Background: an optimization exercise with open tools, aiming at small area. Do not read the settings as production practice. At most, simulation tests tie the RTL to the original design; equivalence was not proved. Not every run is shown, and edits may drop behaviour that the tests do not exercise. The RTL of run 7 was laid out without a check of its function. Power figures rest on the tool's default switching activity, not on a simulated workload.

[design/flow/config.mk]
export PLATFORM = sky130hd
export DESIGN_NAME = pdm_mic
export DESIGN_NICKNAME = pdm_mic
export VERILOG_FILES = /design/flow/design.v
export SDC_FILE = /design/flow/constraint.sdc
export NUM_CORES = 4
export LEC_CHECK = 0
export CAP_MARGIN = 20
export CORE_MARGIN = 2
export CORE_UTILIZATION = 40
export SLEW_MARGIN = 20
[design/flow/constraint.sdc]
create_clock -name core_clock -period 10.0 [get_ports {clk}]
set_input_delay 2.0000 -clock core_clock [delete_from_list [all_inputs] [get_ports {clk}]]
set_output_delay 2.0000 -clock core_clock [all_outputs]
set_load 0.01 [all_outputs]
[design/flow/design.v]
module cic3_pdm (
    input  wire        clk,         
    input  wire        ce,          
    input  wire        rst,         
    input  wire        pdm_in,      
    output wire signed [15:0] pcm_out,  
    output wire        pcm_valid
);
    parameter OUTPUT_SHIFT = 8;  
    reg signed [31:0] integrator_0;
    reg signed [31:0] integrator_1;
    reg signed [31:0] integrator_2;
    reg [5:0] decim_counter;
    reg signed [31:0] comb_0;
    reg signed [31:0] comb_1;
    /*verilator lint_off UNUSEDSIGNAL*/
    reg signed [31:0] comb_2;
    reg signed [31:0] delay_0, delay_1, delay_2;
    reg signed [15:0] pcm_out_r;
    reg pcm_valid_r;
    always @(posedge clk) begin
        if (rst) begin
            integrator_0 <= 0;
            integrator_1 <= 0;
            integrator_2 <= 0;
        end else if (ce) begin
            integrator_0 <= integrator_0 + (pdm_in ? 1 : -1);
            integrator_1 <= integrator_1 + integrator_0;
            integrator_2 <= integrator_2 + integrator_1;
        end
    end
    always @(posedge clk) begin
        if (rst)
            decim_counter <= 0;
        else if (ce)
            decim_counter <= decim_counter + 1;
    end
    always @(posedge clk) begin
        if (rst) begin
            comb_0 <= 0;
            comb_1 <= 0;
            comb_2 <= 0;
            delay_0 <= 0;
            delay_1 <= 0;
            delay_2 <= 0;
            pcm_valid_r <= 0;
            pcm_out_r <= 0;
        end else if (ce) begin
            if (decim_counter == 63) begin
                comb_0 <= integrator_2 - delay_0;
                delay_0 <= integrator_2;
                comb_1 <= comb_0 - delay_1;
                delay_1 <= comb_0;
                comb_2 <= comb_1 - delay_2;
                delay_2 <= comb_1;
                pcm_out_r <= comb_2[OUTPUT_SHIFT + 15 : OUTPUT_SHIFT];
                pcm_valid_r <= 1;
            end else begin
                pcm_valid_r <= 0;  
            end
        end
    end
    assign pcm_out = pcm_out_r;
    assign pcm_valid = pcm_valid_r;
endmodule
`default_nettype none
module pdm_mic (
    input wire clk,
    input wire rst,
    input wire enable,
    input wire [15:0] period,   
    input wire pdm_data_in,
    output wire pdm_clk_out,
    output reg [15:0] pcm_sample,
    output reg pcm_valid
);
    reg [15:0] pdm_counter;
    reg pdm_clk;
    wire pdm_tick = !rst && enable && (pdm_counter >= (period >> 1)) && !pdm_clk;
    always @(posedge clk) begin
        if (rst || !enable) begin
            pdm_counter <= 0;
            pdm_clk <= 0;
        end else begin
            if (pdm_counter >= (period >> 1)) begin   
                pdm_counter <= 0;
                pdm_clk <= ~pdm_clk;
            end else begin
                pdm_counter <= pdm_counter + 1;
            end
        end
    end
    assign pdm_clk_out = enable & pdm_clk;
    wire [15:0] pcm_from_filter;
    wire pcm_valid_from_filter;
    cic3_pdm cic(
        .clk(clk),
        .ce(pdm_tick),
        .rst(rst),
        .pdm_in(pdm_data_in),
        .pcm_out(pcm_from_filter),
        .pcm_valid(pcm_valid_from_filter)
    );
    reg pcm_valid_sync1, pcm_valid_sync2, pcm_valid_sync3;
    always @(posedge clk) begin
        if (rst) begin
            pcm_valid_sync1 <= 0;
            pcm_valid_sync2 <= 0;
            pcm_valid_sync3 <= 0;
            pcm_valid <= 0;
            pcm_sample <= 0;
        end else begin
            pcm_valid_sync1 <= pcm_valid_from_filter;
            pcm_valid_sync2 <= pcm_valid_sync1;
            pcm_valid_sync3 <= pcm_valid_sync2;
            pcm_valid <= pcm_valid_sync2 & ~pcm_valid_sync3;
            if (pcm_valid_sync2 & ~pcm_valid_sync3) begin
                pcm_sample <= pcm_from_filter;
            end
        end
    end
endmodule
`default_nettype wire
[design/flow/run.sh]
#!/bin/bash
# synth_recipe.tcl (not shown) runs the flow's synth.tcl, then flattens the netlist and writes it again
# the make line also repeats each setting of config.mk as NAME=value (left out here)
make -C /OpenROAD-flow-scripts/flow DESIGN_CONFIG=/design/flow/config.mk WORK_HOME=/design/flow/orfs CLKGATE_MAP_FILE= SYNTH_SCRIPT=/design/flow/synth_recipe.tcl finish
==> run_1/congestion_map.png <==
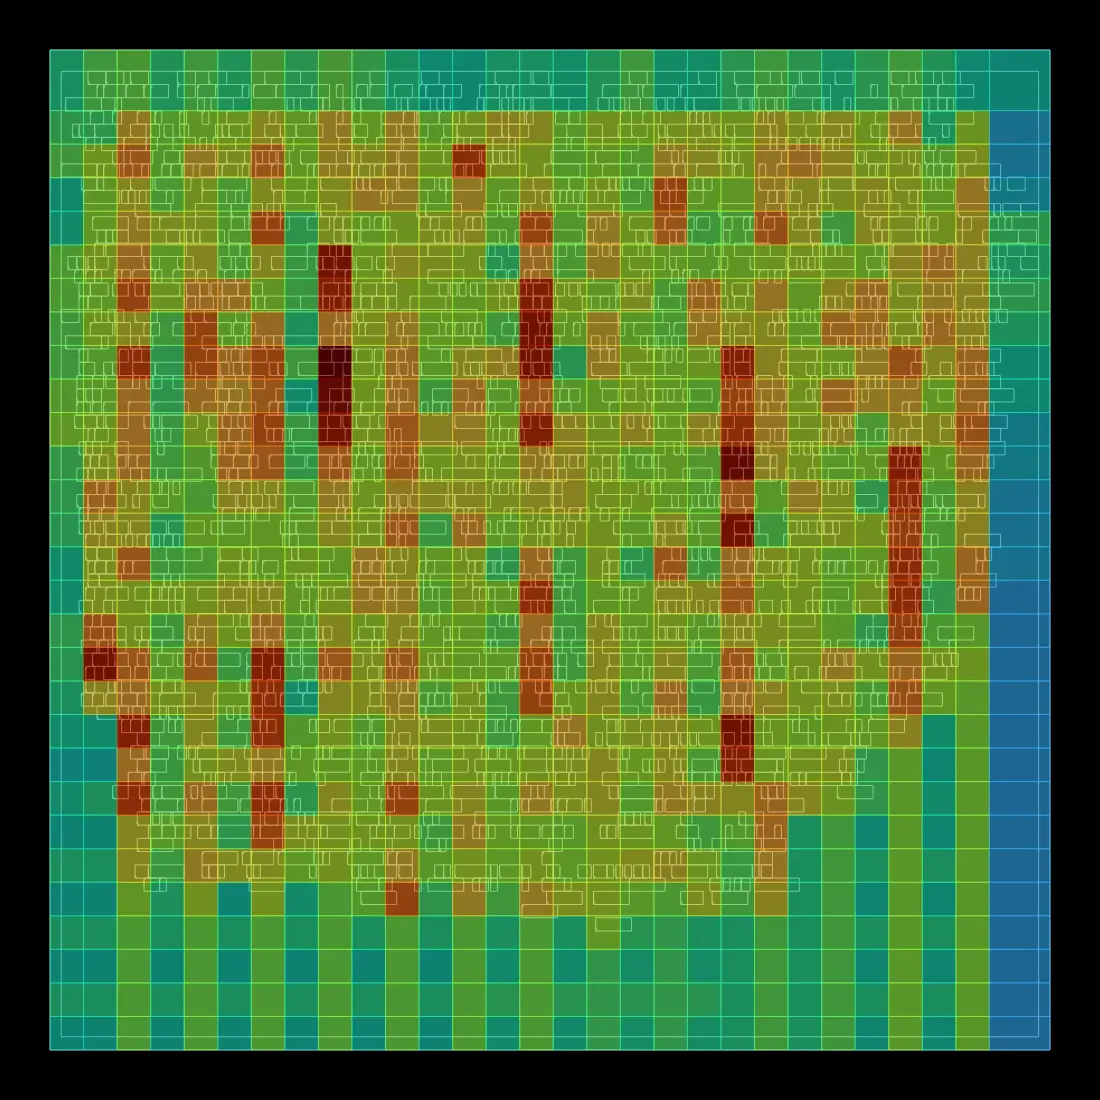
M3 GR Usage: 2.138%
DR WL/cell: 12.69 um
Most Crowded Layer GR: met2

==> run_1/floorplan.png <==
(2 px per um) Pins as bars on the die edge. Tap cells in grey.
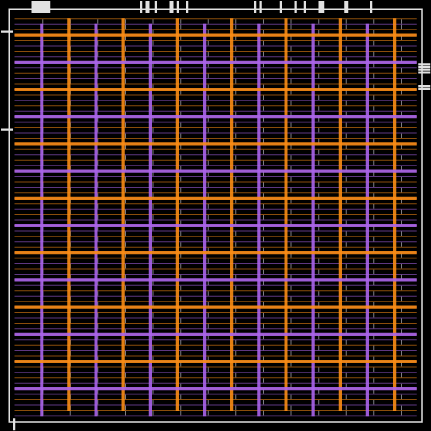
- orange: VDD
- purple: VSS
- met4 straps: 14
- signal pins: 38
die width: 205.7 um
DIE HEIGHT: 205.7 um

==> run_1/class_map.png <==
(3 px per um)
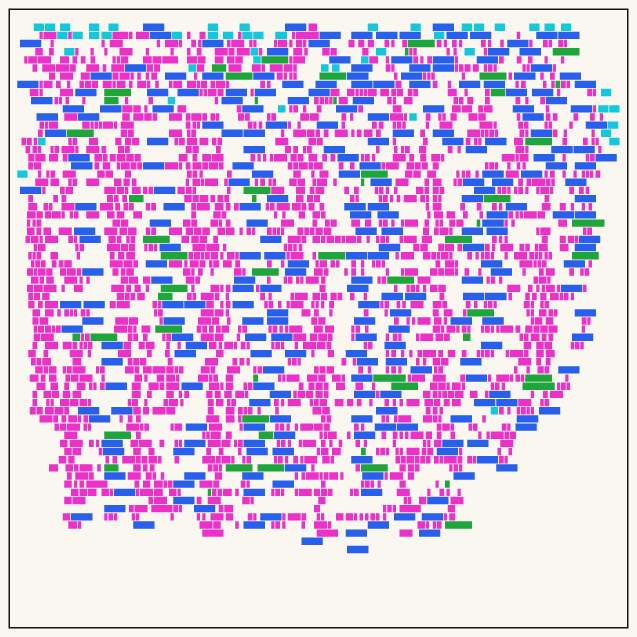
- green: clock drivers and dummy loads (cells 54; share of their area 5.9%)
- blue: sequential cells (cells 268; share of their area 31%)
- magenta: remaining logic cells (cells 1745; share of their area 61%)
- cyan: remaining buffers and delay cells (cells 47; share of their area 2.6%)
Final Cell Area: 0.01803 mm^2
Final Util: 45.16%
row count: 73
floorplan core area: 0.03991 mm^2
Seq/total area: 29.76%

==> results by group, run 1 <==
Yosys
  • Yosys top cell area share: 32.98%
  • Post-Syn Area: 0.01627 mm^2
  • Netlist cell types: 67
  • Post-synth EDFFs: 0
  • Count leader, synth: nand2_1
  • Simple-gate share of the synthesized area: 20.98%
  • Asr flop ratio synth: 0%
  • Synth Area in Compound Gates: 22.38%
  • Synth warn: 2
  • Number of synthesized register bits: 268

CTS
  • Reg clk slew, reported paths: 60 ps
  • Post-CTS sizing: 0
  • Hold bufs inserted after CTS: 0
  • Clk sinks: 268
  • Later-pin clock latency in the skew report: 560 ps
  • Post-CTS Setup Bufs: 0
  • H-tree depth: 1
  • CTS tree: yes

Power and ir drop
  • P_sw: 0.4702 mW
  • Internal Power: 1.779 mW
  • Top Consumer: the clock network

Place
  • Port Buffers: 36

STA
  • Period Utilization, post-route: 57.74%
  • Fmax: 0.1732 GHz
  • Fin crit period: 5774 ps
  • Actual slew at the worst max-slew pin: 1072 ps
  • Max Slew Vio Count: 0
  • Final setup TNS: 0 ps

Layout
  • Top class by area: multi-input gates
  • Multi-In Gates: 1638
  • Most frequent cells in the layout: nand2_1 (406), a21oi_1 (294), dfxtp_1 (268)
  • Invs w/o clock: 107
  • CLK BUF: 44
  • ClkCell Share: 5.685%
  • Flip-flop and latch count: 268
  • Filler instances: 3968
  • Fraction of area in multi-input gates: 56.22%

Die
  • Die area: 0.04230 mm^2

Route
  • Met3 routed WL: 771 um
  • Vias post-DR: 13650
  • Metal2 WL: 15.47 mm
  • DRT iter0 DRCs: 473

Critical path
  • WP buf/inv: 5
  • CP startpoint kind: input port
  • Cell family with most CP delay: buffers and inverters
  • Worst reg-to-reg path cell count: 13
  • Worst path most repeated cell: buf_4
  • Critical path arrival: 6270 ps
  • CP Class: input port to flop
  • Worst Path Required: 10500 ps
  • R2R Setup Slk: 5720 ps

GRT
  • GR Layer Usage met1: 20.26%

Outcome
  • Status: timing/DRC/antenna clean
==> run_1/layers.png <==
(2 px per um)
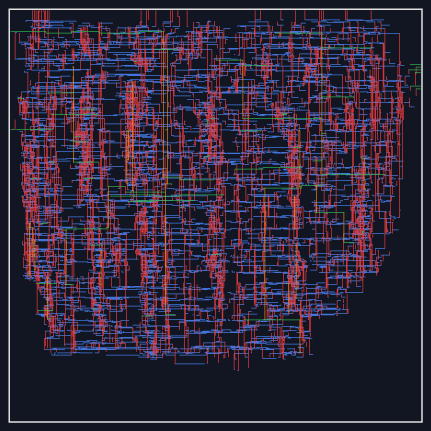

==> inputs of run 2 (changes only) <==
==> design/flow/design.v (replaced) <==
module cic3_pdm (
    input  wire        clk,
    input  wire        ce,          
    input  wire        rst,         
    input  wire        pdm_in,      
    output wire [15:0] pcm_out,     
    output wire        pcm_valid    
);
    reg [5:0]  decim_counter;
    reg [19:0] integrator_0, integrator_1, integrator_2;
    reg [19:0] comb_0, comb_1;
    reg [11:0] res_0, res_1, res_2, res_3, sample;
    reg [1:0]  dly;
    reg        valid;
    wire dec = ce & (&decim_counter);
    wire [19:0] diff_1 = integrator_2 - comb_0;
    wire [19:0] diff_2 = diff_1 - comb_1;
    always @(posedge clk) begin
        if (rst) begin
            decim_counter <= 0;
            integrator_0 <= 0;
            integrator_1 <= 0;
            integrator_2 <= 0;
            comb_0 <= 0;
            comb_1 <= 0;
            res_0 <= 0;
            res_1 <= 0;
            res_2 <= 0;
            res_3 <= 0;
            sample <= 0;
            dly <= 0;
            valid <= 0;
        end else begin
            if (ce) begin
                decim_counter <= decim_counter + 1'b1;
                integrator_0 <= integrator_0 + {{19{~pdm_in}}, 1'b1};
                integrator_1 <= integrator_1 + integrator_0;
                integrator_2 <= (dec ? 20'd0 : integrator_2) + integrator_1;
            end
            if (dec) begin
                comb_0 <= integrator_2;
                comb_1 <= diff_1;
                res_0 <= diff_2[19:8];
                res_1 <= res_0;
                res_2 <= res_1;
                res_3 <= res_2;
            end
            if (dly == 2'd3)
                sample <= res_3;
            valid <= (dly == 2'd3);
            if (dec)
                dly <= 2'd1;
            else if (dly != 2'd0)
                dly <= dly + 1'b1;
        end
    end
    assign pcm_out = {{4{sample[11]}}, sample};
    assign pcm_valid = valid;
endmodule
`default_nettype none
module pdm_mic (
    input wire clk,
    input wire rst,
    input wire enable,
    input wire [15:0] period,
    input wire pdm_data_in,
    output wire pdm_clk_out,
    output wire [15:0] pcm_sample,
    output wire pcm_valid
);
    reg [14:0] pdm_counter;
    reg pdm_clk;
    wire wrap = (pdm_counter >= period[15:1]);
    wire pdm_tick = !rst && enable && wrap && !pdm_clk;
    always @(posedge clk) begin
        if (rst || !enable) begin
            pdm_counter <= 0;
            pdm_clk <= 0;
        end else if (wrap) begin
            pdm_counter <= 0;
            pdm_clk <= ~pdm_clk;
        end else begin
            pdm_counter <= pdm_counter + 1'b1;
        end
    end
    assign pdm_clk_out = enable & pdm_clk;
    cic3_pdm cic (
        .clk(clk),
        .ce(pdm_tick),
        .rst(rst),
        .pdm_in(pdm_data_in),
        .pcm_out(pcm_sample),
        .pcm_valid(pcm_valid)
    );
endmodule
`default_nettype wire
==> run_2/layers.png <==
(3 px per um)
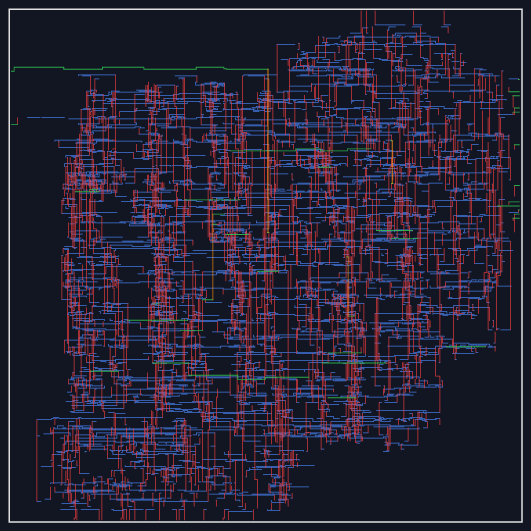
- blue: M1 (wire length 10800 um)
- red: M2 (wire length 10100 um)
- green: M3 (wire length 395 um)
- orange: M4 (wire length 117 um)
vias post-DR: 8924
overall routing resource usage: 15.52%

==> run_2/floorplan.png <==
(3 px per um) Pins as bars on the die edge. Tap cells in grey.
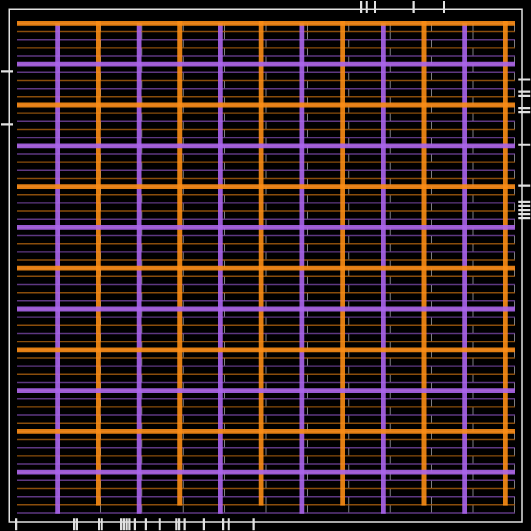
- purple: VSS
- orange: VDD
- tap cells: 372
- signal pins: 38
- met4 straps: 12
- rows: 60
DIE HEIGHT: 170.4 um
die width: 170.4 um

==> results by group, run 2 <==
Yosys
  • Top cells by area, synth: dfxtp_1 (33%), ha_1 (13%), nand2_1 (9.5%)
  • Post-Syn Nets: 1544
  • Area leader, netlist: dfxtp_1
  • Largest family of logic cells by synthesized area: simple AND/OR/NAND/NOR gates
  • Main synth FF type: dfxtp_1
  • Post-Syn Area: 0.01107 mm^2
  • Yosys top cell area share: 33.45%
  • Netlist cell types: 62
  • Asr flop ratio synth: 0%
  • Synth warn: 2
  • Count leader, synth: nand2_1
  • Synth Area in Compound Gates: 19.58%
  • Simple-gate share of the synthesized area: 19.67%
  • Number of synthesized register bits: 185
  • Post-synth EDFFs: 0

Critical path
  • CP Class: input port to flop
  • CP startpoint kind: input port
  • Worst Path Required: 10340 ps
  • R2R Setup Slk: 4590 ps
  • Setup crit end: cic.integrator_2[19]$_SDFFE_PP0P_
  • CP cell instances: clkdlybuf4s50_1 -> inv_1 -> ha_1 -> nand3_1 -> nor4_1 -> a21o_1 -> o31a_2 -> buf_4 -> nand2b_4 -> and2_1 -> ha_1 -> and3_1 -> a221oi_1 -> a211oi_2 -> a41oi_1 -> a21oi_1 -> nor4_1 -> a311oi_1 -> or3_1 -> o311ai_1
  • R2R Path Start: pdm_counter[0]$_SDFF_PP0_
  • WP buf/inv: 3
  • Worst reg-to-reg path cell count: 20
  • Cell family with most CP delay: simple AND/OR/NAND/NOR gates
  • Critical path arrival: 7410 ps

Layout
  • Filler instances: 2696
  • Area Overhead vs Synth: 11.51%
  • Multi-input logic area: 0.006820 mm^2
  • Most frequent cells in the layout: nand2_1 (281), a21oi_1 (186), dfxtp_1 (185)
  • Non-clk bufs: 43
  • Final Util: 45.56%
  • CLK BUF: 17
  • Top class by area: multi-input gates
  • Invs w/o clock: 81
  • Seq/total area: 29.99%
  • Finished Layout Cells: 1793
  • ClkCell Share: 5.218%
  • Flip-flop and latch count: 185
  • Multi-In Gates: 1080
  • Fraction of area in multi-input gates: 55.23%
  • Final Cell Area: 0.01235 mm^2
  • Non-clock buffers, area share: 3.324%
  • Antenna diodes: 0
  • Final net count: 1544

STA
  • Fmax: 0.1414 GHz
  • Final setup TNS: 0 ps
  • Fin crit period: 7070 ps
  • Final Setup Violations: 0
  • Final hold viol count: 0
  • Setup Skew: 20.36 ps
  • Actual slew at the worst max-slew pin: 892.5 ps
  • Setup ws final: 2930 ps
  • Max Slew Vio Count: 0
  • Period Utilization, post-route: 70.70%

Power and ir drop
  • Logic power comb: 0.0508 mW
  • Top Consumer: sequential cells
  • Sequential power: 0.742 mW
  • Total power: 1.509 mW
  • PwrDens: 122.2 mW/mm^2
  • VDD IR-drop max: 0.1075 mV
  • Clock network power: 0.717 mW
  • Comb power frac: 3.4%
  • Register share of total power: 49.1%
  • P_sw: 0.3960 mW
  • Lkg Pwr: 4.906 nW
  • Clock Power Share: 47.5%
  • Internal Power: 1.113 mW

CTS
  • Reg clk slew, reported paths: 90 ps
  • Hold bufs inserted after CTS: 0
  • H-tree depth: 4
  • CTS Buf Count: 17
  • CTS tree: yes
  • Clk sinks: 185
  • Post-CTS Setup Bufs: 0
  • Later-pin clock latency in the skew report: 440 ps
  • Post-CTS sizing: 0
  • Clk buf depth: 2

Die
  • Floorplan core area: 0.02710 mm^2
  • Tap Cells: 372
  • Row count: 60
  • Starting Density: 40.86%
  • Die area: 0.02903 mm^2

Route
  • Routed wire length: 21.36 mm
  • Met3 routed WL: 395 um
  • Routed met1 length: 10.77 mm
  • Post-route ant nets: 0
  • Metal2 WL: 10.07 mm
  • Top layer used by detailed routing: met4
  • Drt drc: 0
  • DR WL/cell: 11.91 um
  • DRT iter0 DRCs: 522

Place
  • Port Buffers: 36
  • GPL Wtd Cong: 0.8257
  • Dpl hpwl: 14.56 mm
  • DP Area: 0.01170 mm^2
  • Pre-CTS setup slack: 2461 ps

GRT
  • Largest net degree at the start of global routing: 88
  • Grt ovf: 0
  • Most Crowded Layer GR: met2
  • GR Layer Usage met1: 19.55%
  • M3 GR Usage: 2.605%
  • First-pass GRT wire length: 38.32 mm
  • Vias in the first global route: 8515
  • Met2 Use GR: 27.82%

Worst hold path
  • Hold Path Depth: 2
  • Hold WC Path Type: flop to flop
  • Hold Path Sink: cic.res_1[11]$_SDFFE_PP0P_

Outcome
  • Status: timing/DRC/antenna clean
==> run_2/congestion_map.png <==
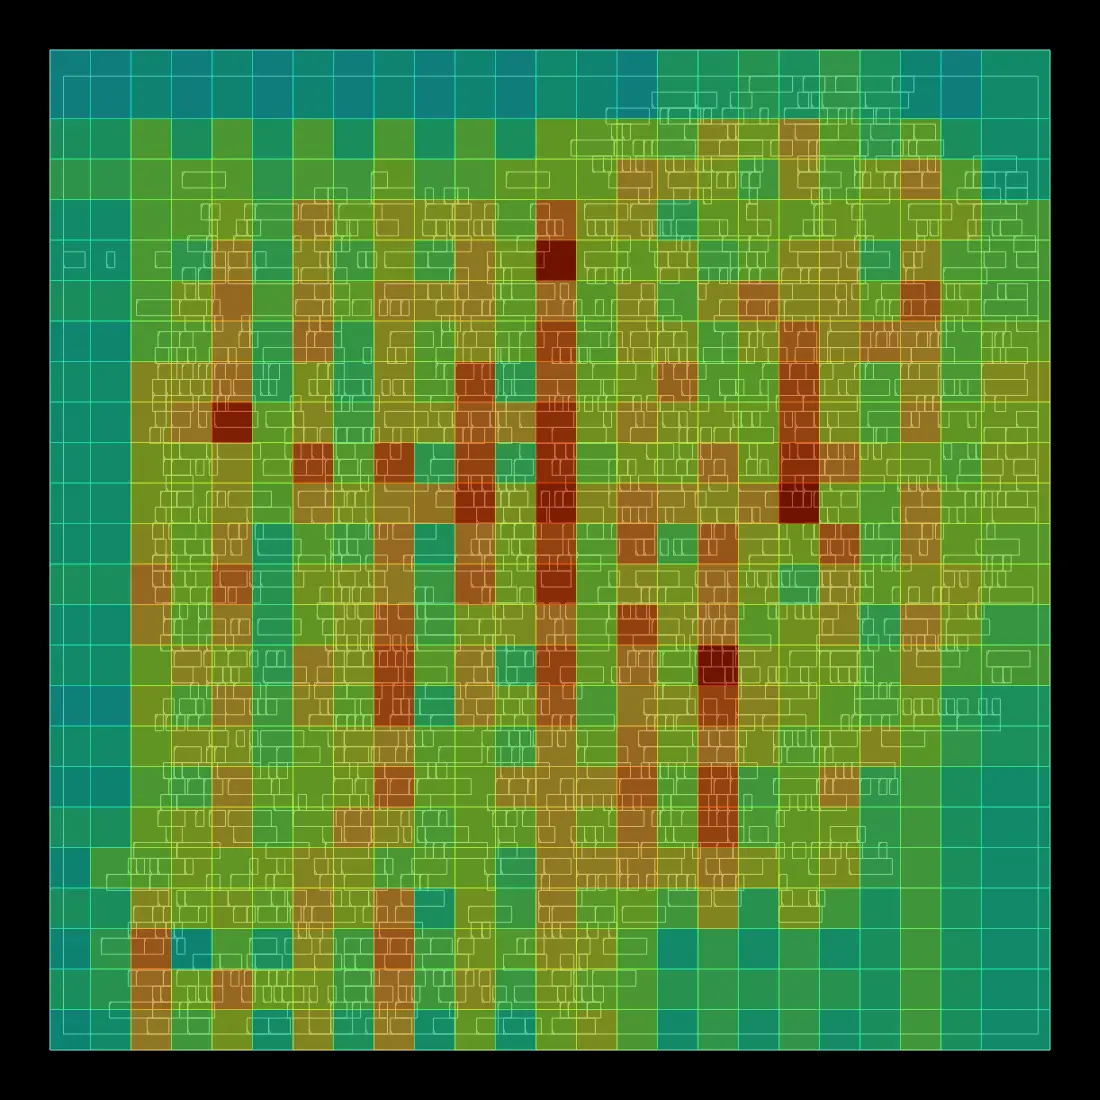

==> inputs of run 3 (changes only) <==
==> design/flow/design.v (replaced) <==
module cic3_pdm (
    input  wire        clk,
    input  wire        ce,          
    input  wire        rst,         
    input  wire        pdm_in,      
    output wire [15:0] pcm_out,     
    output wire        pcm_valid    
);
    reg [5:0] decim_counter;
    reg v1, v2, v3, v4;
    reg x1, x2, x3, x4;
    reg d1, d2, d3, d4;
    reg ph, rst_d;
    reg act, ax, adec;           
    reg [9:0] i0a, i0b, i1a, i1b, j2a, j2b, c0a, c0b, sa, sb;
    reg c_i0, c_i1, c_j2, c_s, c_f, j9;
    reg [11:0] h, q3, q2, sample;
    wire clr  = rst | rst_d;
    wire go   = ~ph & (v3 | v4) & ~rst;       
    wire px   = v3 ? x3 : x4;
    wire pd   = v3 ? d3 : d4;
    wire HI   = act & ~rst;                   
    wire P    = go | HI;                      
    wire X    = HI ? ax : px;
    wire D    = HI ? adec : go & pd;         
    wire [9:0] add_i0_b = {{9{P & ~X}}, P & (HI ? ~X : 1'b1)};
    wire [9:0] s_i0, s_i1, s_j2, s_s, s_f;
    wire co_i0, co_i1, co_j2, co_s, co_f;
    rca10 u_i0 (.a(clr ? 10'd0 : i0b),        .b(add_i0_b),
                .ci(HI & c_i0), .s(s_i0), .co(co_i0));
    rca10 u_i1 (.a(clr ? 10'd0 : i1b),        .b(P ? i0b : 10'd0),
                .ci(HI & c_i1), .s(s_i1), .co(co_i1));
    rca10 u_j2 (.a((clr | D) ? 10'd0 : j2b),  .b(P ? i1b : 10'd0),
                .ci(HI & c_j2), .s(s_j2), .co(co_j2));
    rca10 u_s  (.a({j2b[8:0], HI & j9}),      .b(~c0b),
                .ci(HI ? c_s : 1'b1), .s(s_s), .co(co_s));
    rca10 u_f  (.a(j2b),                      .b(~sb),
                .ci(HI ? c_f : 1'b1), .s(s_f), .co(co_f));
    always @(posedge clk) begin
        i0a <= s_i0;  i0b <= i0a;
        i1a <= s_i1;  i1b <= i1a;
        j2a <= s_j2;  j2b <= j2a;
        c0a <= clr ? 10'd0 : D ? j2b : c0b;   c0b <= c0a;
        sa  <= clr ? 10'd0 : D ? s_s : sb;    sb  <= sa;
        c_i0 <= co_i0;
        c_i1 <= co_i1;
        c_j2 <= co_j2;
        c_s  <= co_s;
        c_f  <= co_f;
        j9   <= j2b[9];
        rst_d <= rst;
        x1 <= pdm_in;
        x2 <= x1;
        x3 <= x2;
        x4 <= x3;
        d1 <= &decim_counter;
        d2 <= d1;
        d3 <= d2;
        d4 <= d3;
        ax <= px;
        adec <= pd;
        if (rst) begin
            decim_counter <= 0;
            v1 <= 0; v2 <= 0; v3 <= 0; v4 <= 0;
            ph <= 0;
            act <= 0;
            h <= 0;
            q3 <= 0;
            q2 <= 0;
            sample <= 0;
        end else begin
            if (ce)
                decim_counter <= decim_counter + 1'b1;
            v1 <= ce;
            v2 <= v1;
            v3 <= v2;
            v4 <= v3;
            ph <= ~ph;
            act <= go;
            if (D & ~HI)
                h[1:0] <= s_f[9:8];
            if (D & HI)
                h[11:2] <= s_f;
            if (v3 & d3) begin
                sample <= q2;
                q2 <= q3;
                q3 <= h;
            end
        end
    end
    assign pcm_out = {{4{sample[11]}}, sample};
    assign pcm_valid = v4 & d4;
endmodule
module rca10 (
    input  wire [9:0] a,
    input  wire [9:0] b,
    input  wire       ci,
    output wire [9:0] s,
    output wire       co
);
    wire [10:0] c;
    assign c[0] = ci;
    genvar k;
    generate
        for (k = 0; k < 10; k = k + 1) begin : g
            assign s[k] = a[k] ^ b[k] ^ c[k];
            assign c[k+1] = (a[k] & b[k]) | (c[k] & (a[k] ^ b[k]));
        end
    endgenerate
    assign co = c[10];
endmodule
`default_nettype none
module pdm_mic (
    input wire clk,
    input wire rst,
    input wire enable,
    input wire [15:0] period,
    input wire pdm_data_in,
    output wire pdm_clk_out,
    output wire [15:0] pcm_sample,
    output wire pcm_valid
);
    reg [14:0] pdm_counter;
    reg pdm_clk;
    wire wrap = (pdm_counter >= period[15:1]);
    wire pdm_tick = !rst && enable && wrap && !pdm_clk;
    always @(posedge clk) begin
        if (rst || !enable) begin
            pdm_counter <= 0;
            pdm_clk <= 0;
        end else if (wrap) begin
            pdm_counter <= 0;
            pdm_clk <= ~pdm_clk;
        end else begin
            pdm_counter <= pdm_counter + 1'b1;
        end
    end
    assign pdm_clk_out = enable & pdm_clk;
    cic3_pdm cic (
        .clk(clk),
        .ce(pdm_tick),
        .rst(rst),
        .pdm_in(pdm_data_in),
        .pcm_out(pcm_sample),
        .pcm_valid(pcm_valid)
    );
endmodule
`default_nettype wire
--- a/design/flow/config.mk
+++ b/design/flow/config.mk
@@ -9,3 +9,4 @@
 export CORE_MARGIN = 2
 export CORE_UTILIZATION = 40
+export CTS_BUF_LIST = sky130_fd_sc_hd__clkbuf_8
 export SLEW_MARGIN = 20
==> run_3/congestion_map.png <==
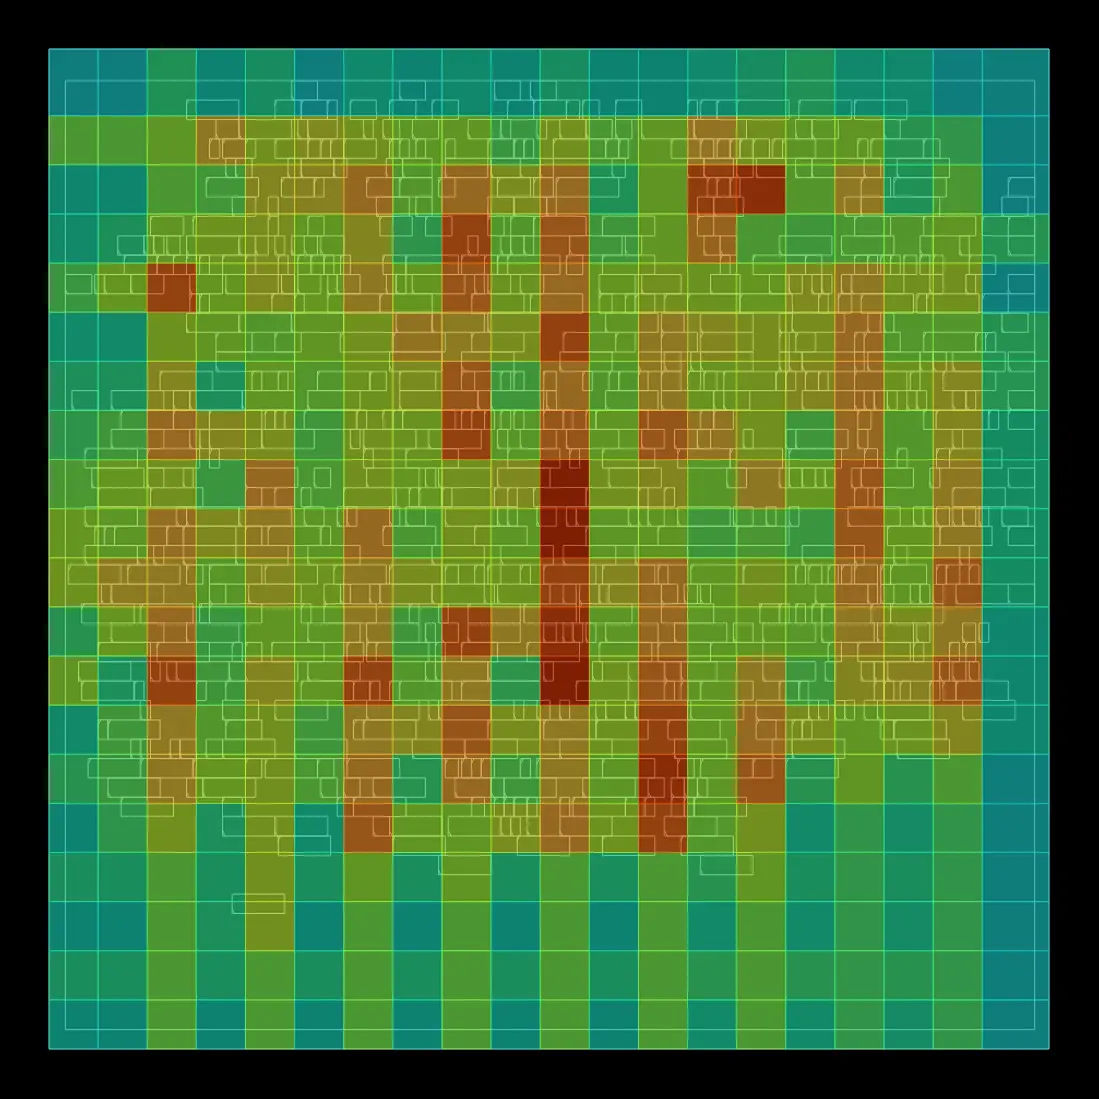
M3 GR Usage: 3.521%
GR Layer Usage met1: 17.13%
overall routing resource usage: 13.25%

==> results by group, run 3 <==
STA
  • Final setup TNS: 0 ps
  • Actual slew at the worst max-slew pin: 691.4 ps
  • Final Setup Violations: 0
  • Fmax: 0.1298 GHz
  • Setup Skew: 11.23 ps
  • Period Utilization, post-route: 77.03%
  • Final hold viol count: 0

Yosys
  • Netlist cell types: 43
  • Main synth FF type: dfxtp_1
  • Simple-gate share of the synthesized area: 16.02%
  • Post-Syn Area: 0.007450 mm^2
  • Area leader, netlist: dfxtp_1
  • Number of synthesized register bits: 193
  • Synth Area in Compound Gates: 7.524%
  • Yosys top cell area share: 51.86%
  • Post-synth EDFFs: 0
  • Synth warn: 2

CTS
  • Later-pin clock latency in the skew report: 460 ps
  • CTS tree: yes
  • Clk sinks: 193
  • Reg clk slew, reported paths: 90 ps
  • Post-CTS sizing: 0
  • Hold bufs inserted after CTS: 0

GRT
  • First-pass GRT wire length: 21.26 mm
  • Met2 Use GR: 21.70%
  • Largest net degree at the start of global routing: 43
  • Most Crowded Layer GR: met2

Route
  • Routed met1 length: 5.714 mm
  • Top layer used by detailed routing: met4
  • Drt drc: 0
  • Met3 routed WL: 410 um
  • Metal2 WL: 5.738 mm
  • DR WL/cell: 12.16 um
  • Vias post-DR: 4591
  • DRT iter0 DRCs: 164

Critical path
  • CP Class: input port to flop
  • Worst path most repeated cell: fa_1
  • CP startpoint kind: input port
  • WP buf/inv: 4
  • Worst reg-to-reg path cell count: 16
  • Worst Path Required: 10350 ps
  • Cell family with most CP delay: adder cells
  • Setup crit end: cic.i0a[9]$_DFF_P_
  • Critical path arrival: 8050 ps
  • R2R Setup Slk: 3860 ps
  • R2R Path Start: cic.v3$_SDFF_PP0_

Layout
  • Filler instances: 1707
  • Invs w/o clock: 59
  • Fraction of area in multi-input gates: 38.02%
  • Final net count: 836
  • Final Util: 46.19%
  • Multi-In Gates: 439
  • Non-clk bufs: 39
  • Most frequent cells in the layout: dfxtp_1 (193), nand2_1 (132), a21oi_1 (60)
  • ClkCell Share: 5.314%
  • Seq/total area: 46.10%
  • Top class by area: registers
  • Final Cell Area: 0.008382 mm^2
  • Antenna diodes: 0
  • Multi-input logic area: 0.003187 mm^2

Die
  • Die width: 140.5 um
  • Tap Cells: 229
  • Row count: 49
  • DIE HEIGHT: 140.5 um
  • Starting Density: 41.05%
  • Floorplan core area: 0.01815 mm^2
  • Die area: 0.01973 mm^2

Power and ir drop
  • PwrDens: 161.4 mW/mm^2
  • Clock Power Share: 41.2%
  • Comb power frac: 1.9%
  • Total power: 1.353 mW
  • Internal Power: 1.076 mW
  • Lkg Pwr: 3.212 nW
  • Clock network power: 0.557 mW
  • P_sw: 0.2769 mW
  • Top Consumer: sequential cells

Outcome
  • Status: timing/DRC/antenna clean

Worst hold path
  • Hold WC Path Type: flop to flop
  • Hold Path Sink: cic.d2$_DFF_P_

Place
  • GPL Wtd Cong: 0.7582
  • Port Buffers: 36
  • Pre-CTS setup slack: 1770 ps
==> run_3/cts.png <==
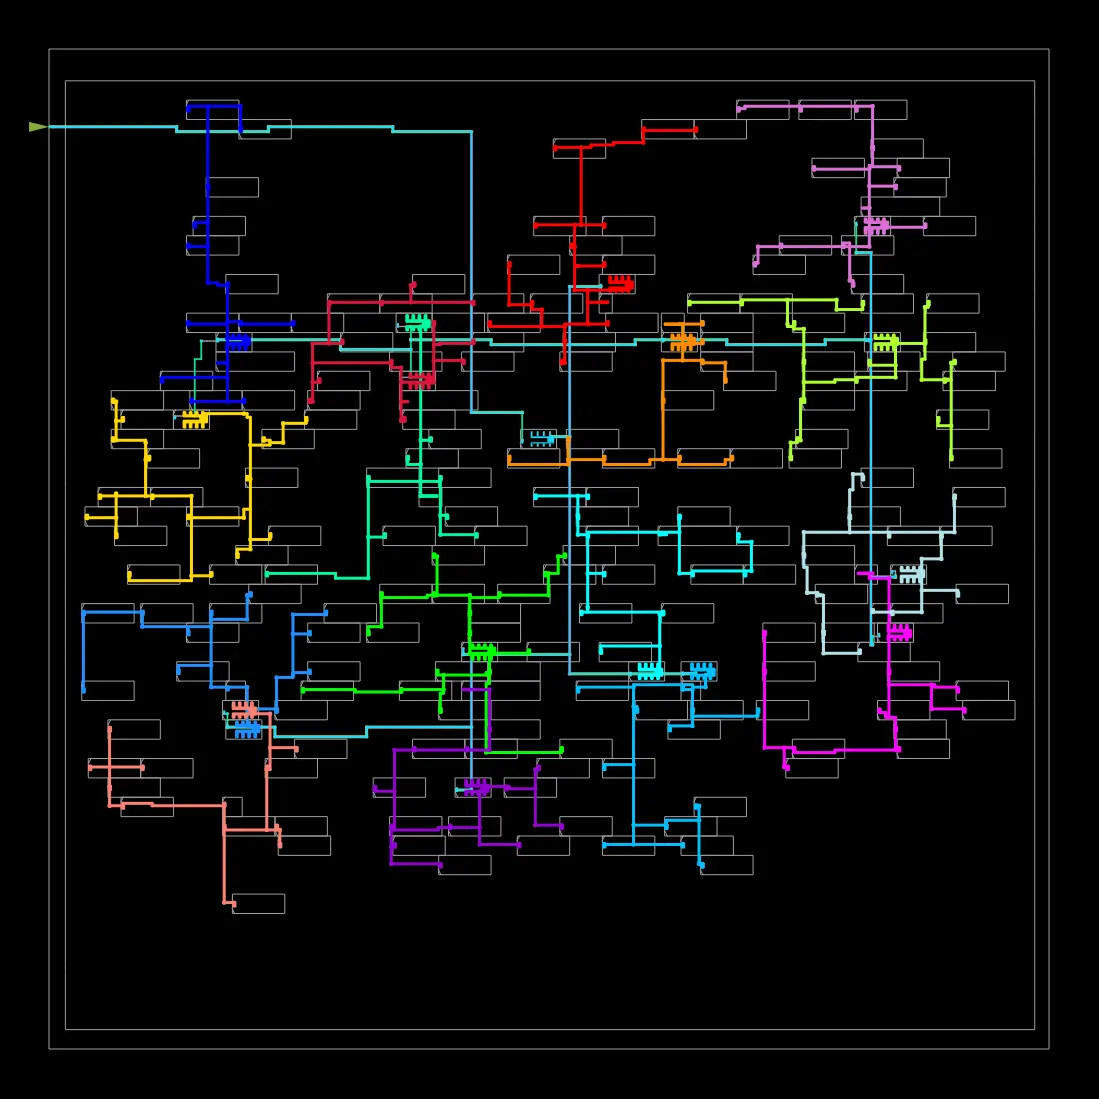
flip-flop and latch count: 193
Root Buffer: clkbuf_8
H-tree depth: 4
CTS Buf Count: 17

==> run_3/class_map.png <==
(4 px per um)
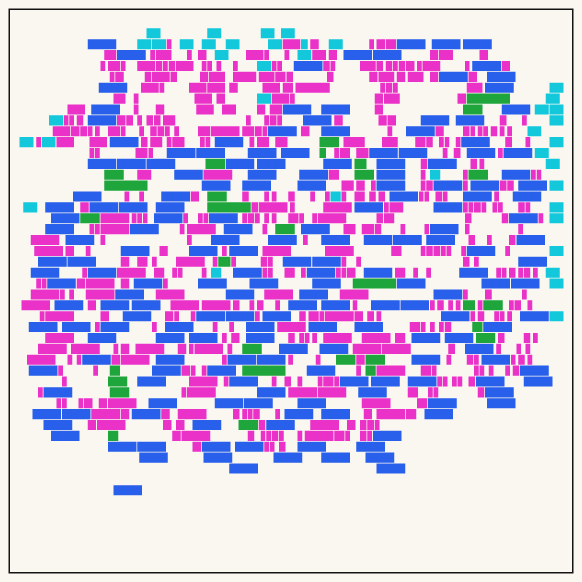

==> inputs of run 4 (changes only) <==
--- a/design/flow/config.mk
+++ b/design/flow/config.mk
@@ -8,5 +8,5 @@
 export CAP_MARGIN = 20
 export CORE_MARGIN = 2
-export CORE_UTILIZATION = 40
+export CORE_UTILIZATION = 70
 export CTS_BUF_LIST = sky130_fd_sc_hd__clkbuf_8
 export SLEW_MARGIN = 20
==> run_4/class_map.png <==
(6 px per um)
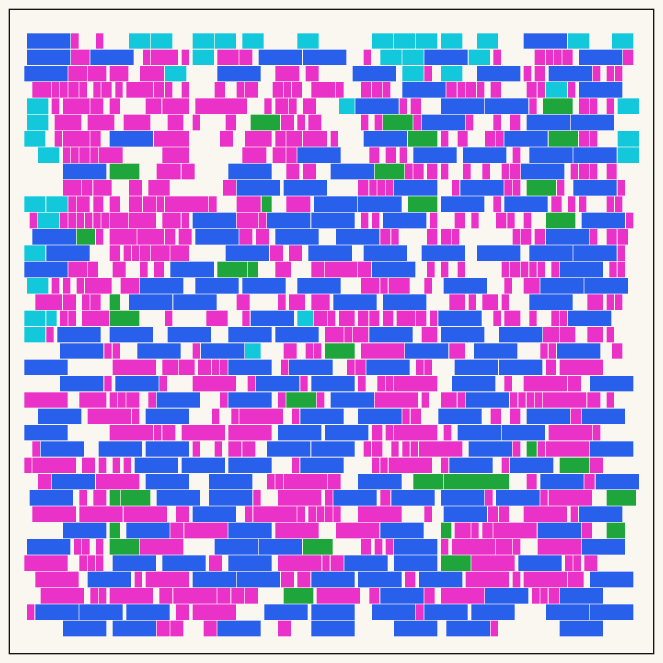
- cyan: remaining buffers and delay cells (cells 39; share of their area 4.7%)
- magenta: remaining logic cells (cells 498; share of their area 42%)
- blue: sequential cells (cells 193; share of their area 48%)
- green: clock drivers and dummy loads (cells 32; share of their area 4.8%)
floorplan core area: 0.01032 mm^2
Final Cell Area: 0.008205 mm^2
row count: 37
Seq/total area: 47.09%

==> results by group, run 4 <==
Outcome
  • Status: timing/DRC/antenna clean

Route
  • DR WL/cell: 13.67 um
  • Top layer used by detailed routing: met4
  • DRT iter0 DRCs: 237
  • Routed wire length: 12.28 mm
  • Met3 routed WL: 353 um
  • Metal2 WL: 6.072 mm

STA
  • Final Setup Violations: 0
  • Period Utilization, post-route: 74.02%
  • Setup ws final: 2598 ps
  • Setup Skew: 11.83 ps
  • Fin crit period: 7402 ps
  • Actual slew at the worst max-slew pin: 770.8 ps
  • Final hold viol count: 0
  • Max Slew Vio Count: 0

CTS
  • Hold bufs inserted after CTS: 0
  • H-tree depth: 4
  • Root Buffer: clkbuf_8
  • CTS tree: yes

Critical path
  • Setup crit end: cic.i0a[9]$_DFF_P_
  • Worst Path Required: 10340 ps
  • Cell family with most CP delay: adder cells
  • Worst reg-to-reg path cell count: 16
  • R2R Path Start: cic.v3$_SDFF_PP0_
  • CP startpoint kind: input port
  • CP cell instances: buf_2 -> a21oi_2 -> buf_4 -> a21boi_0 -> a21boi_0 -> inv_1 -> fa_1 -> fa_1 -> fa_1 -> fa_1 -> fa_1 -> fa_1 -> fa_1 -> inv_1 -> fa_1 -> fa_1

Place
  • DP Area: 0.007816 mm^2
  • Dpl hpwl: 8.397 mm
  • Pre-CTS setup slack: 2166 ps

GRT
  • GR Layer Usage met1: 31.63%
  • First-pass GRT wire length: 21.45 mm
  • Grt ovf: 0
  • M3 GR Usage: 6.444%
  • Overall routing resource usage: 24.11%
  • Most Crowded Layer GR: met2
  • Vias in the first global route: 4750
  • Met2 Use GR: 39.15%

Layout
  • Most frequent cells in the layout: dfxtp_1 (193), nand2_1 (132), a21oi_1 (60)
  • CLK BUF: 22
  • Area Overhead vs Synth: 10.14%
  • Non-clk bufs: 39
  • Top class by area: registers
  • Multi-input logic area: 0.003187 mm^2
  • Flip-flop and latch count: 193
  • Multi-In Gates: 439
  • Invs w/o clock: 59
  • Fraction of area in multi-input gates: 38.84%
  • Filler instances: 665
  • Finished Layout Cells: 898

Power and ir drop
  • Internal Power: 1.009 mW
  • VDD IR-drop max: 0.1330 mV
  • Sequential power: 0.771 mW
  • Clock Power Share: 37.7%
  • Comb power frac: 1.9%
  • Logic power comb: 0.0248 mW
  • PwrDens: 155.7 mW/mm^2
  • Total power: 1.277 mW
  • Top Consumer: sequential cells

Worst hold path
  • Hold WC Path Type: flop to flop
  • Hold Path Sink: cic.sb[9]$_DFF_P_

Yosys
  • Post-synth EDFFs: 0
  • Post-Syn Area: 0.007450 mm^2
  • Synth Area in Compound Gates: 7.524%
  • Post-Syn Nets: 813
  • Top cells by area, synth: dfxtp_1 (52%), fa_1 (13%), nand2_1 (6.7%)
  • Area leader, netlist: dfxtp_1
  • Number of synthesized register bits: 193

Die
  • Tap Cells: 136
  • DIE HEIGHT: 107.2 um
  • Die width: 107.2 um
  • Starting Density: 72.16%
==> run_4/cts.png <==
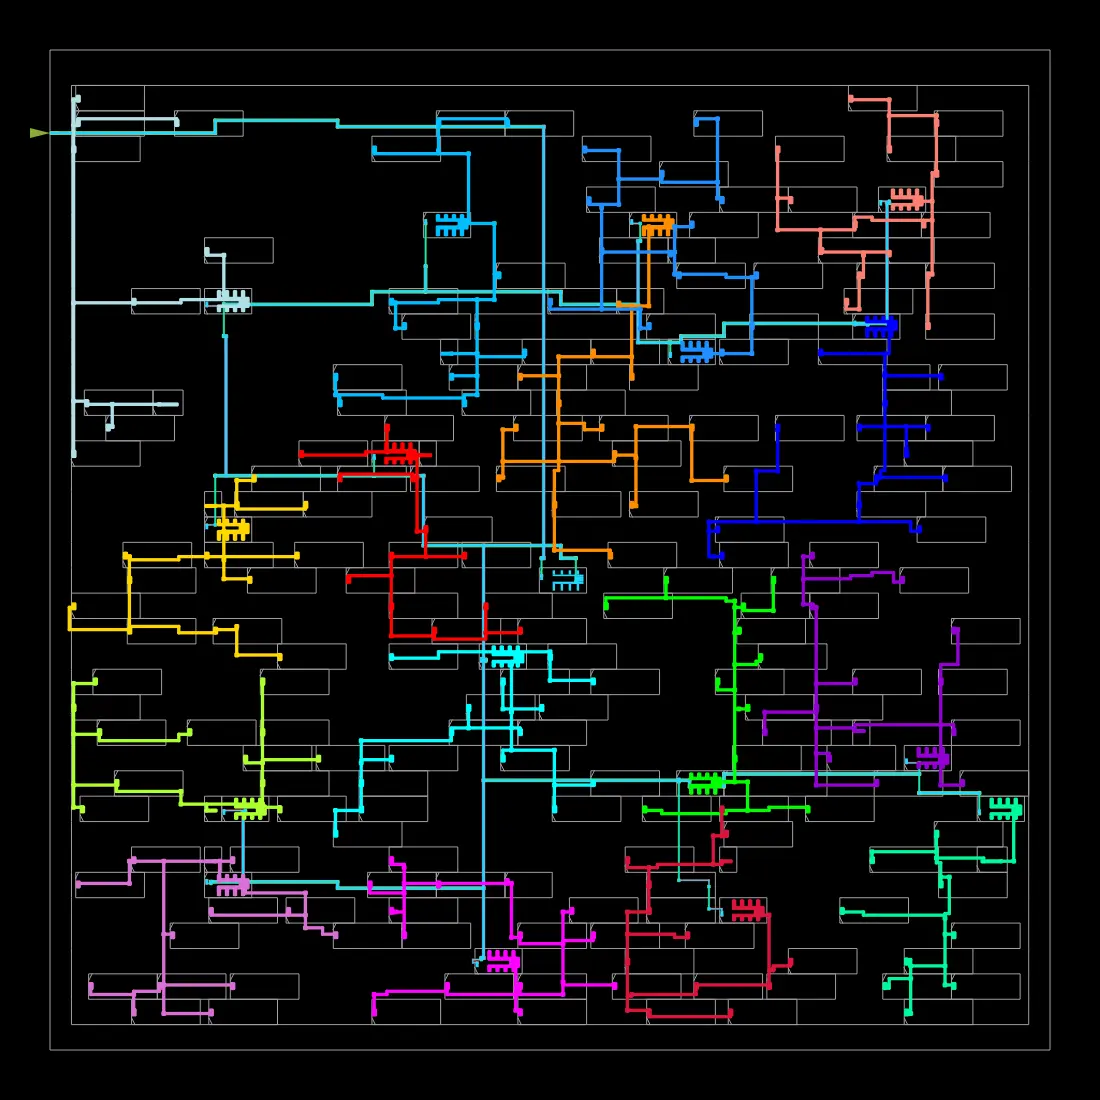
clk sinks: 193

==> inputs of run 5 (changes only) <==
--- a/design/flow/config.mk
+++ b/design/flow/config.mk
@@ -9,4 +9,4 @@
 export CORE_MARGIN = 2
 export CORE_UTILIZATION = 70
-export CTS_BUF_LIST = sky130_fd_sc_hd__clkbuf_8
+export CTS_BUF_LIST = sky130_fd_sc_hd__clkbuf_4 sky130_fd_sc_hd__clkbuf_8
 export SLEW_MARGIN = 20
==> run_5/clock_wires.png <==
(6 px per um)
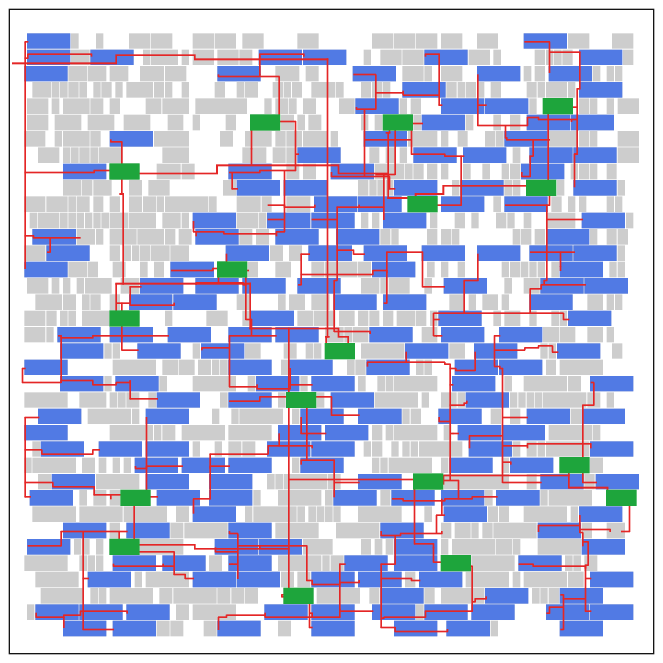
- red: clock wires (length 1870 um)
- green: clock-net drivers (count 17)
- blue: flip-flops (count 193)
- routed clock nets: 18
- flops lie: widely spread
Setup Skew: 11.83 ps
Clock Power Share: 37.7%
later-pin clock latency in the skew report: 460 ps
clock network power: 0.482 mW

==> run_5/congestion_map.png <==
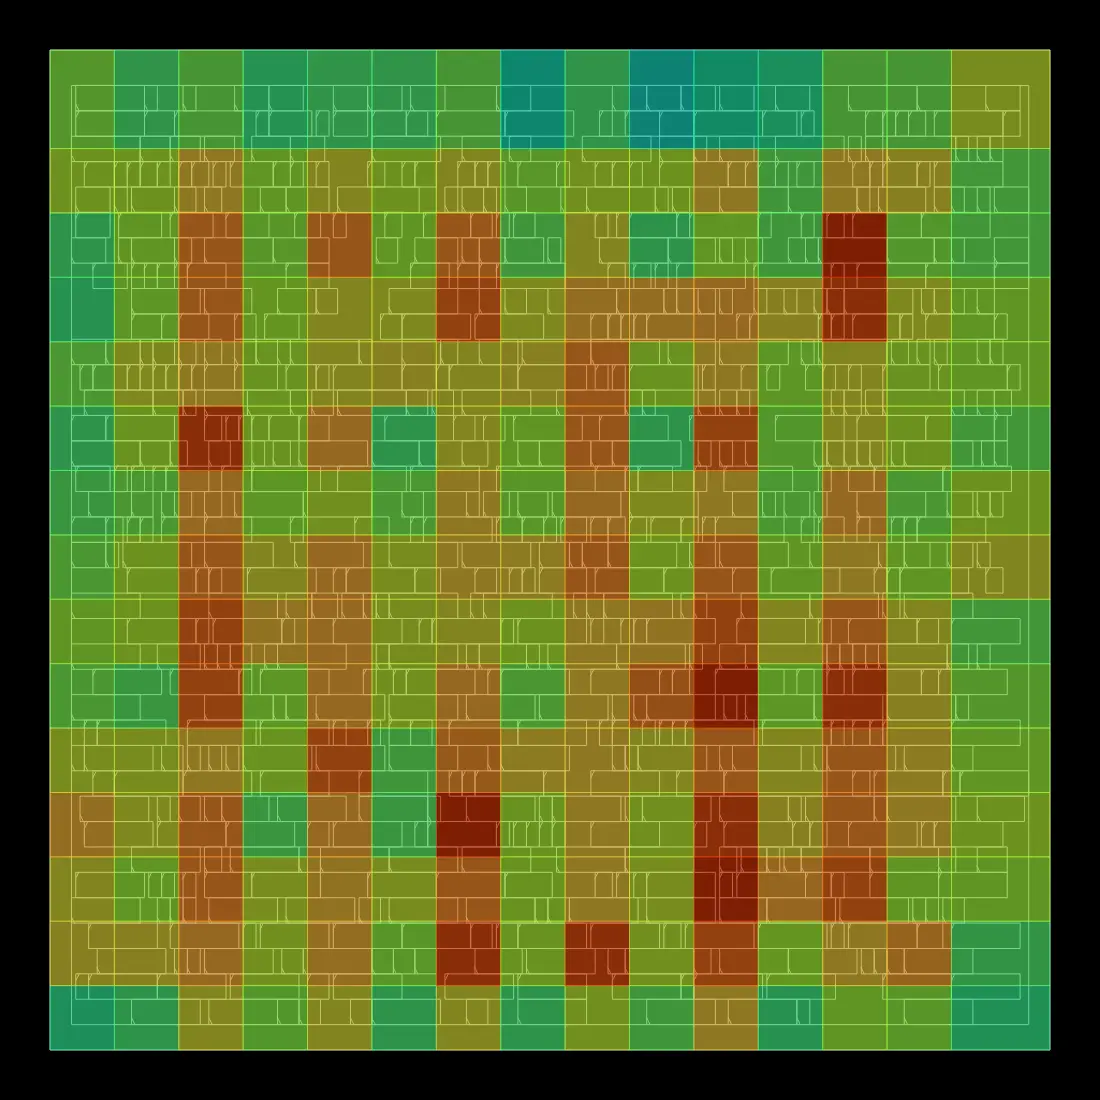
Final Util: 79.48%
M3 GR Usage: 6.444%
DR WL/cell: 13.67 um
met2 Use GR: 39.15%
overall routing resource usage: 24.11%

==> results by group, run 5 <==
Critical path
  • Setup crit end: cic.i0a[9]$_DFF_P_
  • Worst Setup SP: rst
  • R2R Path Start: cic.v3$_SDFF_PP0_
  • Worst reg-to-reg path cell count: 16
  • WP buf/inv: 4
  • Worst Path Required: 10340 ps
  • Critical path arrival: 7740 ps
  • Worst path most repeated cell: fa_1
  • CP startpoint kind: input port
  • Cell family with most CP delay: adder cells
  • R2R Setup Slk: 3780 ps

Power and ir drop
  • VDD IR-drop max: 0.1330 mV
  • P_sw: 0.2689 mW
  • Sequential power: 0.771 mW
  • Top Consumer: sequential cells
  • Total power: 1.277 mW
  • Logic power comb: 0.0248 mW
  • Register share of total power: 60.3%
  • Lkg Pwr: 3.209 nW
  • Internal Power: 1.009 mW

CTS
  • H-tree depth: 4
  • Reg clk slew, reported paths: 90 ps
  • CTS Buf Count: 17
  • Post-CTS Setup Bufs: 0
  • Hold bufs inserted after CTS: 0
  • Root Buffer: clkbuf_8
  • CTS tree: yes
  • Post-CTS sizing: 0

STA
  • RSZ-0062 raised after global routing: no
  • Max Slew Vio Count: 0
  • Final hold viol count: 0
  • Final setup TNS: 0 ps
  • Fin crit period: 7402 ps
  • Actual slew at the worst max-slew pin: 770.8 ps
  • Period Utilization, post-route: 74.02%
  • Setup ws final: 2598 ps
  • Fmax: 0.1351 GHz
  • Final Setup Violations: 0

Layout
  • Final Cell Area: 0.008205 mm^2
  • Finished Layout Cells: 898
  • Antenna diodes: 0
  • Final net count: 836
  • Seq/total area: 47.09%
  • Flip-flop and latch count: 193
  • CLK BUF: 22
  • Area Overhead vs Synth: 10.14%
  • Non-clock buffers, area share: 4.605%
  • Non-clk bufs: 39
  • Multi-input logic area: 0.003187 mm^2
  • Fraction of area in multi-input gates: 38.84%
  • Filler instances: 665
  • Invs w/o clock: 59
  • Multi-In Gates: 439

Yosys
  • Top cells by area, synth: dfxtp_1 (52%), fa_1 (13%), nand2_1 (6.7%)
  • Count leader, synth: dfxtp_1
  • Post-Syn Nets: 813
  • Netlist cell types: 43
  • Simple-gate share of the synthesized area: 16.02%
  • Largest family of logic cells by synthesized area: adder cells
  • Post-synth EDFFs: 0
  • Synth warn: 2
  • Synth Area in Compound Gates: 7.524%
  • Main synth FF type: dfxtp_1
  • Area leader, netlist: dfxtp_1
  • Most instantiated cells after synthesis: dfxtp_1 (193), nand2_1 (133), a21oi_1 (60)
  • Yosys top cell area share: 51.86%
  • Post-Synth Adder-Cell Area: 16.29%
  • Asr flop ratio synth: 0%
  • Post-Syn Area: 0.007450 mm^2

Place
  • GPL Wtd Cong: 0.8088
  • Pre-CTS setup slack: 2166 ps
  • Port Buffers: 36
  • Dpl hpwl: 8.397 mm

Die
  • Starting Density: 72.16%
  • Die area: 0.01148 mm^2
  • Tap Cells: 136
  • DIE HEIGHT: 107.2 um
  • Die width: 107.2 um
  • Floorplan core area: 0.01032 mm^2

Route
  • Vias per cell: 5.166
  • Vias post-DR: 4639
  • Met3 routed WL: 353 um
  • Drt drc: 0
  • Metal2 WL: 6.072 mm
  • Top layer used by detailed routing: met4
  • Routed met1 length: 5.671 mm
  • Routed wire length: 12.28 mm

GRT
  • Largest net degree at the start of global routing: 50
  • Most Crowded Layer GR: met2
  • Grt ovf: 0
  • First-pass GRT wire length: 21.45 mm
  • Vias in the first global route: 4750

Worst hold path
  • Hold Path Sink: cic.sb[9]$_DFF_P_
  • Hold WC Path Type: flop to flop

Outcome
  • Status: timing/DRC/antenna clean
==> run_5/layers.png <==
(4 px per um)
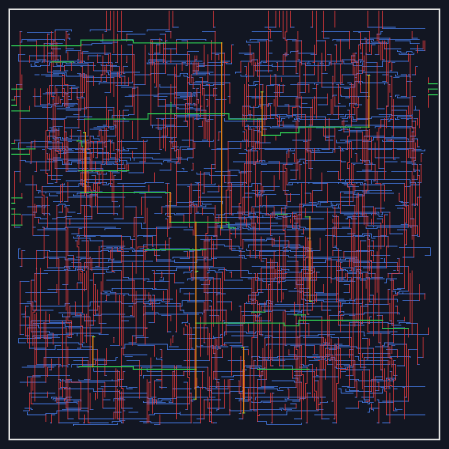

==> inputs of run 6 (changes only) <==
--- a/design/flow/config.mk
+++ b/design/flow/config.mk
@@ -8,5 +8,4 @@
 export CAP_MARGIN = 20
 export CORE_MARGIN = 2
-export CORE_UTILIZATION = 70
-export CTS_BUF_LIST = sky130_fd_sc_hd__clkbuf_4 sky130_fd_sc_hd__clkbuf_8
+export CORE_UTILIZATION = 40
 export SLEW_MARGIN = 20
==> run_6/layers.png <==
(3 px per um)
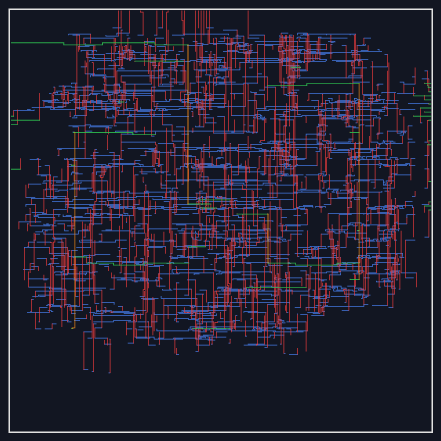
- orange: M4 (wire length 201 um)
- blue: M1 (wire length 5800 um)
- green: M3 (wire length 337 um)
- red: M2 (wire length 5770 um)
routed wire length: 12.11 mm
overall routing resource usage: 13.37%

==> run_6/congestion_map.png <==
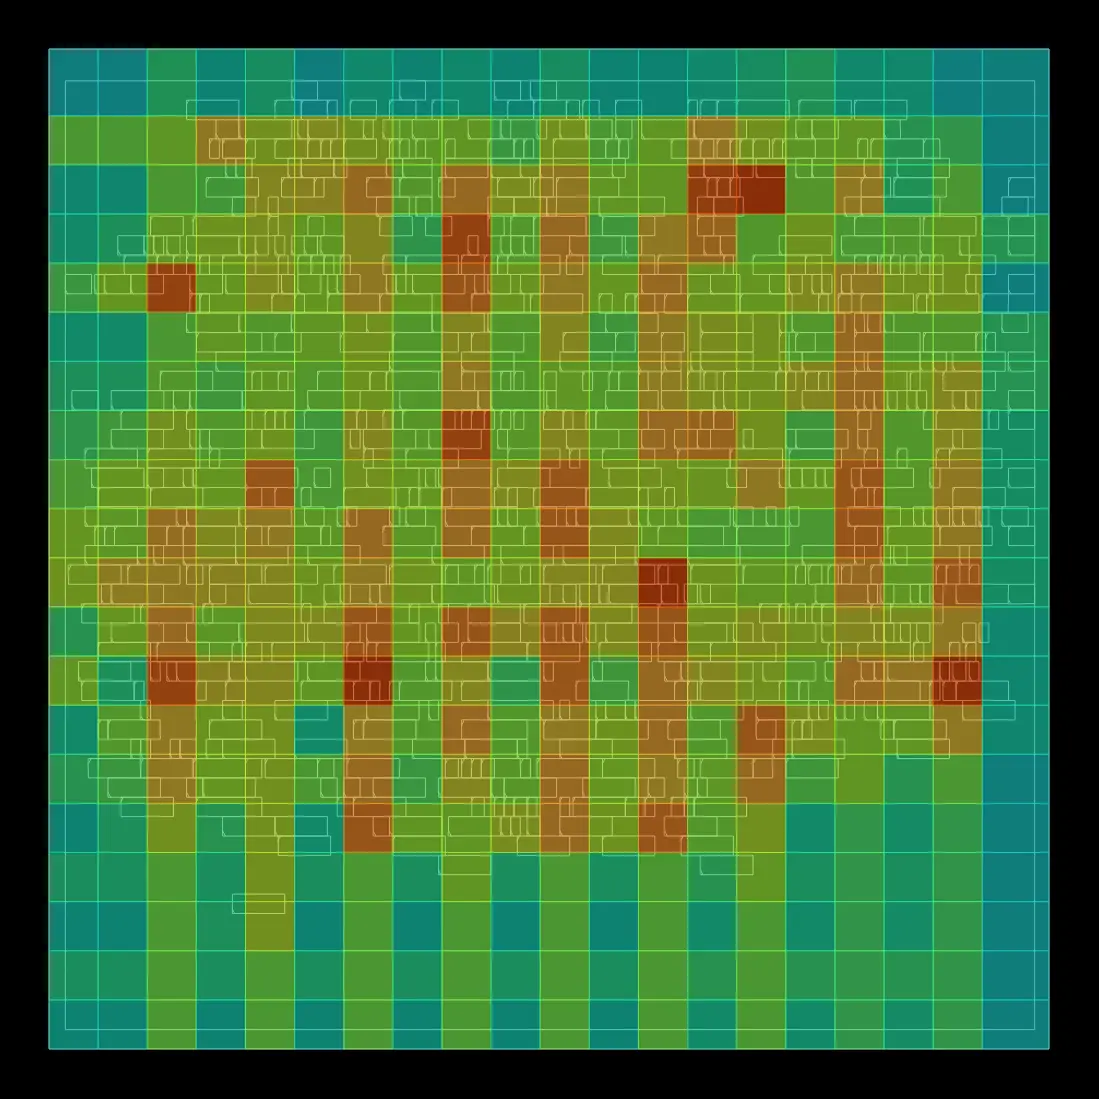
met2 Use GR: 21.75%
Final Util: 47.24%

==> results by group, run 6 <==
Outcome
  • Status: timing/DRC/antenna clean

Layout
  • Multi-In Gates: 439
  • Top class by area: registers
  • Non-clk bufs: 39
  • Finished Layout Cells: 989
  • Invs w/o clock: 59
  • ClkCell Share: 7.428%
  • CLK BUF: 17
  • Antenna diodes: 0
  • Multi-input logic area: 0.003187 mm^2
  • Area Overhead vs Synth: 15.08%

Power and ir drop
  • Sequential power: 0.771 mW
  • Total power: 1.520 mW
  • Lkg Pwr: 3.299 nW
  • Comb power frac: 1.7%
  • PwrDens: 177.3 mW/mm^2
  • Clock Power Share: 47.6%
  • Register share of total power: 50.8%

Route
  • Drt drc: 0
  • Routed met1 length: 5.802 mm
  • Met3 routed WL: 337 um

Yosys
  • Synth Area in Compound Gates: 7.524%
  • Post-Syn Area: 0.007450 mm^2
  • Simple-gate share of the synthesized area: 16.02%
  • Asr flop ratio synth: 0%

Place
  • Pre-CTS setup slack: 1770 ps
  • Port Buffers: 36
  • GPL Wtd Cong: 0.7582

Critical path
  • Cell family with most CP delay: adder cells
  • CP startpoint kind: input port
  • R2R Setup Slk: 3860 ps
  • Worst reg-to-reg path cell count: 16
  • Setup crit end: cic.i0a[9]$_DFF_P_
  • WP buf/inv: 4
  • Worst Path Required: 10310 ps
  • Critical path arrival: 8050 ps
  • CP Class: input port to flop
  • Worst Setup SP: rst

CTS
  • Post-CTS sizing: 0
  • CTS Buf Count: 17
  • H-tree depth: 4
  • Root Buffer: clkbuf_16
  • Hold bufs inserted after CTS: 0
  • Clk sinks: 193
  • Later-pin clock latency in the skew report: 430 ps

STA
  • Setup ws final: 2257 ps
  • Final hold viol count: 0
  • Fin crit period: 7743 ps
  • Max Slew Vio Count: 0
  • Actual slew at the worst max-slew pin: 684.7 ps
  • Final Setup Violations: 0
  • Fmax: 0.1292 GHz

Die
  • Tap Cells: 229
  • DIE HEIGHT: 140.5 um

Worst hold path
  • Hold WC Path Type: flop to flop
  • Hold Path Depth: 0

GRT
  • Grt ovf: 0
  • Largest net degree at the start of global routing: 43
  • First-pass GRT wire length: 21.34 mm
==> run_6/floorplan.png <==
(3 px per um) Pins as bars on the die edge. Tap cells in grey.
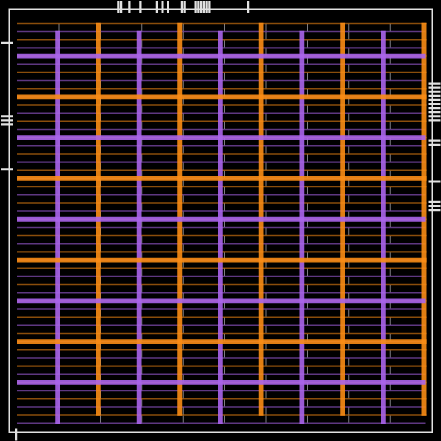

==> inputs of run 7 (changes only) <==
--- a/design/flow/design.v
+++ b/design/flow/design.v
@@ -13,5 +13,5 @@
     reg ph, rst_d;
     reg act, ax, adec;           
-    reg [9:0] i0a, i0b, i1a, i1b, j2a, j2b, c0a, c0b, sa, sb;
+    reg [9:0] i0a, i0b, i1a, i1b, j2a, j2b, c0a, c0b, nsa, nsb;
     reg c_i0, c_i1, c_j2, c_s, c_f, j9;
     reg [11:0] h, q3, q2, sample;
@@ -33,7 +33,7 @@
     rca10 u_j2 (.a((clr | D) ? 10'd0 : j2b),  .b(P ? i1b : 10'd0),
                 .ci(HI & c_j2), .s(s_j2), .co(co_j2));
-    rca10 u_s  (.a({j2b[8:0], HI & j9}),      .b(~c0b),
-                .ci(HI ? c_s : 1'b1), .s(s_s), .co(co_s));
-    rca10 u_f  (.a(j2b),                      .b(~sb),
+    rca10 u_s  (.a(~{j2b[8:0], HI & j9}),     .b(c0b),
+                .ci(HI & c_s), .s(s_s), .co(co_s));
+    rca10 u_f  (.a(j2b),                      .b(nsb),
                 .ci(HI ? c_f : 1'b1), .s(s_f), .co(co_f));
     always @(posedge clk) begin
@@ -42,5 +42,5 @@
         j2a <= s_j2;  j2b <= j2a;
         c0a <= clr ? 10'd0 : D ? j2b : c0b;   c0b <= c0a;
-        sa  <= clr ? 10'd0 : D ? s_s : sb;    sb  <= sa;
+        nsa <= clr ? 10'h3ff : D ? s_s : nsb; nsb <= nsa;
         c_i0 <= co_i0;
         c_i1 <= co_i1;
@@ -105,5 +105,5 @@
         for (k = 0; k < 10; k = k + 1) begin : g
             assign s[k] = a[k] ^ b[k] ^ c[k];
-            assign c[k+1] = (a[k] & b[k]) | (c[k] & (a[k] ^ b[k]));
+            assign c[k+1] = (a[k] & b[k]) | (a[k] & c[k]) | (b[k] & c[k]);
         end
     endgenerate
@@ -123,5 +123,14 @@
     reg [14:0] pdm_counter;
     reg pdm_clk;
-    wire wrap = (pdm_counter >= period[15:1]);
+    wire [15:0] ge;
+    assign ge[0] = 1'b1;
+    genvar k;
+    generate
+        for (k = 0; k < 15; k = k + 1) begin : g_cmp
+            assign ge[k+1] = pdm_counter[k] ? (~period[k+1] | ge[k])
+                                            : (~period[k+1] & ge[k]);
+        end
+    endgenerate
+    wire wrap = ge[15];
     wire pdm_tick = !rst && enable && wrap && !pdm_clk;
     always @(posedge clk) begin
==> design/flow/flow/run.sh (new file) <==
#!/bin/bash
# The standard layout (standard.sh), with two changes: the port buffers
# are the smallest buffer cell, and the clock tree uses clkbuf_8 without
# dummy loads. All tool output goes to standard.log here; ORFS keeps its
# per-step logs under orfs/logs.
set -euo pipefail
export BUFFER_PORTS_ARGS="-buffer_cell sky130_fd_sc_hd__buf_1"
export CTS_ARGS="-sink_clustering_enable -repair_clock_nets -buf_list sky130_fd_sc_hd__clkbuf_8 -dont_use_dummy_load"
bash standard.sh > standard.log 2>&1
==> design/flow/standard.sh (new file) <==
#!/bin/bash
# synth_recipe.tcl (not shown) runs the flow's synth.tcl, then flattens the netlist and writes it again
# the make line also repeats each setting of config.mk as NAME=value (left out here)
make -C /OpenROAD-flow-scripts/flow DESIGN_CONFIG=/design/flow/config.mk WORK_HOME=/design/flow/orfs CLKGATE_MAP_FILE= SYNTH_SCRIPT=/design/flow/synth_recipe.tcl "${@:-finish}"
--- a/design/flow/config.mk
+++ b/design/flow/config.mk
@@ -8,4 +8,5 @@
 export CAP_MARGIN = 20
 export CORE_MARGIN = 2
-export CORE_UTILIZATION = 40
+export CORE_UTILIZATION = 70
+export CTS_BUF_LIST = sky130_fd_sc_hd__clkbuf_8
 export SLEW_MARGIN = 20
removed: design/flow/run.sh
==> run_7/floorplan.png <==
(4 px per um) Pins as bars on the die edge. Tap cells in grey.
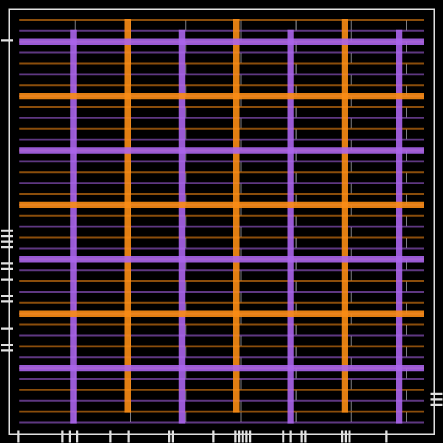
- orange: VDD
- purple: VSS
- met4 straps: 7
- met1 rails: 38
- met5 straps: 7
- rows: 37
VDD IR-drop max: 0.1395 mV
DIE HEIGHT: 105.8 um
die width: 105.8 um
floorplan core area: 0.01018 mm^2

==> results by group, run 7 <==
Yosys
  • Yosys top cell area share: 53.21%
  • Largest family of logic cells by synthesized area: simple AND/OR/NAND/NOR gates
  • Post-synth EDFFs: 0
  • Post-Syn Nets: 768
  • Post-Synth Adder-Cell Area: 14.42%
  • Main synth FF type: dfxtp_1
  • Post-Syn Area: 0.007261 mm^2
  • Count leader, synth: dfxtp_1
  • Area leader, netlist: dfxtp_1
  • Synth warn: 2
  • Asr flop ratio synth: 0%
  • Simple-gate share of the synthesized area: 18.03%
  • Number of synthesized register bits: 193
  • Most instantiated cells after synthesis: dfxtp_1 (193), nand2_1 (139), fa_1 (50)

GRT
  • Grt ovf: 0
  • Met2 Use GR: 38.85%
  • M3 GR Usage: 6.432%
  • First-pass GRT wire length: 20.93 mm
  • Largest net degree at the start of global routing: 53
  • GR Layer Usage met1: 30.77%
  • Overall routing resource usage: 23.87%
  • Vias in the first global route: 4635

Critical path
  • Setup crit end: cic.h[11]$_SDFFE_PP0P_
  • Cell family with most CP delay: adder cells
  • Critical path arrival: 8340 ps
  • R2R Setup Slk: 3870 ps
  • WP buf/inv: 2
  • CP Class: input port to flop
  • Worst Setup SP: rst
  • CP cell instances: clkbuf_2 -> nor2b_1 -> nand2b_1 -> fa_1 -> fa_1 -> fa_1 -> fa_1 -> fa_1 -> fa_1 -> fa_1 -> fa_1 -> fa_1 -> inv_1 -> fa_1 -> a211oi_1
  • CP startpoint kind: input port
  • Worst reg-to-reg path cell count: 14

Die
  • Tap Cells: 136
  • Die area: 0.01120 mm^2

Layout
  • Multi-input logic area: 0.003090 mm^2
  • Area Overhead vs Synth: 5.756%
  • Multi-In Gates: 427
  • Seq/total area: 50.32%
  • Top class by area: registers
  • Final Cell Area: 0.007679 mm^2
  • Antenna diodes: 0
  • Invs w/o clock: 45
  • ClkCell Share: 3.047%
  • Finished Layout Cells: 856
  • Flip-flop and latch count: 193
  • Filler instances: 725
  • Final net count: 794
  • Non-clk bufs: 38

STA
  • RSZ-0062 raised after global routing: no
  • Period Utilization, post-route: 79.94%
  • Final hold viol count: 0
  • Final setup TNS: 0 ps
  • Fin crit period: 7994 ps

Power and ir drop
  • Total power: 1.160 mW
  • Sequential power: 0.771 mW
  • Logic power comb: 0.0185 mW
  • PwrDens: 151.0 mW/mm^2
  • Internal Power: 0.9258 mW
  • Top Consumer: sequential cells
  • Register share of total power: 66.5%
  • P_sw: 0.2338 mW
  • Lkg Pwr: 3.070 nW

Route
  • Post-route ant nets: 0
  • Vias per cell: 5.290
  • Top layer used by detailed routing: met4
  • Drt drc: 0
  • DR WL/cell: 13.71 um
  • Met3 routed WL: 391 um

Worst hold path
  • Hold Path Sink: cic.i0b[0]$_DFF_P_
  • Hold WC Path Type: flop to flop
  • Hold Path Depth: 0

Place
  • GPL Wtd Cong: 0.7645
  • Port Buffers: 36
  • Pre-CTS setup slack: 1485 ps

Outcome
  • Status: timing/DRC/antenna clean

CTS
  • Post-CTS Setup Bufs: 0
  • Clk buf depth: 2
  • Root Buffer: clkbuf_8
  • CTS tree: yes
==> run_7/clock_wires.png <==
(6 px per um)
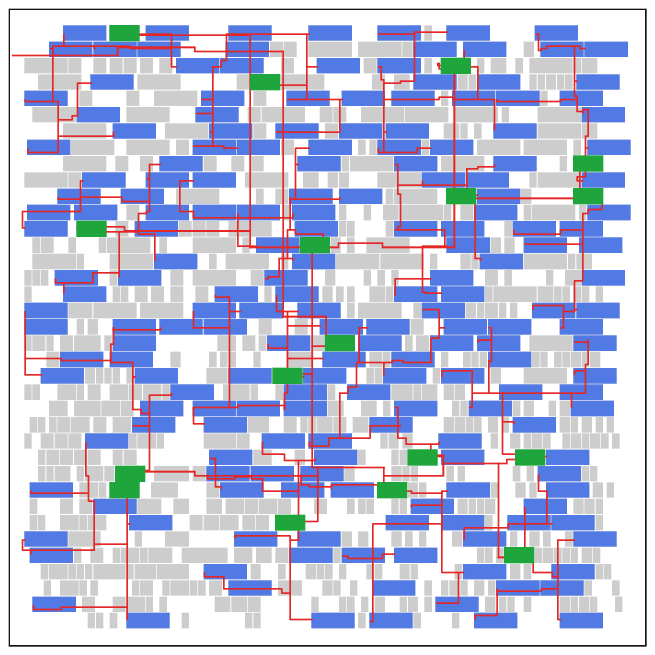
- blue: flip-flops (count 193)
- red: clock wires (length 1810 um)
- green: clock-net drivers (count 17)
- routed clock nets: 18
- flops lie: widely spread
Setup Skew: 19.24 ps
clock network power: 0.370 mW
later-pin clock latency in the skew report: 450 ps
Clock Power Share: 31.9%

==> run_7/cts.png <==
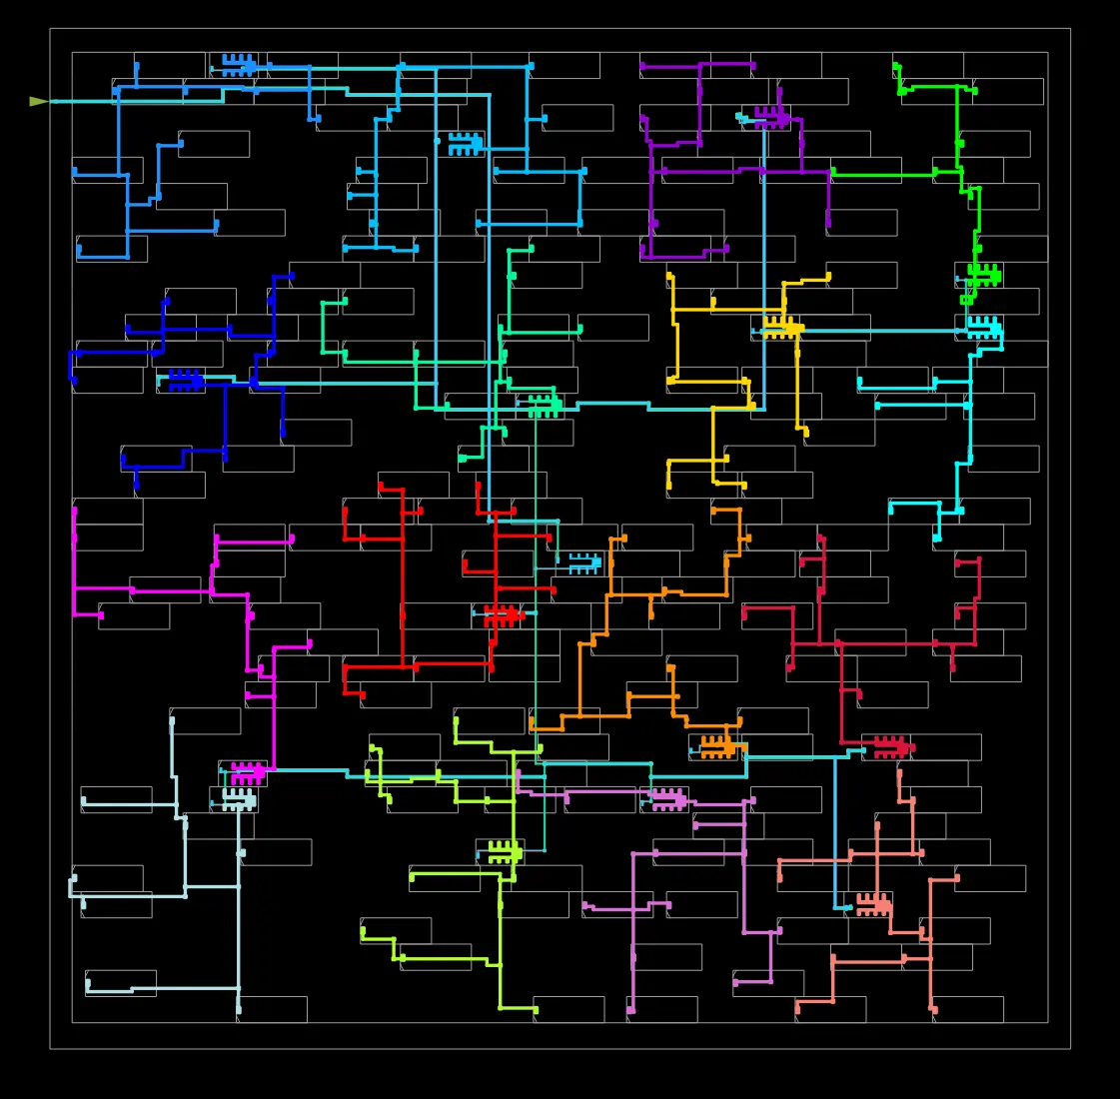

==> inputs of run 8 (changes only) <==
--- a/design/flow/design.v
+++ b/design/flow/design.v
@@ -10,5 +10,7 @@
     reg v1, v2, v3, v4;
     reg x1, x2, x3, x4;
-    reg d1, d2, d3, d4;
+    wire c_lo = ~|decim_counter[5:1];
+    wire d3 = c_lo & (decim_counter[0] == v1);
+    wire d4 = c_lo & (decim_counter[0] == (v1 | v2));
     reg ph, rst_d;
     reg act, ax, adec;           
@@ -16,4 +18,5 @@
     reg c_i0, c_i1, c_j2, c_s, c_f, j9;
     reg [11:0] h, q3, q2, sample;
+    reg [1:0] nd;
     wire clr  = rst | rst_d;
     wire go   = ~ph & (v3 | v4) & ~rst;       
@@ -54,8 +57,4 @@
         x3 <= x2;
         x4 <= x3;
-        d1 <= &decim_counter;
-        d2 <= d1;
-        d3 <= d2;
-        d4 <= d3;
         ax <= px;
         adec <= pd;
@@ -65,7 +64,5 @@
             ph <= 0;
             act <= 0;
-            h <= 0;
-            q3 <= 0;
-            q2 <= 0;
+            nd <= 0;
             sample <= 0;
         end else begin
@@ -78,13 +75,17 @@
             ph <= ~ph;
             act <= go;
-            if (D & ~HI)
-                h[1:0] <= s_f[9:8];
-            if (D & HI)
-                h[11:2] <= s_f;
             if (v3 & d3) begin
-                sample <= q2;
-                q2 <= q3;
-                q3 <= h;
+                sample <= (&nd) ? q2 : 12'd0;
+                if (~&nd)
+                    nd <= nd + 1'b1;
             end
+        end
+        if (D & ~HI)
+            h[1:0] <= s_f[9:8];
+        if (D & HI)
+            h[11:2] <= s_f;
+        if (v3 & d3) begin
+            q2 <= q3;
+            q3 <= h;
         end
     end
==> run_8/cts.png <==
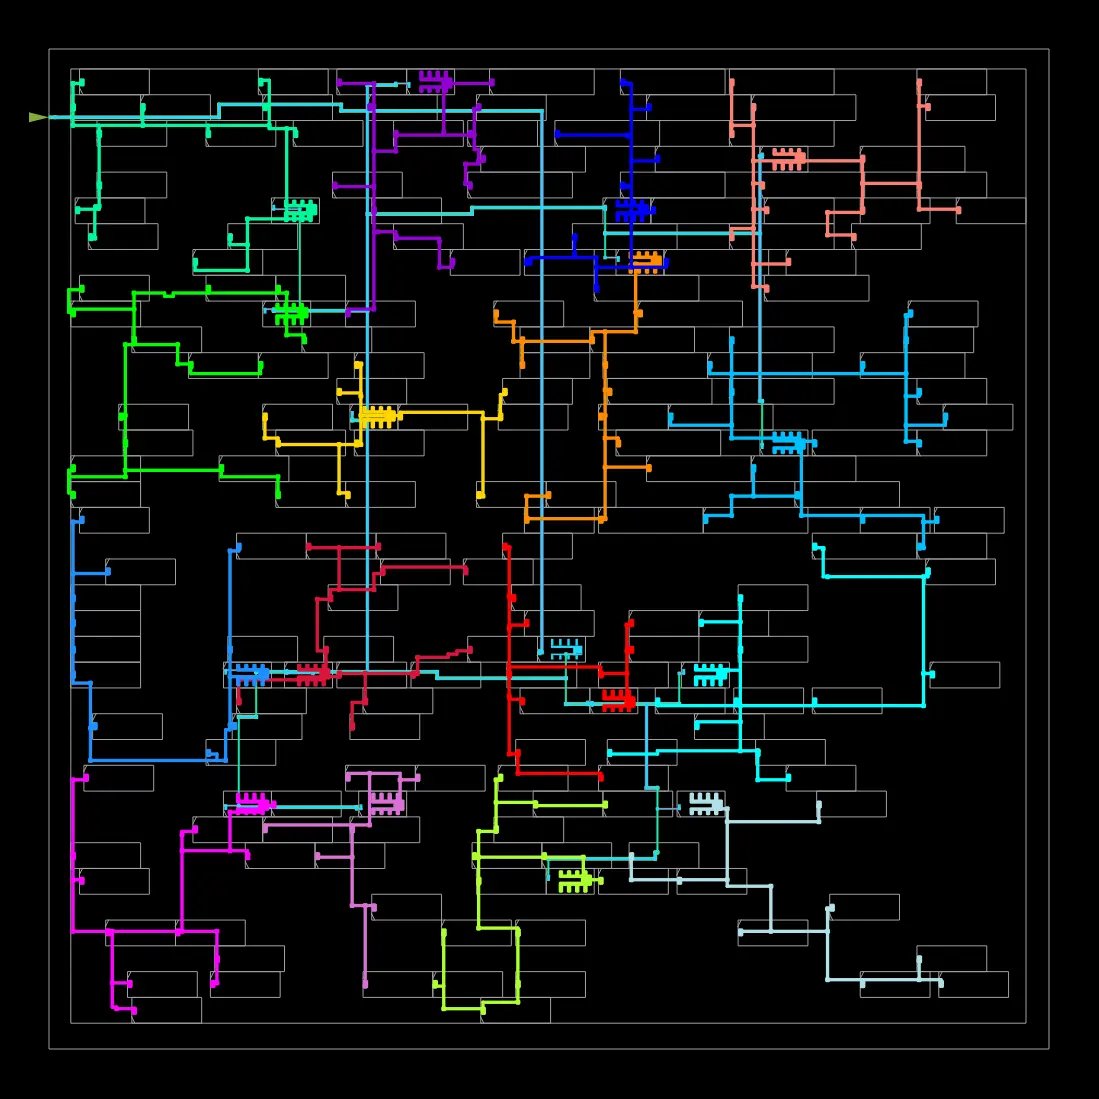
flip-flop and latch count: 191
clk sinks: 191

==> results by group, run 8 <==
STA
  • Actual slew at the worst max-slew pin: 691.2 ps
  • Max Slew Vio Count: 0
  • RSZ-0062 raised after global routing: no
  • Setup Skew: 28.28 ps
  • Final hold viol count: 0
  • Fmax: 0.1371 GHz
  • Setup ws final: 2708 ps
  • Fin crit period: 7292 ps
  • Period Utilization, post-route: 72.92%
  • Final Setup Violations: 0

Yosys
  • Post-Syn Area: 0.007207 mm^2
  • Area leader, netlist: dfxtp_1
  • Largest family of logic cells by synthesized area: simple AND/OR/NAND/NOR gates
  • Synth warn: 2
  • Post-synth EDFFs: 36
  • Netlist cell types: 50
  • Synth Area in Compound Gates: 5.417%
  • Most instantiated cells after synthesis: dfxtp_1 (155), and2_1 (56), fa_1 (50), inv_1 (50), nor2_1 (44)
  • Top cells by area, synth: dfxtp_1 (43%), edfxtp_1 (15%), fa_1 (14%)
  • Count leader, synth: dfxtp_1
  • Asr flop ratio synth: 0%
  • Main synth FF type: dfxtp_1
  • Yosys top cell area share: 43.06%

Layout
  • Multi-input logic area: 0.002706 mm^2
  • Invs w/o clock: 50
  • Filler instances: 670
  • Final Cell Area: 0.007655 mm^2
  • Top class by area: registers
  • Non-clk bufs: 41
  • Multi-In Gates: 345
  • Antenna diodes: 0
  • Area Overhead vs Synth: 6.215%
  • Non-clock buffers, area share: 2.256%
  • CLK BUF: 17
  • Most frequent cells in the layout: dfxtp_1 (155), and2_1 (56), fa_1 (50)
  • Finished Layout Cells: 780
  • Fraction of area in multi-input gates: 35.35%
  • FF/Latch Area: 0.004184 mm^2
  • Most flop-heavy register: pdm_counter
  • Seq/total area: 54.66%
  • Final net count: 719
  • ClkCell Share: 3.057%

Power and ir drop
  • Lkg Pwr: 3.002 nW
  • P_sw: 0.2224 mW
  • Clock Power Share: 31.2%
  • Logic power comb: 0.0159 mW
  • Register share of total power: 67.5%
  • Total power: 1.160 mW
  • VDD IR-drop max: 0.1112 mV
  • Sequential power: 0.783 mW
  • Clock network power: 0.361 mW
  • Internal Power: 0.9379 mW
  • Comb power frac: 1.4%

Place
  • Port Buffers: 36
  • Pre-CTS setup slack: 2226 ps
  • GPL Wtd Cong: 0.8090
  • Dpl hpwl: 7.485 mm
  • DP Area: 0.007421 mm^2

Route
  • Met3 routed WL: 351 um
  • Drt drc: 0
  • Top layer used by detailed routing: met4
  • Vias per cell: 5.240
  • Metal2 WL: 5.057 mm
  • Post-route ant nets: 0
  • Routed met1 length: 5.108 mm
  • DR WL/cell: 13.76 um
  • Routed wire length: 10.74 mm

CTS
  • Root Buffer: clkbuf_8
  • Post-CTS Setup Bufs: 0
  • Post-CTS sizing: 0
  • H-tree depth: 4
  • Hold bufs inserted after CTS: 0
  • Reg clk slew, reported paths: 70 ps
  • Later-pin clock latency in the skew report: 440 ps
  • Clk buf depth: 2

Critical path
  • Worst Path Required: 10300 ps
  • R2R Setup Slk: 4080 ps
  • CP cell instances: buf_1 -> buf_4 -> nor2b_1 -> nand2b_1 -> fa_1 -> fa_1 -> fa_1 -> fa_1 -> fa_1 -> fa_1 -> fa_1 -> fa_1 -> fa_1 -> inv_1 -> fa_1 -> inv_1
  • Setup crit end: cic.h[11]$_DFFE_PP_
  • Critical path arrival: 7590 ps
  • Worst path most repeated cell: fa_1
  • WP buf/inv: 4
  • CP startpoint kind: input port
  • CP Class: input port to flop

Die
  • DIE HEIGHT: 105.5 um
  • Row count: 37
  • Floorplan core area: 0.01014 mm^2
  • Die width: 105.5 um
  • Starting Density: 71.08%
  • Die area: 0.01112 mm^2
  • Tap Cells: 136

GRT
  • GR Layer Usage met1: 29.69%
  • Vias in the first global route: 4042
  • Most Crowded Layer GR: met2
  • Largest net degree at the start of global routing: 37

Worst hold path
  • Hold Path Depth: 0
  • Hold WC Path Type: flop to flop
  • Hold Path Sink: cic.i0b[2]$_DFF_P_

Outcome
  • Status: timing/DRC/antenna clean
==> run_8/congestion_map.png <==
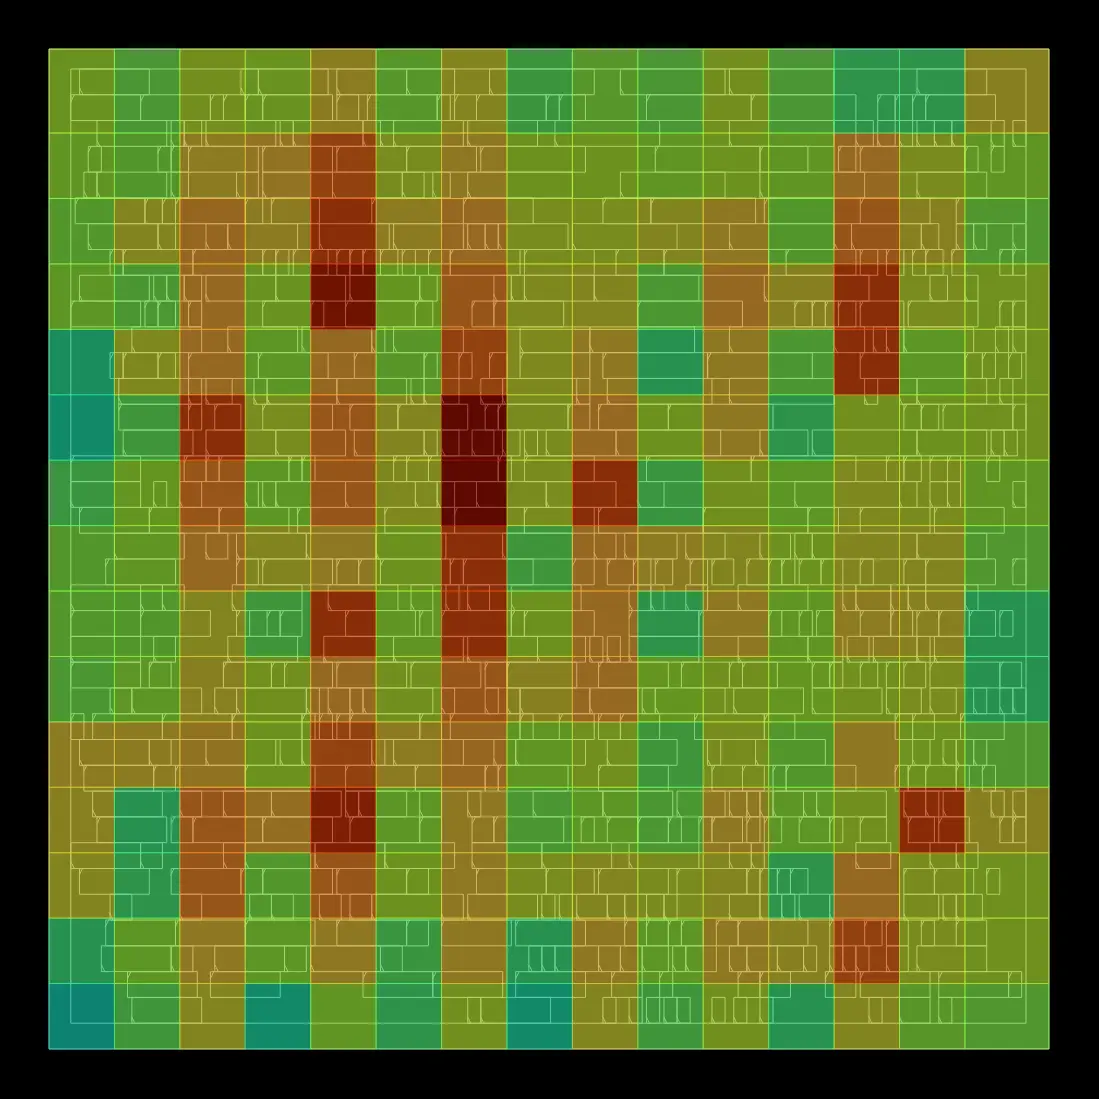
Final Util: 75.50%
overall routing resource usage: 21.90%

==> run_8/class_map.png <==
(6 px per um)
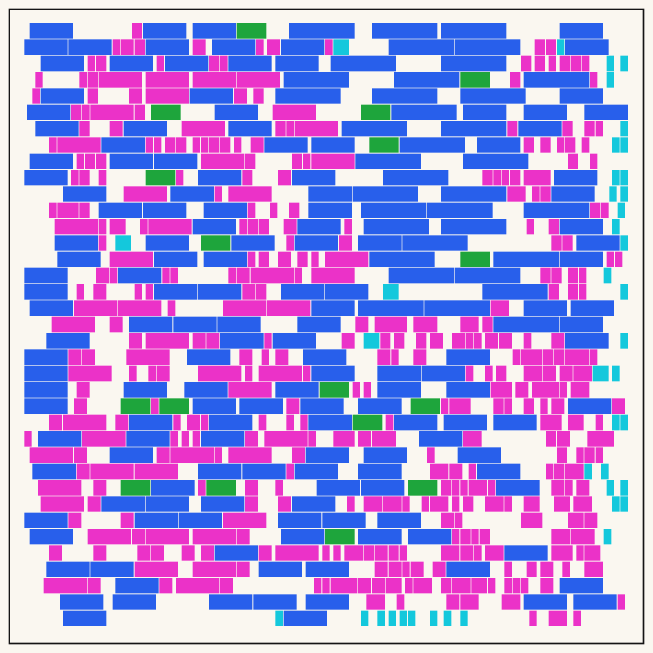

==> inputs of run 9 (changes only) <==
--- a/design/flow/config.mk
+++ b/design/flow/config.mk
@@ -6,4 +6,5 @@
 export NUM_CORES = 4
 export LEC_CHECK = 0
+export ABC_AREA = 1
 export CAP_MARGIN = 20
 export CORE_MARGIN = 2
==> run_9/class_map.png <==
(6 px per um)
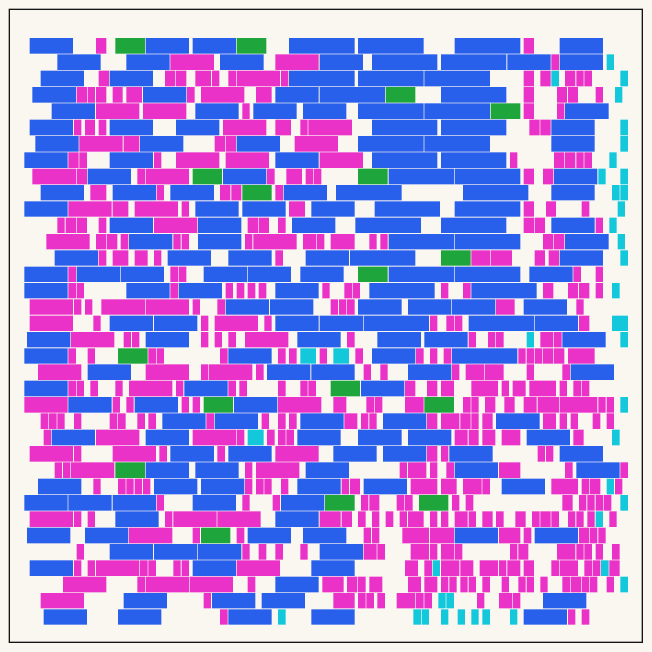
- green: clock-net drivers (cells 17; share of their area 3.1%)
- cyan: remaining buffers and delay cells (cells 40; share of their area 2.2%)
- blue: sequential cells (cells 191; share of their area 56%)
- magenta: remaining logic cells (cells 453; share of their area 39%)
row count: 36
Final Cell Area: 0.007651 mm^2

==> run_9/clock_wires.png <==
(6 px per um)
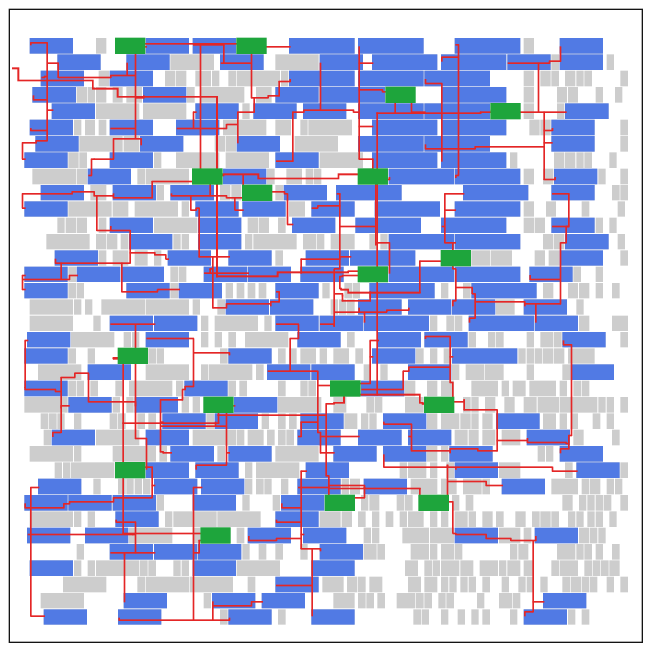
- blue: flip-flops (count 191)
- red: clock wires (length 1780 um)
- green: clock-net drivers (count 17)
- flops lie: widely spread
Setup Skew: 22.80 ps
Clock Power Share: 31.6%

==> results by group, run 9 <==
Layout
  • Non-clk bufs: 40
  • Most frequent cells in the layout: dfxtp_1 (155), inv_1 (112), nand2_1 (77)
  • FF/Latch Area: 0.004184 mm^2
  • CLK BUF: 17
  • Invs w/o clock: 119
  • Multi-input logic area: 0.002455 mm^2
  • Filler instances: 650
  • Antenna diodes: 0
  • Area Overhead vs Synth: 6.607%
  • Most flop-heavy register: pdm_counter
  • Fraction of area in multi-input gates: 32.08%
  • Multi-In Gates: 334
  • Flip-flop and latch count: 191
  • Final net count: 776
  • Finished Layout Cells: 834

Critical path
  • CP startpoint kind: input port
  • Worst Setup SP: rst
  • Worst Path Required: 10400 ps
  • WP buf/inv: 9
  • CP Class: input port to flop
  • R2R Path Start: cic.act$_SDFF_PP0_
  • CP cell instances: buf_1 -> buf_4 -> nor2_1 -> inv_1 -> nor2_1 -> nor2_4 -> inv_2 -> nor2_2 -> inv_2 -> nor2_1 -> fa_1 -> inv_1 -> fa_1 -> inv_1 -> fa_1 -> fa_1 -> fa_1 -> fa_1 -> fa_1 -> fa_1 -> fa_1 -> inv_1 -> fa_1 -> inv_1
  • Cell family with most CP delay: adder cells

Power and ir drop
  • Total power: 1.169 mW
  • VDD IR-drop max: 0.1335 mV
  • PwrDens: 152.8 mW/mm^2
  • P_sw: 0.2315 mW
  • Comb power frac: 1.4%
  • Lkg Pwr: 3.055 nW
  • Logic power comb: 0.0169 mW
  • Register share of total power: 66.9%
  • Sequential power: 0.783 mW

Worst hold path
  • Hold WC Path Type: flop to flop
  • Hold Path Depth: 0

STA
  • Fin crit period: 7948 ps
  • Final hold viol count: 0
  • Final Setup Violations: 0
  • Final setup TNS: 0 ps
  • Actual slew at the worst max-slew pin: 936.3 ps
  • RSZ-0062 raised after global routing: no
  • Setup ws final: 2052 ps
  • Max Slew Vio Count: 0

Yosys
  • Post-Syn Nets: 734
  • Post-Synth Adder-Cell Area: 14.47%
  • Asr flop ratio synth: 0%
  • Area leader, netlist: dfxtp_1
  • Count leader, synth: dfxtp_1
  • Number of synthesized register bits: 191
  • Yosys top cell area share: 43.24%
  • Netlist cell types: 38
  • Main synth FF type: dfxtp_1
  • Post-synth EDFFs: 36
  • Synth Area in Compound Gates: 6.067%
  • Largest family of logic cells by synthesized area: adder cells
  • Post-Syn Area: 0.007177 mm^2

Place
  • DP Area: 0.007417 mm^2
  • Pre-CTS setup slack: 1518 ps
  • GPL Wtd Cong: 0.8244
  • Dpl hpwl: 7.728 mm

GRT
  • Vias in the first global route: 4340
  • Grt ovf: 0
  • M3 GR Usage: 6.370%
  • Largest net degree at the start of global routing: 38
  • Most Crowded Layer GR: met2
  • Overall routing resource usage: 22.42%

CTS
  • CTS Buf Count: 17
  • Root Buffer: clkbuf_8
  • CTS tree: yes
  • Post-CTS Setup Bufs: 0
  • Post-CTS sizing: 0
  • Later-pin clock latency in the skew report: 450 ps
  • H-tree depth: 4
  • Hold bufs inserted after CTS: 0

Route
  • Routed met1 length: 5.030 mm
  • Metal2 WL: 5.405 mm
  • Vias per cell: 5.048
  • DR WL/cell: 13.21 um
  • Vias post-DR: 4210
  • Met3 routed WL: 387 um
  • DRT iter0 DRCs: 186
  • Routed wire length: 11.02 mm
  • Post-route ant nets: 0
  • Top layer used by detailed routing: met4

Die
  • DIE HEIGHT: 105.3 um
  • Die width: 105.3 um
  • Floorplan core area: 0.009864 mm^2

Outcome
  • Status: timing/DRC/antenna clean
==> run_9/congestion_map.png <==
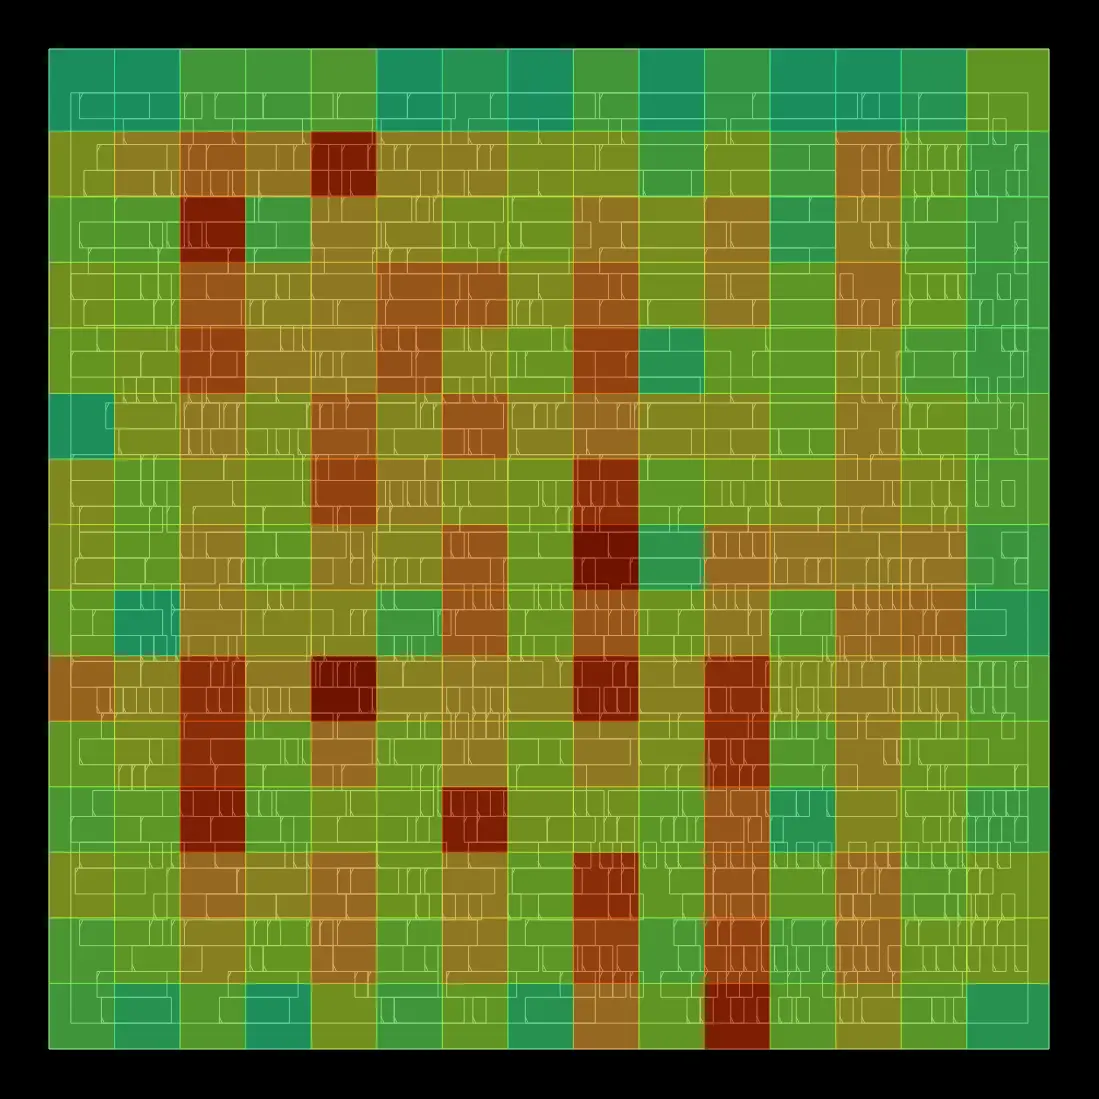

==> inputs of run 10 (changes only) <==
--- a/design/flow/design.v
+++ b/design/flow/design.v
@@ -8,4 +8,5 @@
 );
     reg [5:0] decim_counter;
+    wire lfsr_in = decim_counter[5] ^ decim_counter[4] ^ ~|decim_counter[4:0];
     reg v1, v2, v3, v4;
     reg x1, x2, x3, x4;
@@ -68,5 +69,5 @@
         end else begin
             if (ce)
-                decim_counter <= decim_counter + 1'b1;
+                decim_counter <= {decim_counter[4:0], lfsr_in};
             v1 <= ce;
             v2 <= v1;
==> run_10/congestion_map.png <==
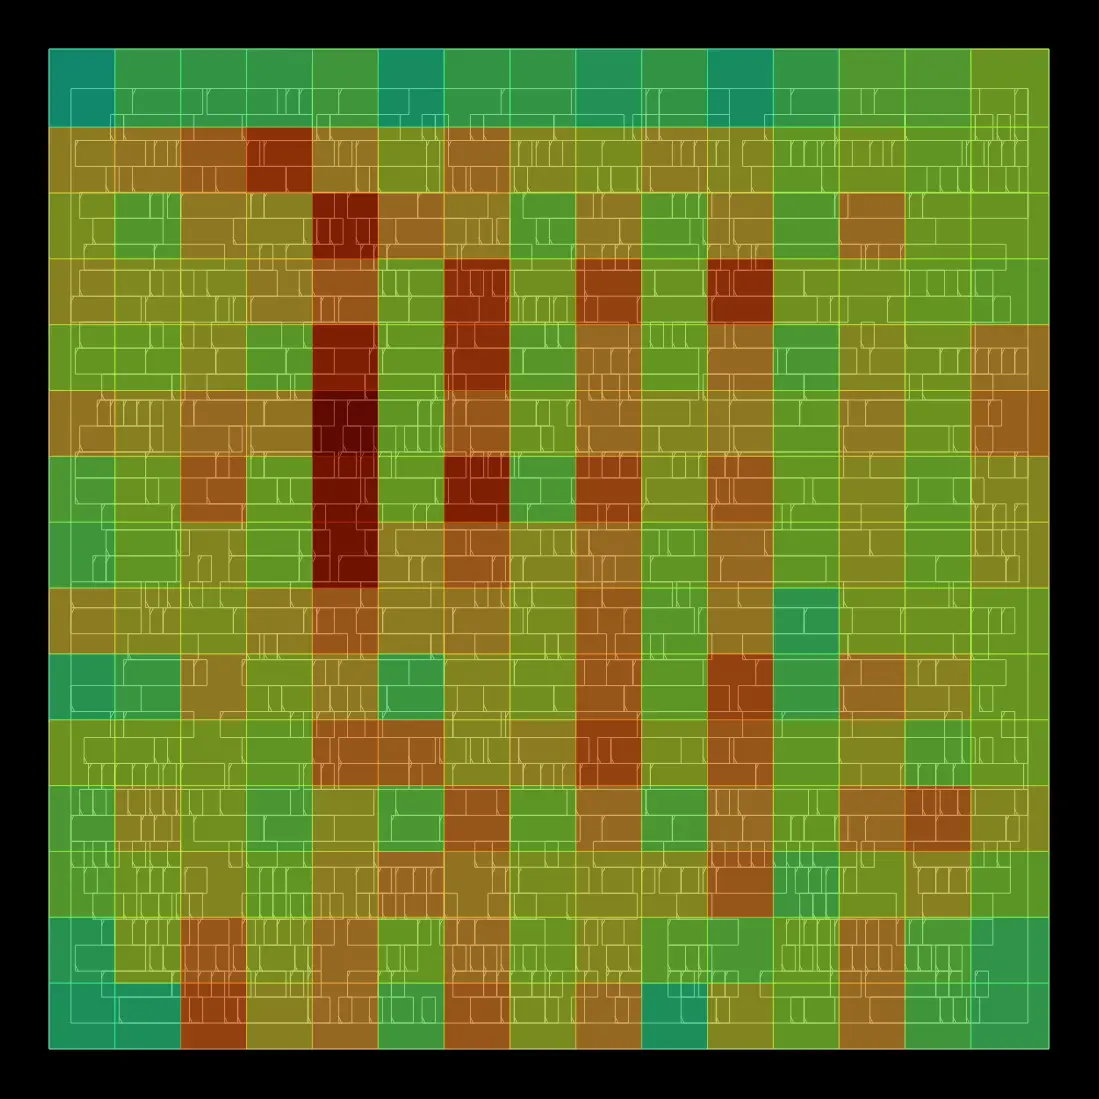
overall routing resource usage: 22.13%
M3 GR Usage: 5.864%
GR Layer Usage met1: 28.82%

==> run_10/clock_wires.png <==
(6 px per um)
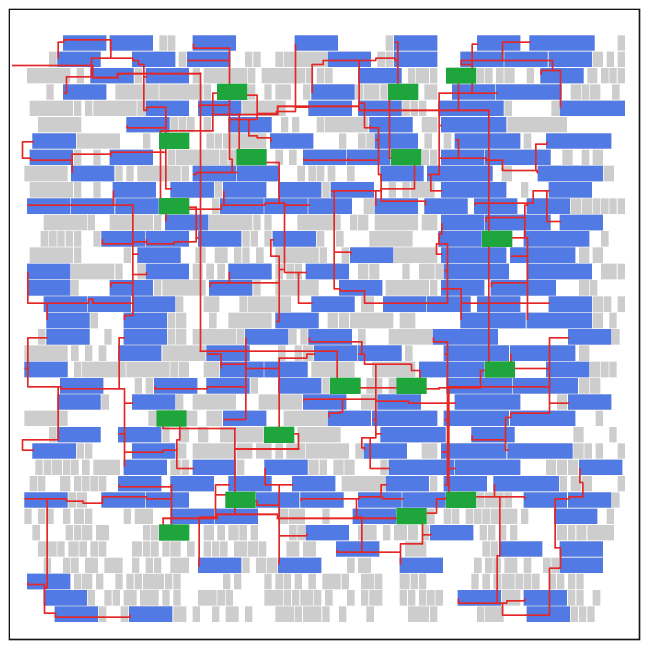
- green: clock-net drivers (count 17)
- blue: flip-flops (count 191)
- red: clock wires (length 1760 um)
- flops lie: widely spread
Clock Power Share: 31.4%
Setup Skew: 35.96 ps
clock network power: 0.366 mW

==> results by group, run 10 <==
Die
  • Tap Cells: 133
  • Die area: 0.01098 mm^2
  • Die width: 104.8 um
  • DIE HEIGHT: 104.8 um
  • Floorplan core area: 0.009819 mm^2

Yosys
  • Synth Area in Compound Gates: 6.194%
  • Number of synthesized register bits: 191
  • Simple-gate share of the synthesized area: 12.14%
  • Top cells by area, synth: dfxtp_1 (44%), edfxtp_1 (15%), fa_1 (14%)
  • Largest family of logic cells by synthesized area: adder cells
  • Yosys top cell area share: 43.64%
  • Post-Syn Nets: 735
  • Synth warn: 2
  • Count leader, synth: dfxtp_1
  • Main synth FF type: dfxtp_1
  • Netlist cell types: 35

GRT
  • Largest net degree at the start of global routing: 38
  • First-pass GRT wire length: 18.99 mm
  • Met2 Use GR: 36.36%
  • Most Crowded Layer GR: met2

Route
  • DRT iter0 DRCs: 179
  • Metal2 WL: 5.451 mm
  • Vias per cell: 4.970
  • Top layer used by detailed routing: met4
  • DR WL/cell: 12.97 um
  • Vias post-DR: 4160
  • Drt drc: 0
  • Met3 routed WL: 278 um
  • Routed met1 length: 5.036 mm
  • Post-route ant nets: 0

Power and ir drop
  • Register share of total power: 67.2%
  • Total power: 1.165 mW
  • Comb power frac: 1.4%
  • P_sw: 0.2268 mW
  • Sequential power: 0.783 mW
  • VDD IR-drop max: 0.08896 mV
  • Lkg Pwr: 3.074 nW
  • Internal Power: 0.9378 mW
  • Top Consumer: sequential cells

STA
  • Final hold viol count: 0
  • Fin crit period: 7480 ps
  • RSZ-0062 raised after global routing: no
  • Final Setup Violations: 0
  • Period Utilization, post-route: 74.80%
  • Fmax: 0.1337 GHz

Critical path
  • R2R Setup Slk: 3850 ps
  • Worst path most repeated cell: fa_1
  • CP startpoint kind: input port
  • Cell family with most CP delay: adder cells
  • Worst Setup SP: rst
  • Worst reg-to-reg path cell count: 26
  • Worst Path Required: 10320 ps

Layout
  • Non-clk bufs: 42
  • Final Cell Area: 0.007602 mm^2
  • CLK BUF: 17
  • Fraction of area in multi-input gates: 31.34%
  • Seq/total area: 55.04%
  • Antenna diodes: 0
  • Invs w/o clock: 116
  • Non-clock buffers, area share: 2.633%
  • Most frequent cells in the layout: dfxtp_1 (155), inv_1 (110), nand2_1 (87)
  • Final net count: 778
  • Multi-input logic area: 0.002382 mm^2
  • Filler instances: 663
  • Top class by area: registers
  • Finished Layout Cells: 837

Worst hold path
  • Hold Path Depth: 0
  • Hold WC Path Type: flop to flop
  • Hold Path Sink: cic.c0b[5]$_DFF_P_

CTS
  • H-tree depth: 4
  • Root Buffer: clkbuf_8
  • Hold bufs inserted after CTS: 0
  • CTS Buf Count: 17
  • Clk sinks: 191
  • Later-pin clock latency in the skew report: 450 ps
  • Reg clk slew, reported paths: 100 ps

Place
  • DP Area: 0.007368 mm^2
  • Port Buffers: 36
  • GPL Wtd Cong: 0.7696
  • Pre-CTS setup slack: 1997 ps

Outcome
  • Status: timing/DRC/antenna clean
==> run_10/floorplan.png <==
(4 px per um) Pins as bars on the die edge. Tap cells in grey.
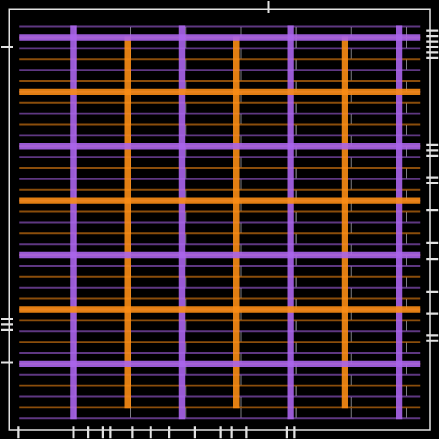

==> inputs of run 11 (changes only) <==
--- a/design/flow/config.mk
+++ b/design/flow/config.mk
@@ -6,5 +6,4 @@
 export NUM_CORES = 4
 export LEC_CHECK = 0
-export ABC_AREA = 1
 export CAP_MARGIN = 20
 export CORE_MARGIN = 2
==> run_11/floorplan.png <==
(4 px per um) Pins as bars on the die edge. Tap cells in grey.
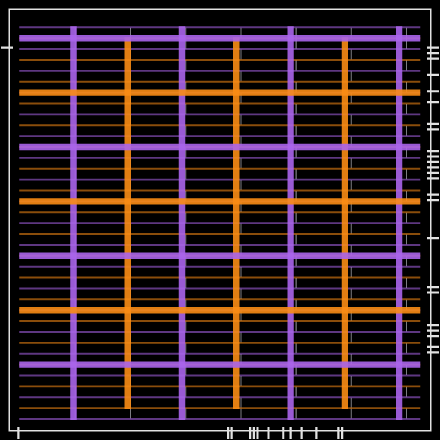
- orange: VDD
- purple: VSS
- signal pins: 38
- met5 straps: 7
- met4 straps: 7
- met1 rails: 37
die width: 105.0 um
floorplan core area: 0.009819 mm^2
DIE HEIGHT: 105.0 um
VDD IR-drop max: 0.09766 mV

==> results by group, run 11 <==
Outcome
  • Status: timing/DRC/antenna clean

Critical path
  • Worst Setup SP: rst
  • Worst path most repeated cell: fa_1
  • Worst Path Required: 10300 ps
  • Critical path arrival: 7780 ps
  • Worst reg-to-reg path cell count: 21
  • CP Class: input port to flop
  • WP buf/inv: 3
  • R2R Setup Slk: 3840 ps
  • CP startpoint kind: input port
  • Cell family with most CP delay: adder cells

Layout
  • Seq/total area: 55.15%
  • Antenna diodes: 0
  • Most flop-heavy register: pdm_counter
  • Final Util: 77.26%
  • Non-clk bufs: 41
  • Fraction of area in multi-input gates: 35.07%
  • Multi-input logic area: 0.002660 mm^2
  • Multi-In Gates: 342
  • ClkCell Share: 3.084%
  • CLK BUF: 17
  • Invs w/o clock: 45
  • Top class by area: registers
  • Finished Layout Cells: 769

STA
  • Max Slew Vio Count: 0
  • Actual slew at the worst max-slew pin: 641.7 ps
  • Fmax: 0.1338 GHz
  • Fin crit period: 7474 ps
  • RSZ-0062 raised after global routing: no
  • Final Setup Violations: 0

CTS
  • Post-CTS sizing: 0
  • Clk sinks: 191
  • Hold bufs inserted after CTS: 0
  • Later-pin clock latency in the skew report: 440 ps
  • H-tree depth: 4
  • Root Buffer: clkbuf_8
  • Clk buf depth: 2

Yosys
  • Number of synthesized register bits: 191
  • Asr flop ratio synth: 0%
  • Top cells by area, synth: dfxtp_1 (43%), edfxtp_1 (15%), fa_1 (14%)
  • Simple-gate share of the synthesized area: 14.48%
  • Post-synth EDFFs: 36
  • Netlist cell types: 44
  • Yosys top cell area share: 43.48%
  • Synth warn: 2
  • Post-Synth Adder-Cell Area: 14.38%
  • Count leader, synth: dfxtp_1
  • Most instantiated cells after synthesis: dfxtp_1 (155), and2_1 (54), fa_1 (50)
  • Post-Syn Area: 0.007137 mm^2

Die
  • Tap Cells: 133
  • Die area: 0.01102 mm^2

Route
  • Met3 routed WL: 386 um
  • Routed wire length: 11.29 mm
  • Vias per cell: 5.332
  • Routed met1 length: 5.023 mm
  • Post-route ant nets: 0
  • Drt drc: 0
  • Metal2 WL: 5.719 mm

Power and ir drop
  • Total power: 1.165 mW
  • Logic power comb: 0.0156 mW
  • PwrDens: 153.5 mW/mm^2
  • Comb power frac: 1.3%
  • Lkg Pwr: 2.946 nW
  • Top Consumer: sequential cells
  • Register share of total power: 67.2%

GRT
  • GR Layer Usage met1: 30.66%
  • Met2 Use GR: 38.27%
  • Most Crowded Layer GR: met2
  • Grt ovf: 0

Worst hold path
  • Hold Path Depth: 0

Place
  • GPL Wtd Cong: 0.8264
  • Dpl hpwl: 7.823 mm
  • Port Buffers: 36
==> run_11/layers.png <==
(4 px per um)
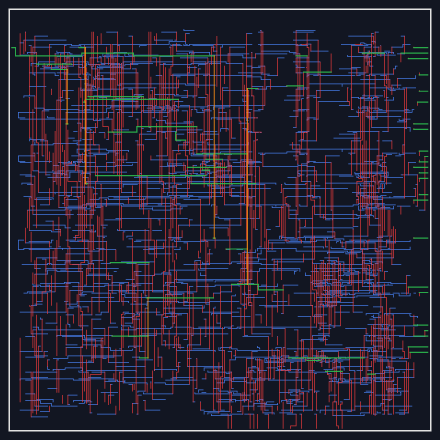
- orange: M4 (wire length 157 um)
- green: M3 (wire length 386 um)
- blue: M1 (wire length 5020 um)
- red: M2 (wire length 5720 um)
vias post-DR: 4100
overall routing resource usage: 23.13%

==> inputs of run 12 (changes only) <==
--- a/design/flow/flow/run.sh
+++ b/design/flow/flow/run.sh
@@ -6,4 +6,4 @@
 set -euo pipefail
 export BUFFER_PORTS_ARGS="-buffer_cell sky130_fd_sc_hd__buf_1"
-export CTS_ARGS="-sink_clustering_enable -repair_clock_nets -buf_list sky130_fd_sc_hd__clkbuf_8 -dont_use_dummy_load"
+export CTS_ARGS="-repair_clock_nets -buf_list sky130_fd_sc_hd__clkbuf_8 -dont_use_dummy_load"
 bash standard.sh > standard.log 2>&1
==> run_12/class_map.png <==
(6 px per um)
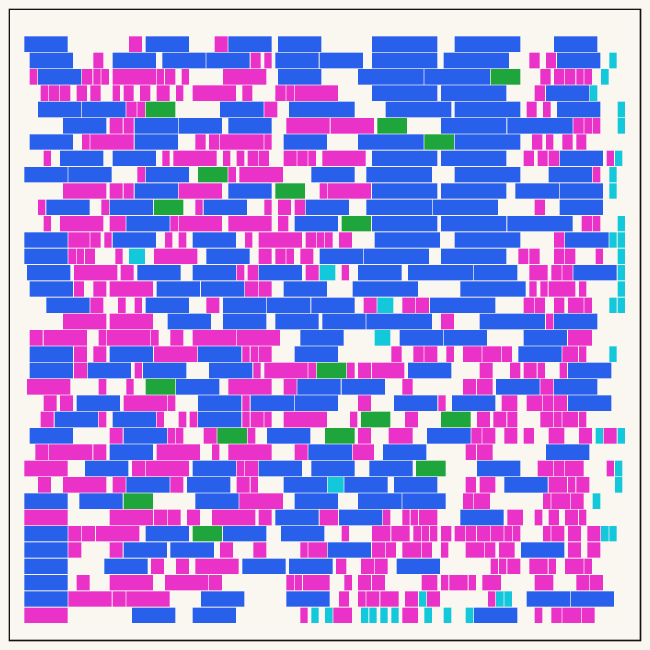
- cyan: remaining buffers and delay cells (cells 41; share of their area 2.3%)
- blue: sequential cells (cells 191; share of their area 56%)
- magenta: remaining logic cells (cells 387; share of their area 38%)
- green: clock-net drivers (cells 17; share of their area 3.2%)
Final Cell Area: 0.007586 mm^2
Final Util: 77.26%
Seq/total area: 55.15%

==> run_12/cts.png <==
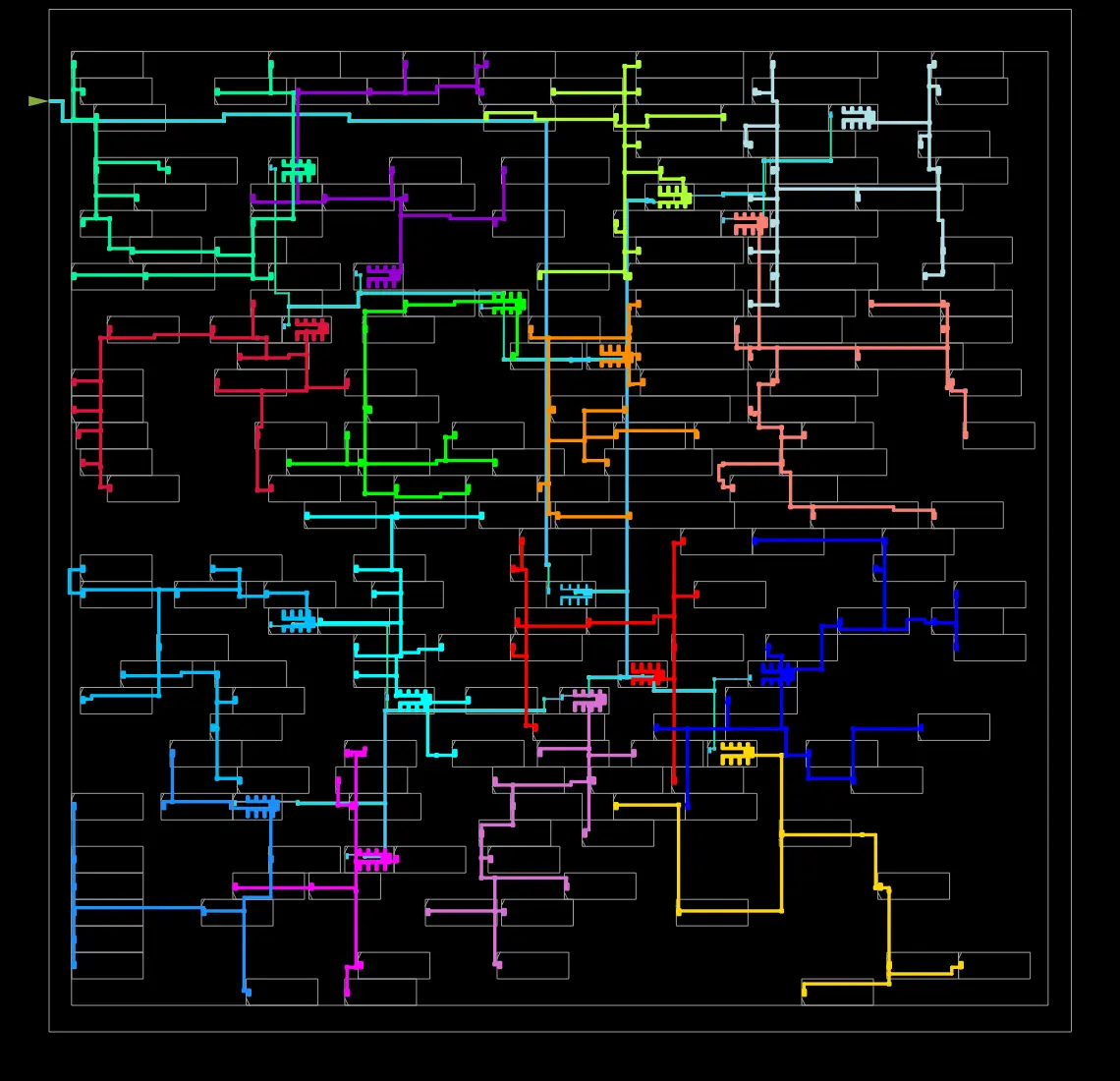

==> results by group, run 12 <==
Outcome
  • Status: timing/DRC/antenna clean

Power and ir drop
  • Internal Power: 0.9379 mW
  • P_sw: 0.2267 mW
  • Comb power frac: 1.3%
  • Clock Power Share: 31.4%
  • Register share of total power: 67.2%
  • Total power: 1.165 mW
  • Top Consumer: sequential cells

Place
  • Pre-CTS setup slack: 2103 ps
  • GPL Wtd Cong: 0.8264
  • DP Area: 0.007352 mm^2

Die
  • Floorplan core area: 0.009819 mm^2
  • Die width: 105.0 um

Yosys
  • Most instantiated cells after synthesis: dfxtp_1 (155), and2_1 (54), fa_1 (50)
  • Simple-gate share of the synthesized area: 14.48%
  • Main synth FF type: dfxtp_1
  • Largest family of logic cells by synthesized area: simple AND/OR/NAND/NOR gates
  • Asr flop ratio synth: 0%
  • Post-Synth Adder-Cell Area: 14.38%

Route
  • Post-route ant nets: 0
  • Top layer used by detailed routing: met4
  • Met3 routed WL: 386 um
  • Routed wire length: 11.29 mm
  • Vias post-DR: 4100

Critical path
  • Worst path most repeated cell: fa_1
  • Worst Path Required: 10300 ps
  • Cell family with most CP delay: adder cells
  • Setup crit end: cic.nsa[9]$_SDFF_PP1_
  • CP Class: input port to flop

STA
  • Fmax: 0.1338 GHz
  • Period Utilization, post-route: 74.74%
  • Max Slew Vio Count: 0
  • Actual slew at the worst max-slew pin: 641.7 ps
  • Fin crit period: 7474 ps
  • RSZ-0062 raised after global routing: no

Layout
  • Area Overhead vs Synth: 6.294%
  • Finished Layout Cells: 769
  • FF/Latch Area: 0.004184 mm^2
  • Non-clk bufs: 41
  • CLK BUF: 17
  • Invs w/o clock: 45
  • Multi-input logic area: 0.002660 mm^2
  • ClkCell Share: 3.084%
  • Most frequent cells in the layout: dfxtp_1 (155), and2_1 (54), fa_1 (50)
  • Multi-In Gates: 342
  • Antenna diodes: 0

Worst hold path
  • Hold Path Depth: 0

CTS
  • Clk sinks: 191
  • Later-pin clock latency in the skew report: 440 ps
  • Root Buffer: clkbuf_8
  • CTS Buf Count: 17
  • Post-CTS sizing: 0
  • Clk buf depth: 2

GRT
  • Grt ovf: 0
  • Met2 Use GR: 38.27%
  • Overall routing resource usage: 23.13%
  • Largest net degree at the start of global routing: 37
  • Most Crowded Layer GR: met2

## Gallery

Clock network drawn from the DEF.
image #1
(4 px per um)
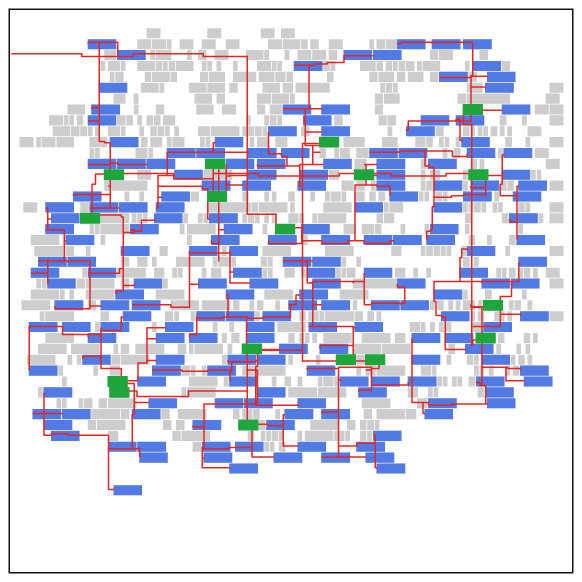
image #2
(3 px per um)
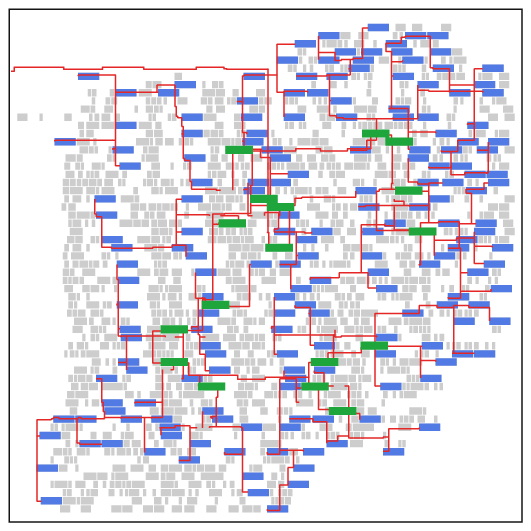
image #3
(6 px per um)
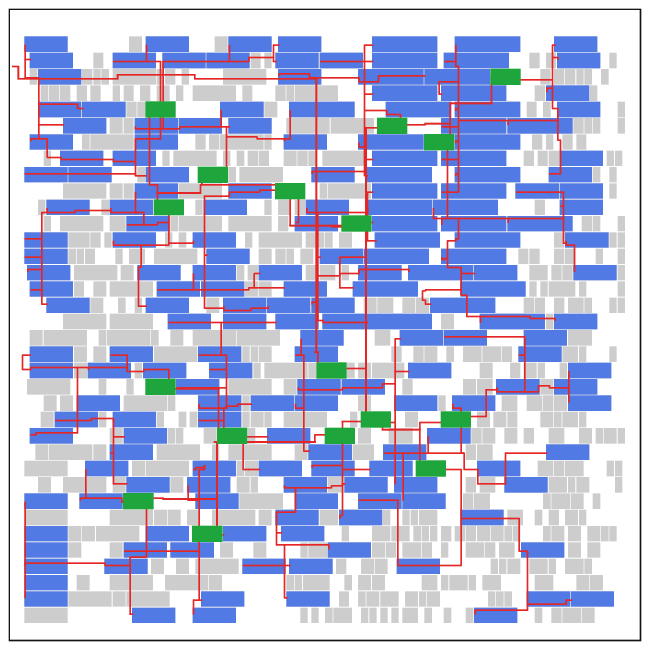
image #4
(3 px per um)
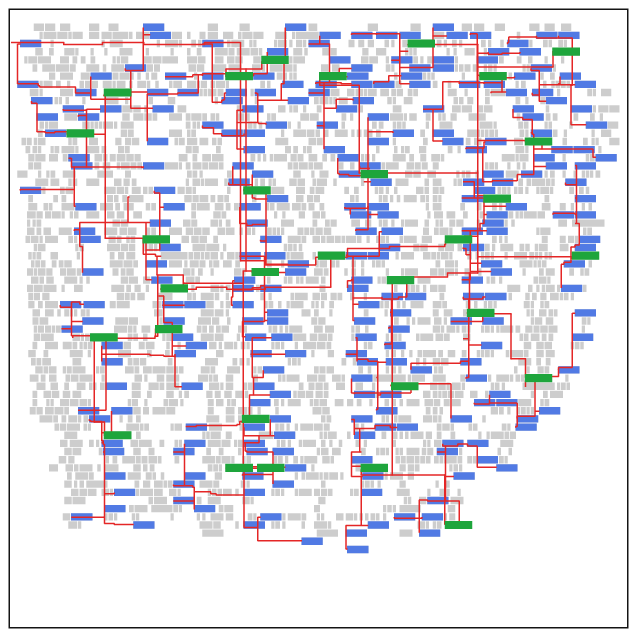
image #5
(6 px per um)
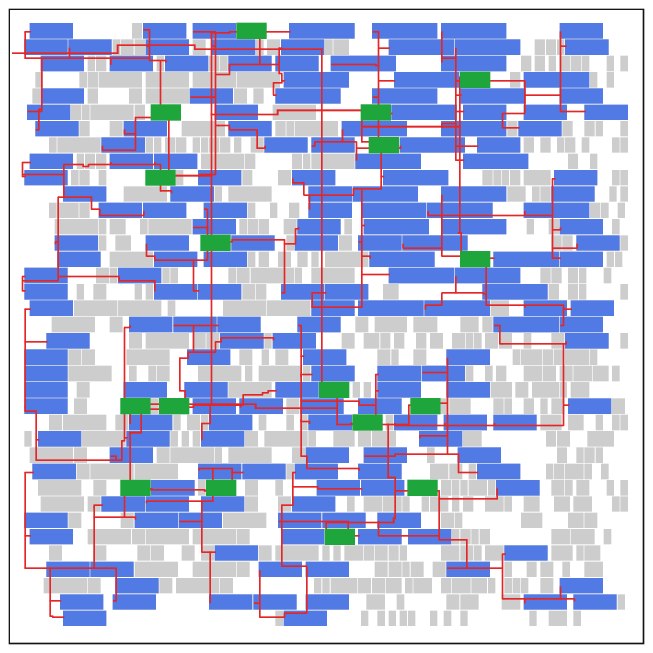
- largest die: image #4
- most sequential cells: image #4
Run 11 is image #3.
Run 8 is image #5.
Run 2 is image #2.
Run 3 is image #1.
Run 1 is image #4.

Key to image #1:
- red: clock wires (length 2000 um)
- green: clock-net drivers (count 17)
- blue: flip-flops (count 193)
- routed clock nets: 18


==> screenshots <==
Cells coloured by class.
Plate I
(3 px per um)
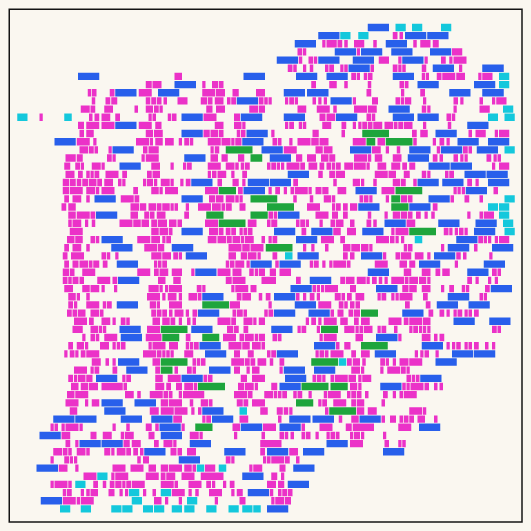
Plate II
(4 px per um)
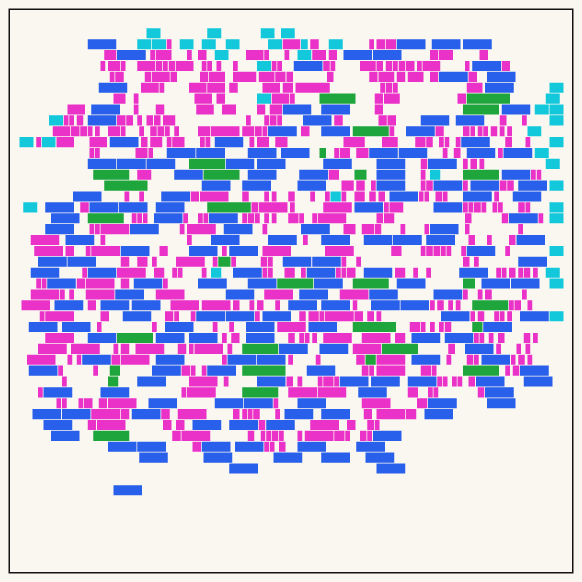
Plate III
(6 px per um)
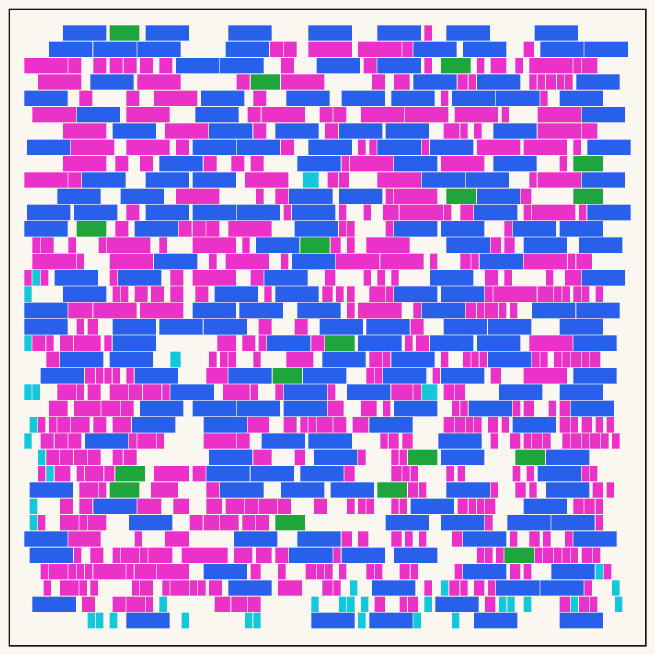
The one with the fewest cells is Plate III.
The one with the largest die is Plate I.
Plate I is run 2.
Plate III is run 7.
Plate II is run 6.

Key to Plate III:
- blue: sequential cells (cells 193; share of their area 51%)
- magenta: remaining logic cells (cells 472; share of their area 43%)
- green: clock-net drivers (cells 17; share of their area 3.1%)
- cyan: remaining buffers and delay cells (cells 38; share of their area 2.0%)

Setup slack of run 12, layout unchanged: 2.526 ns with ideal ports, 2.541 ns with driving cells assumed (clock clkbuf_16, inputs buf_2), 2.083 ns with port delays also shifted by the 0.458 ns mid clock arrival.
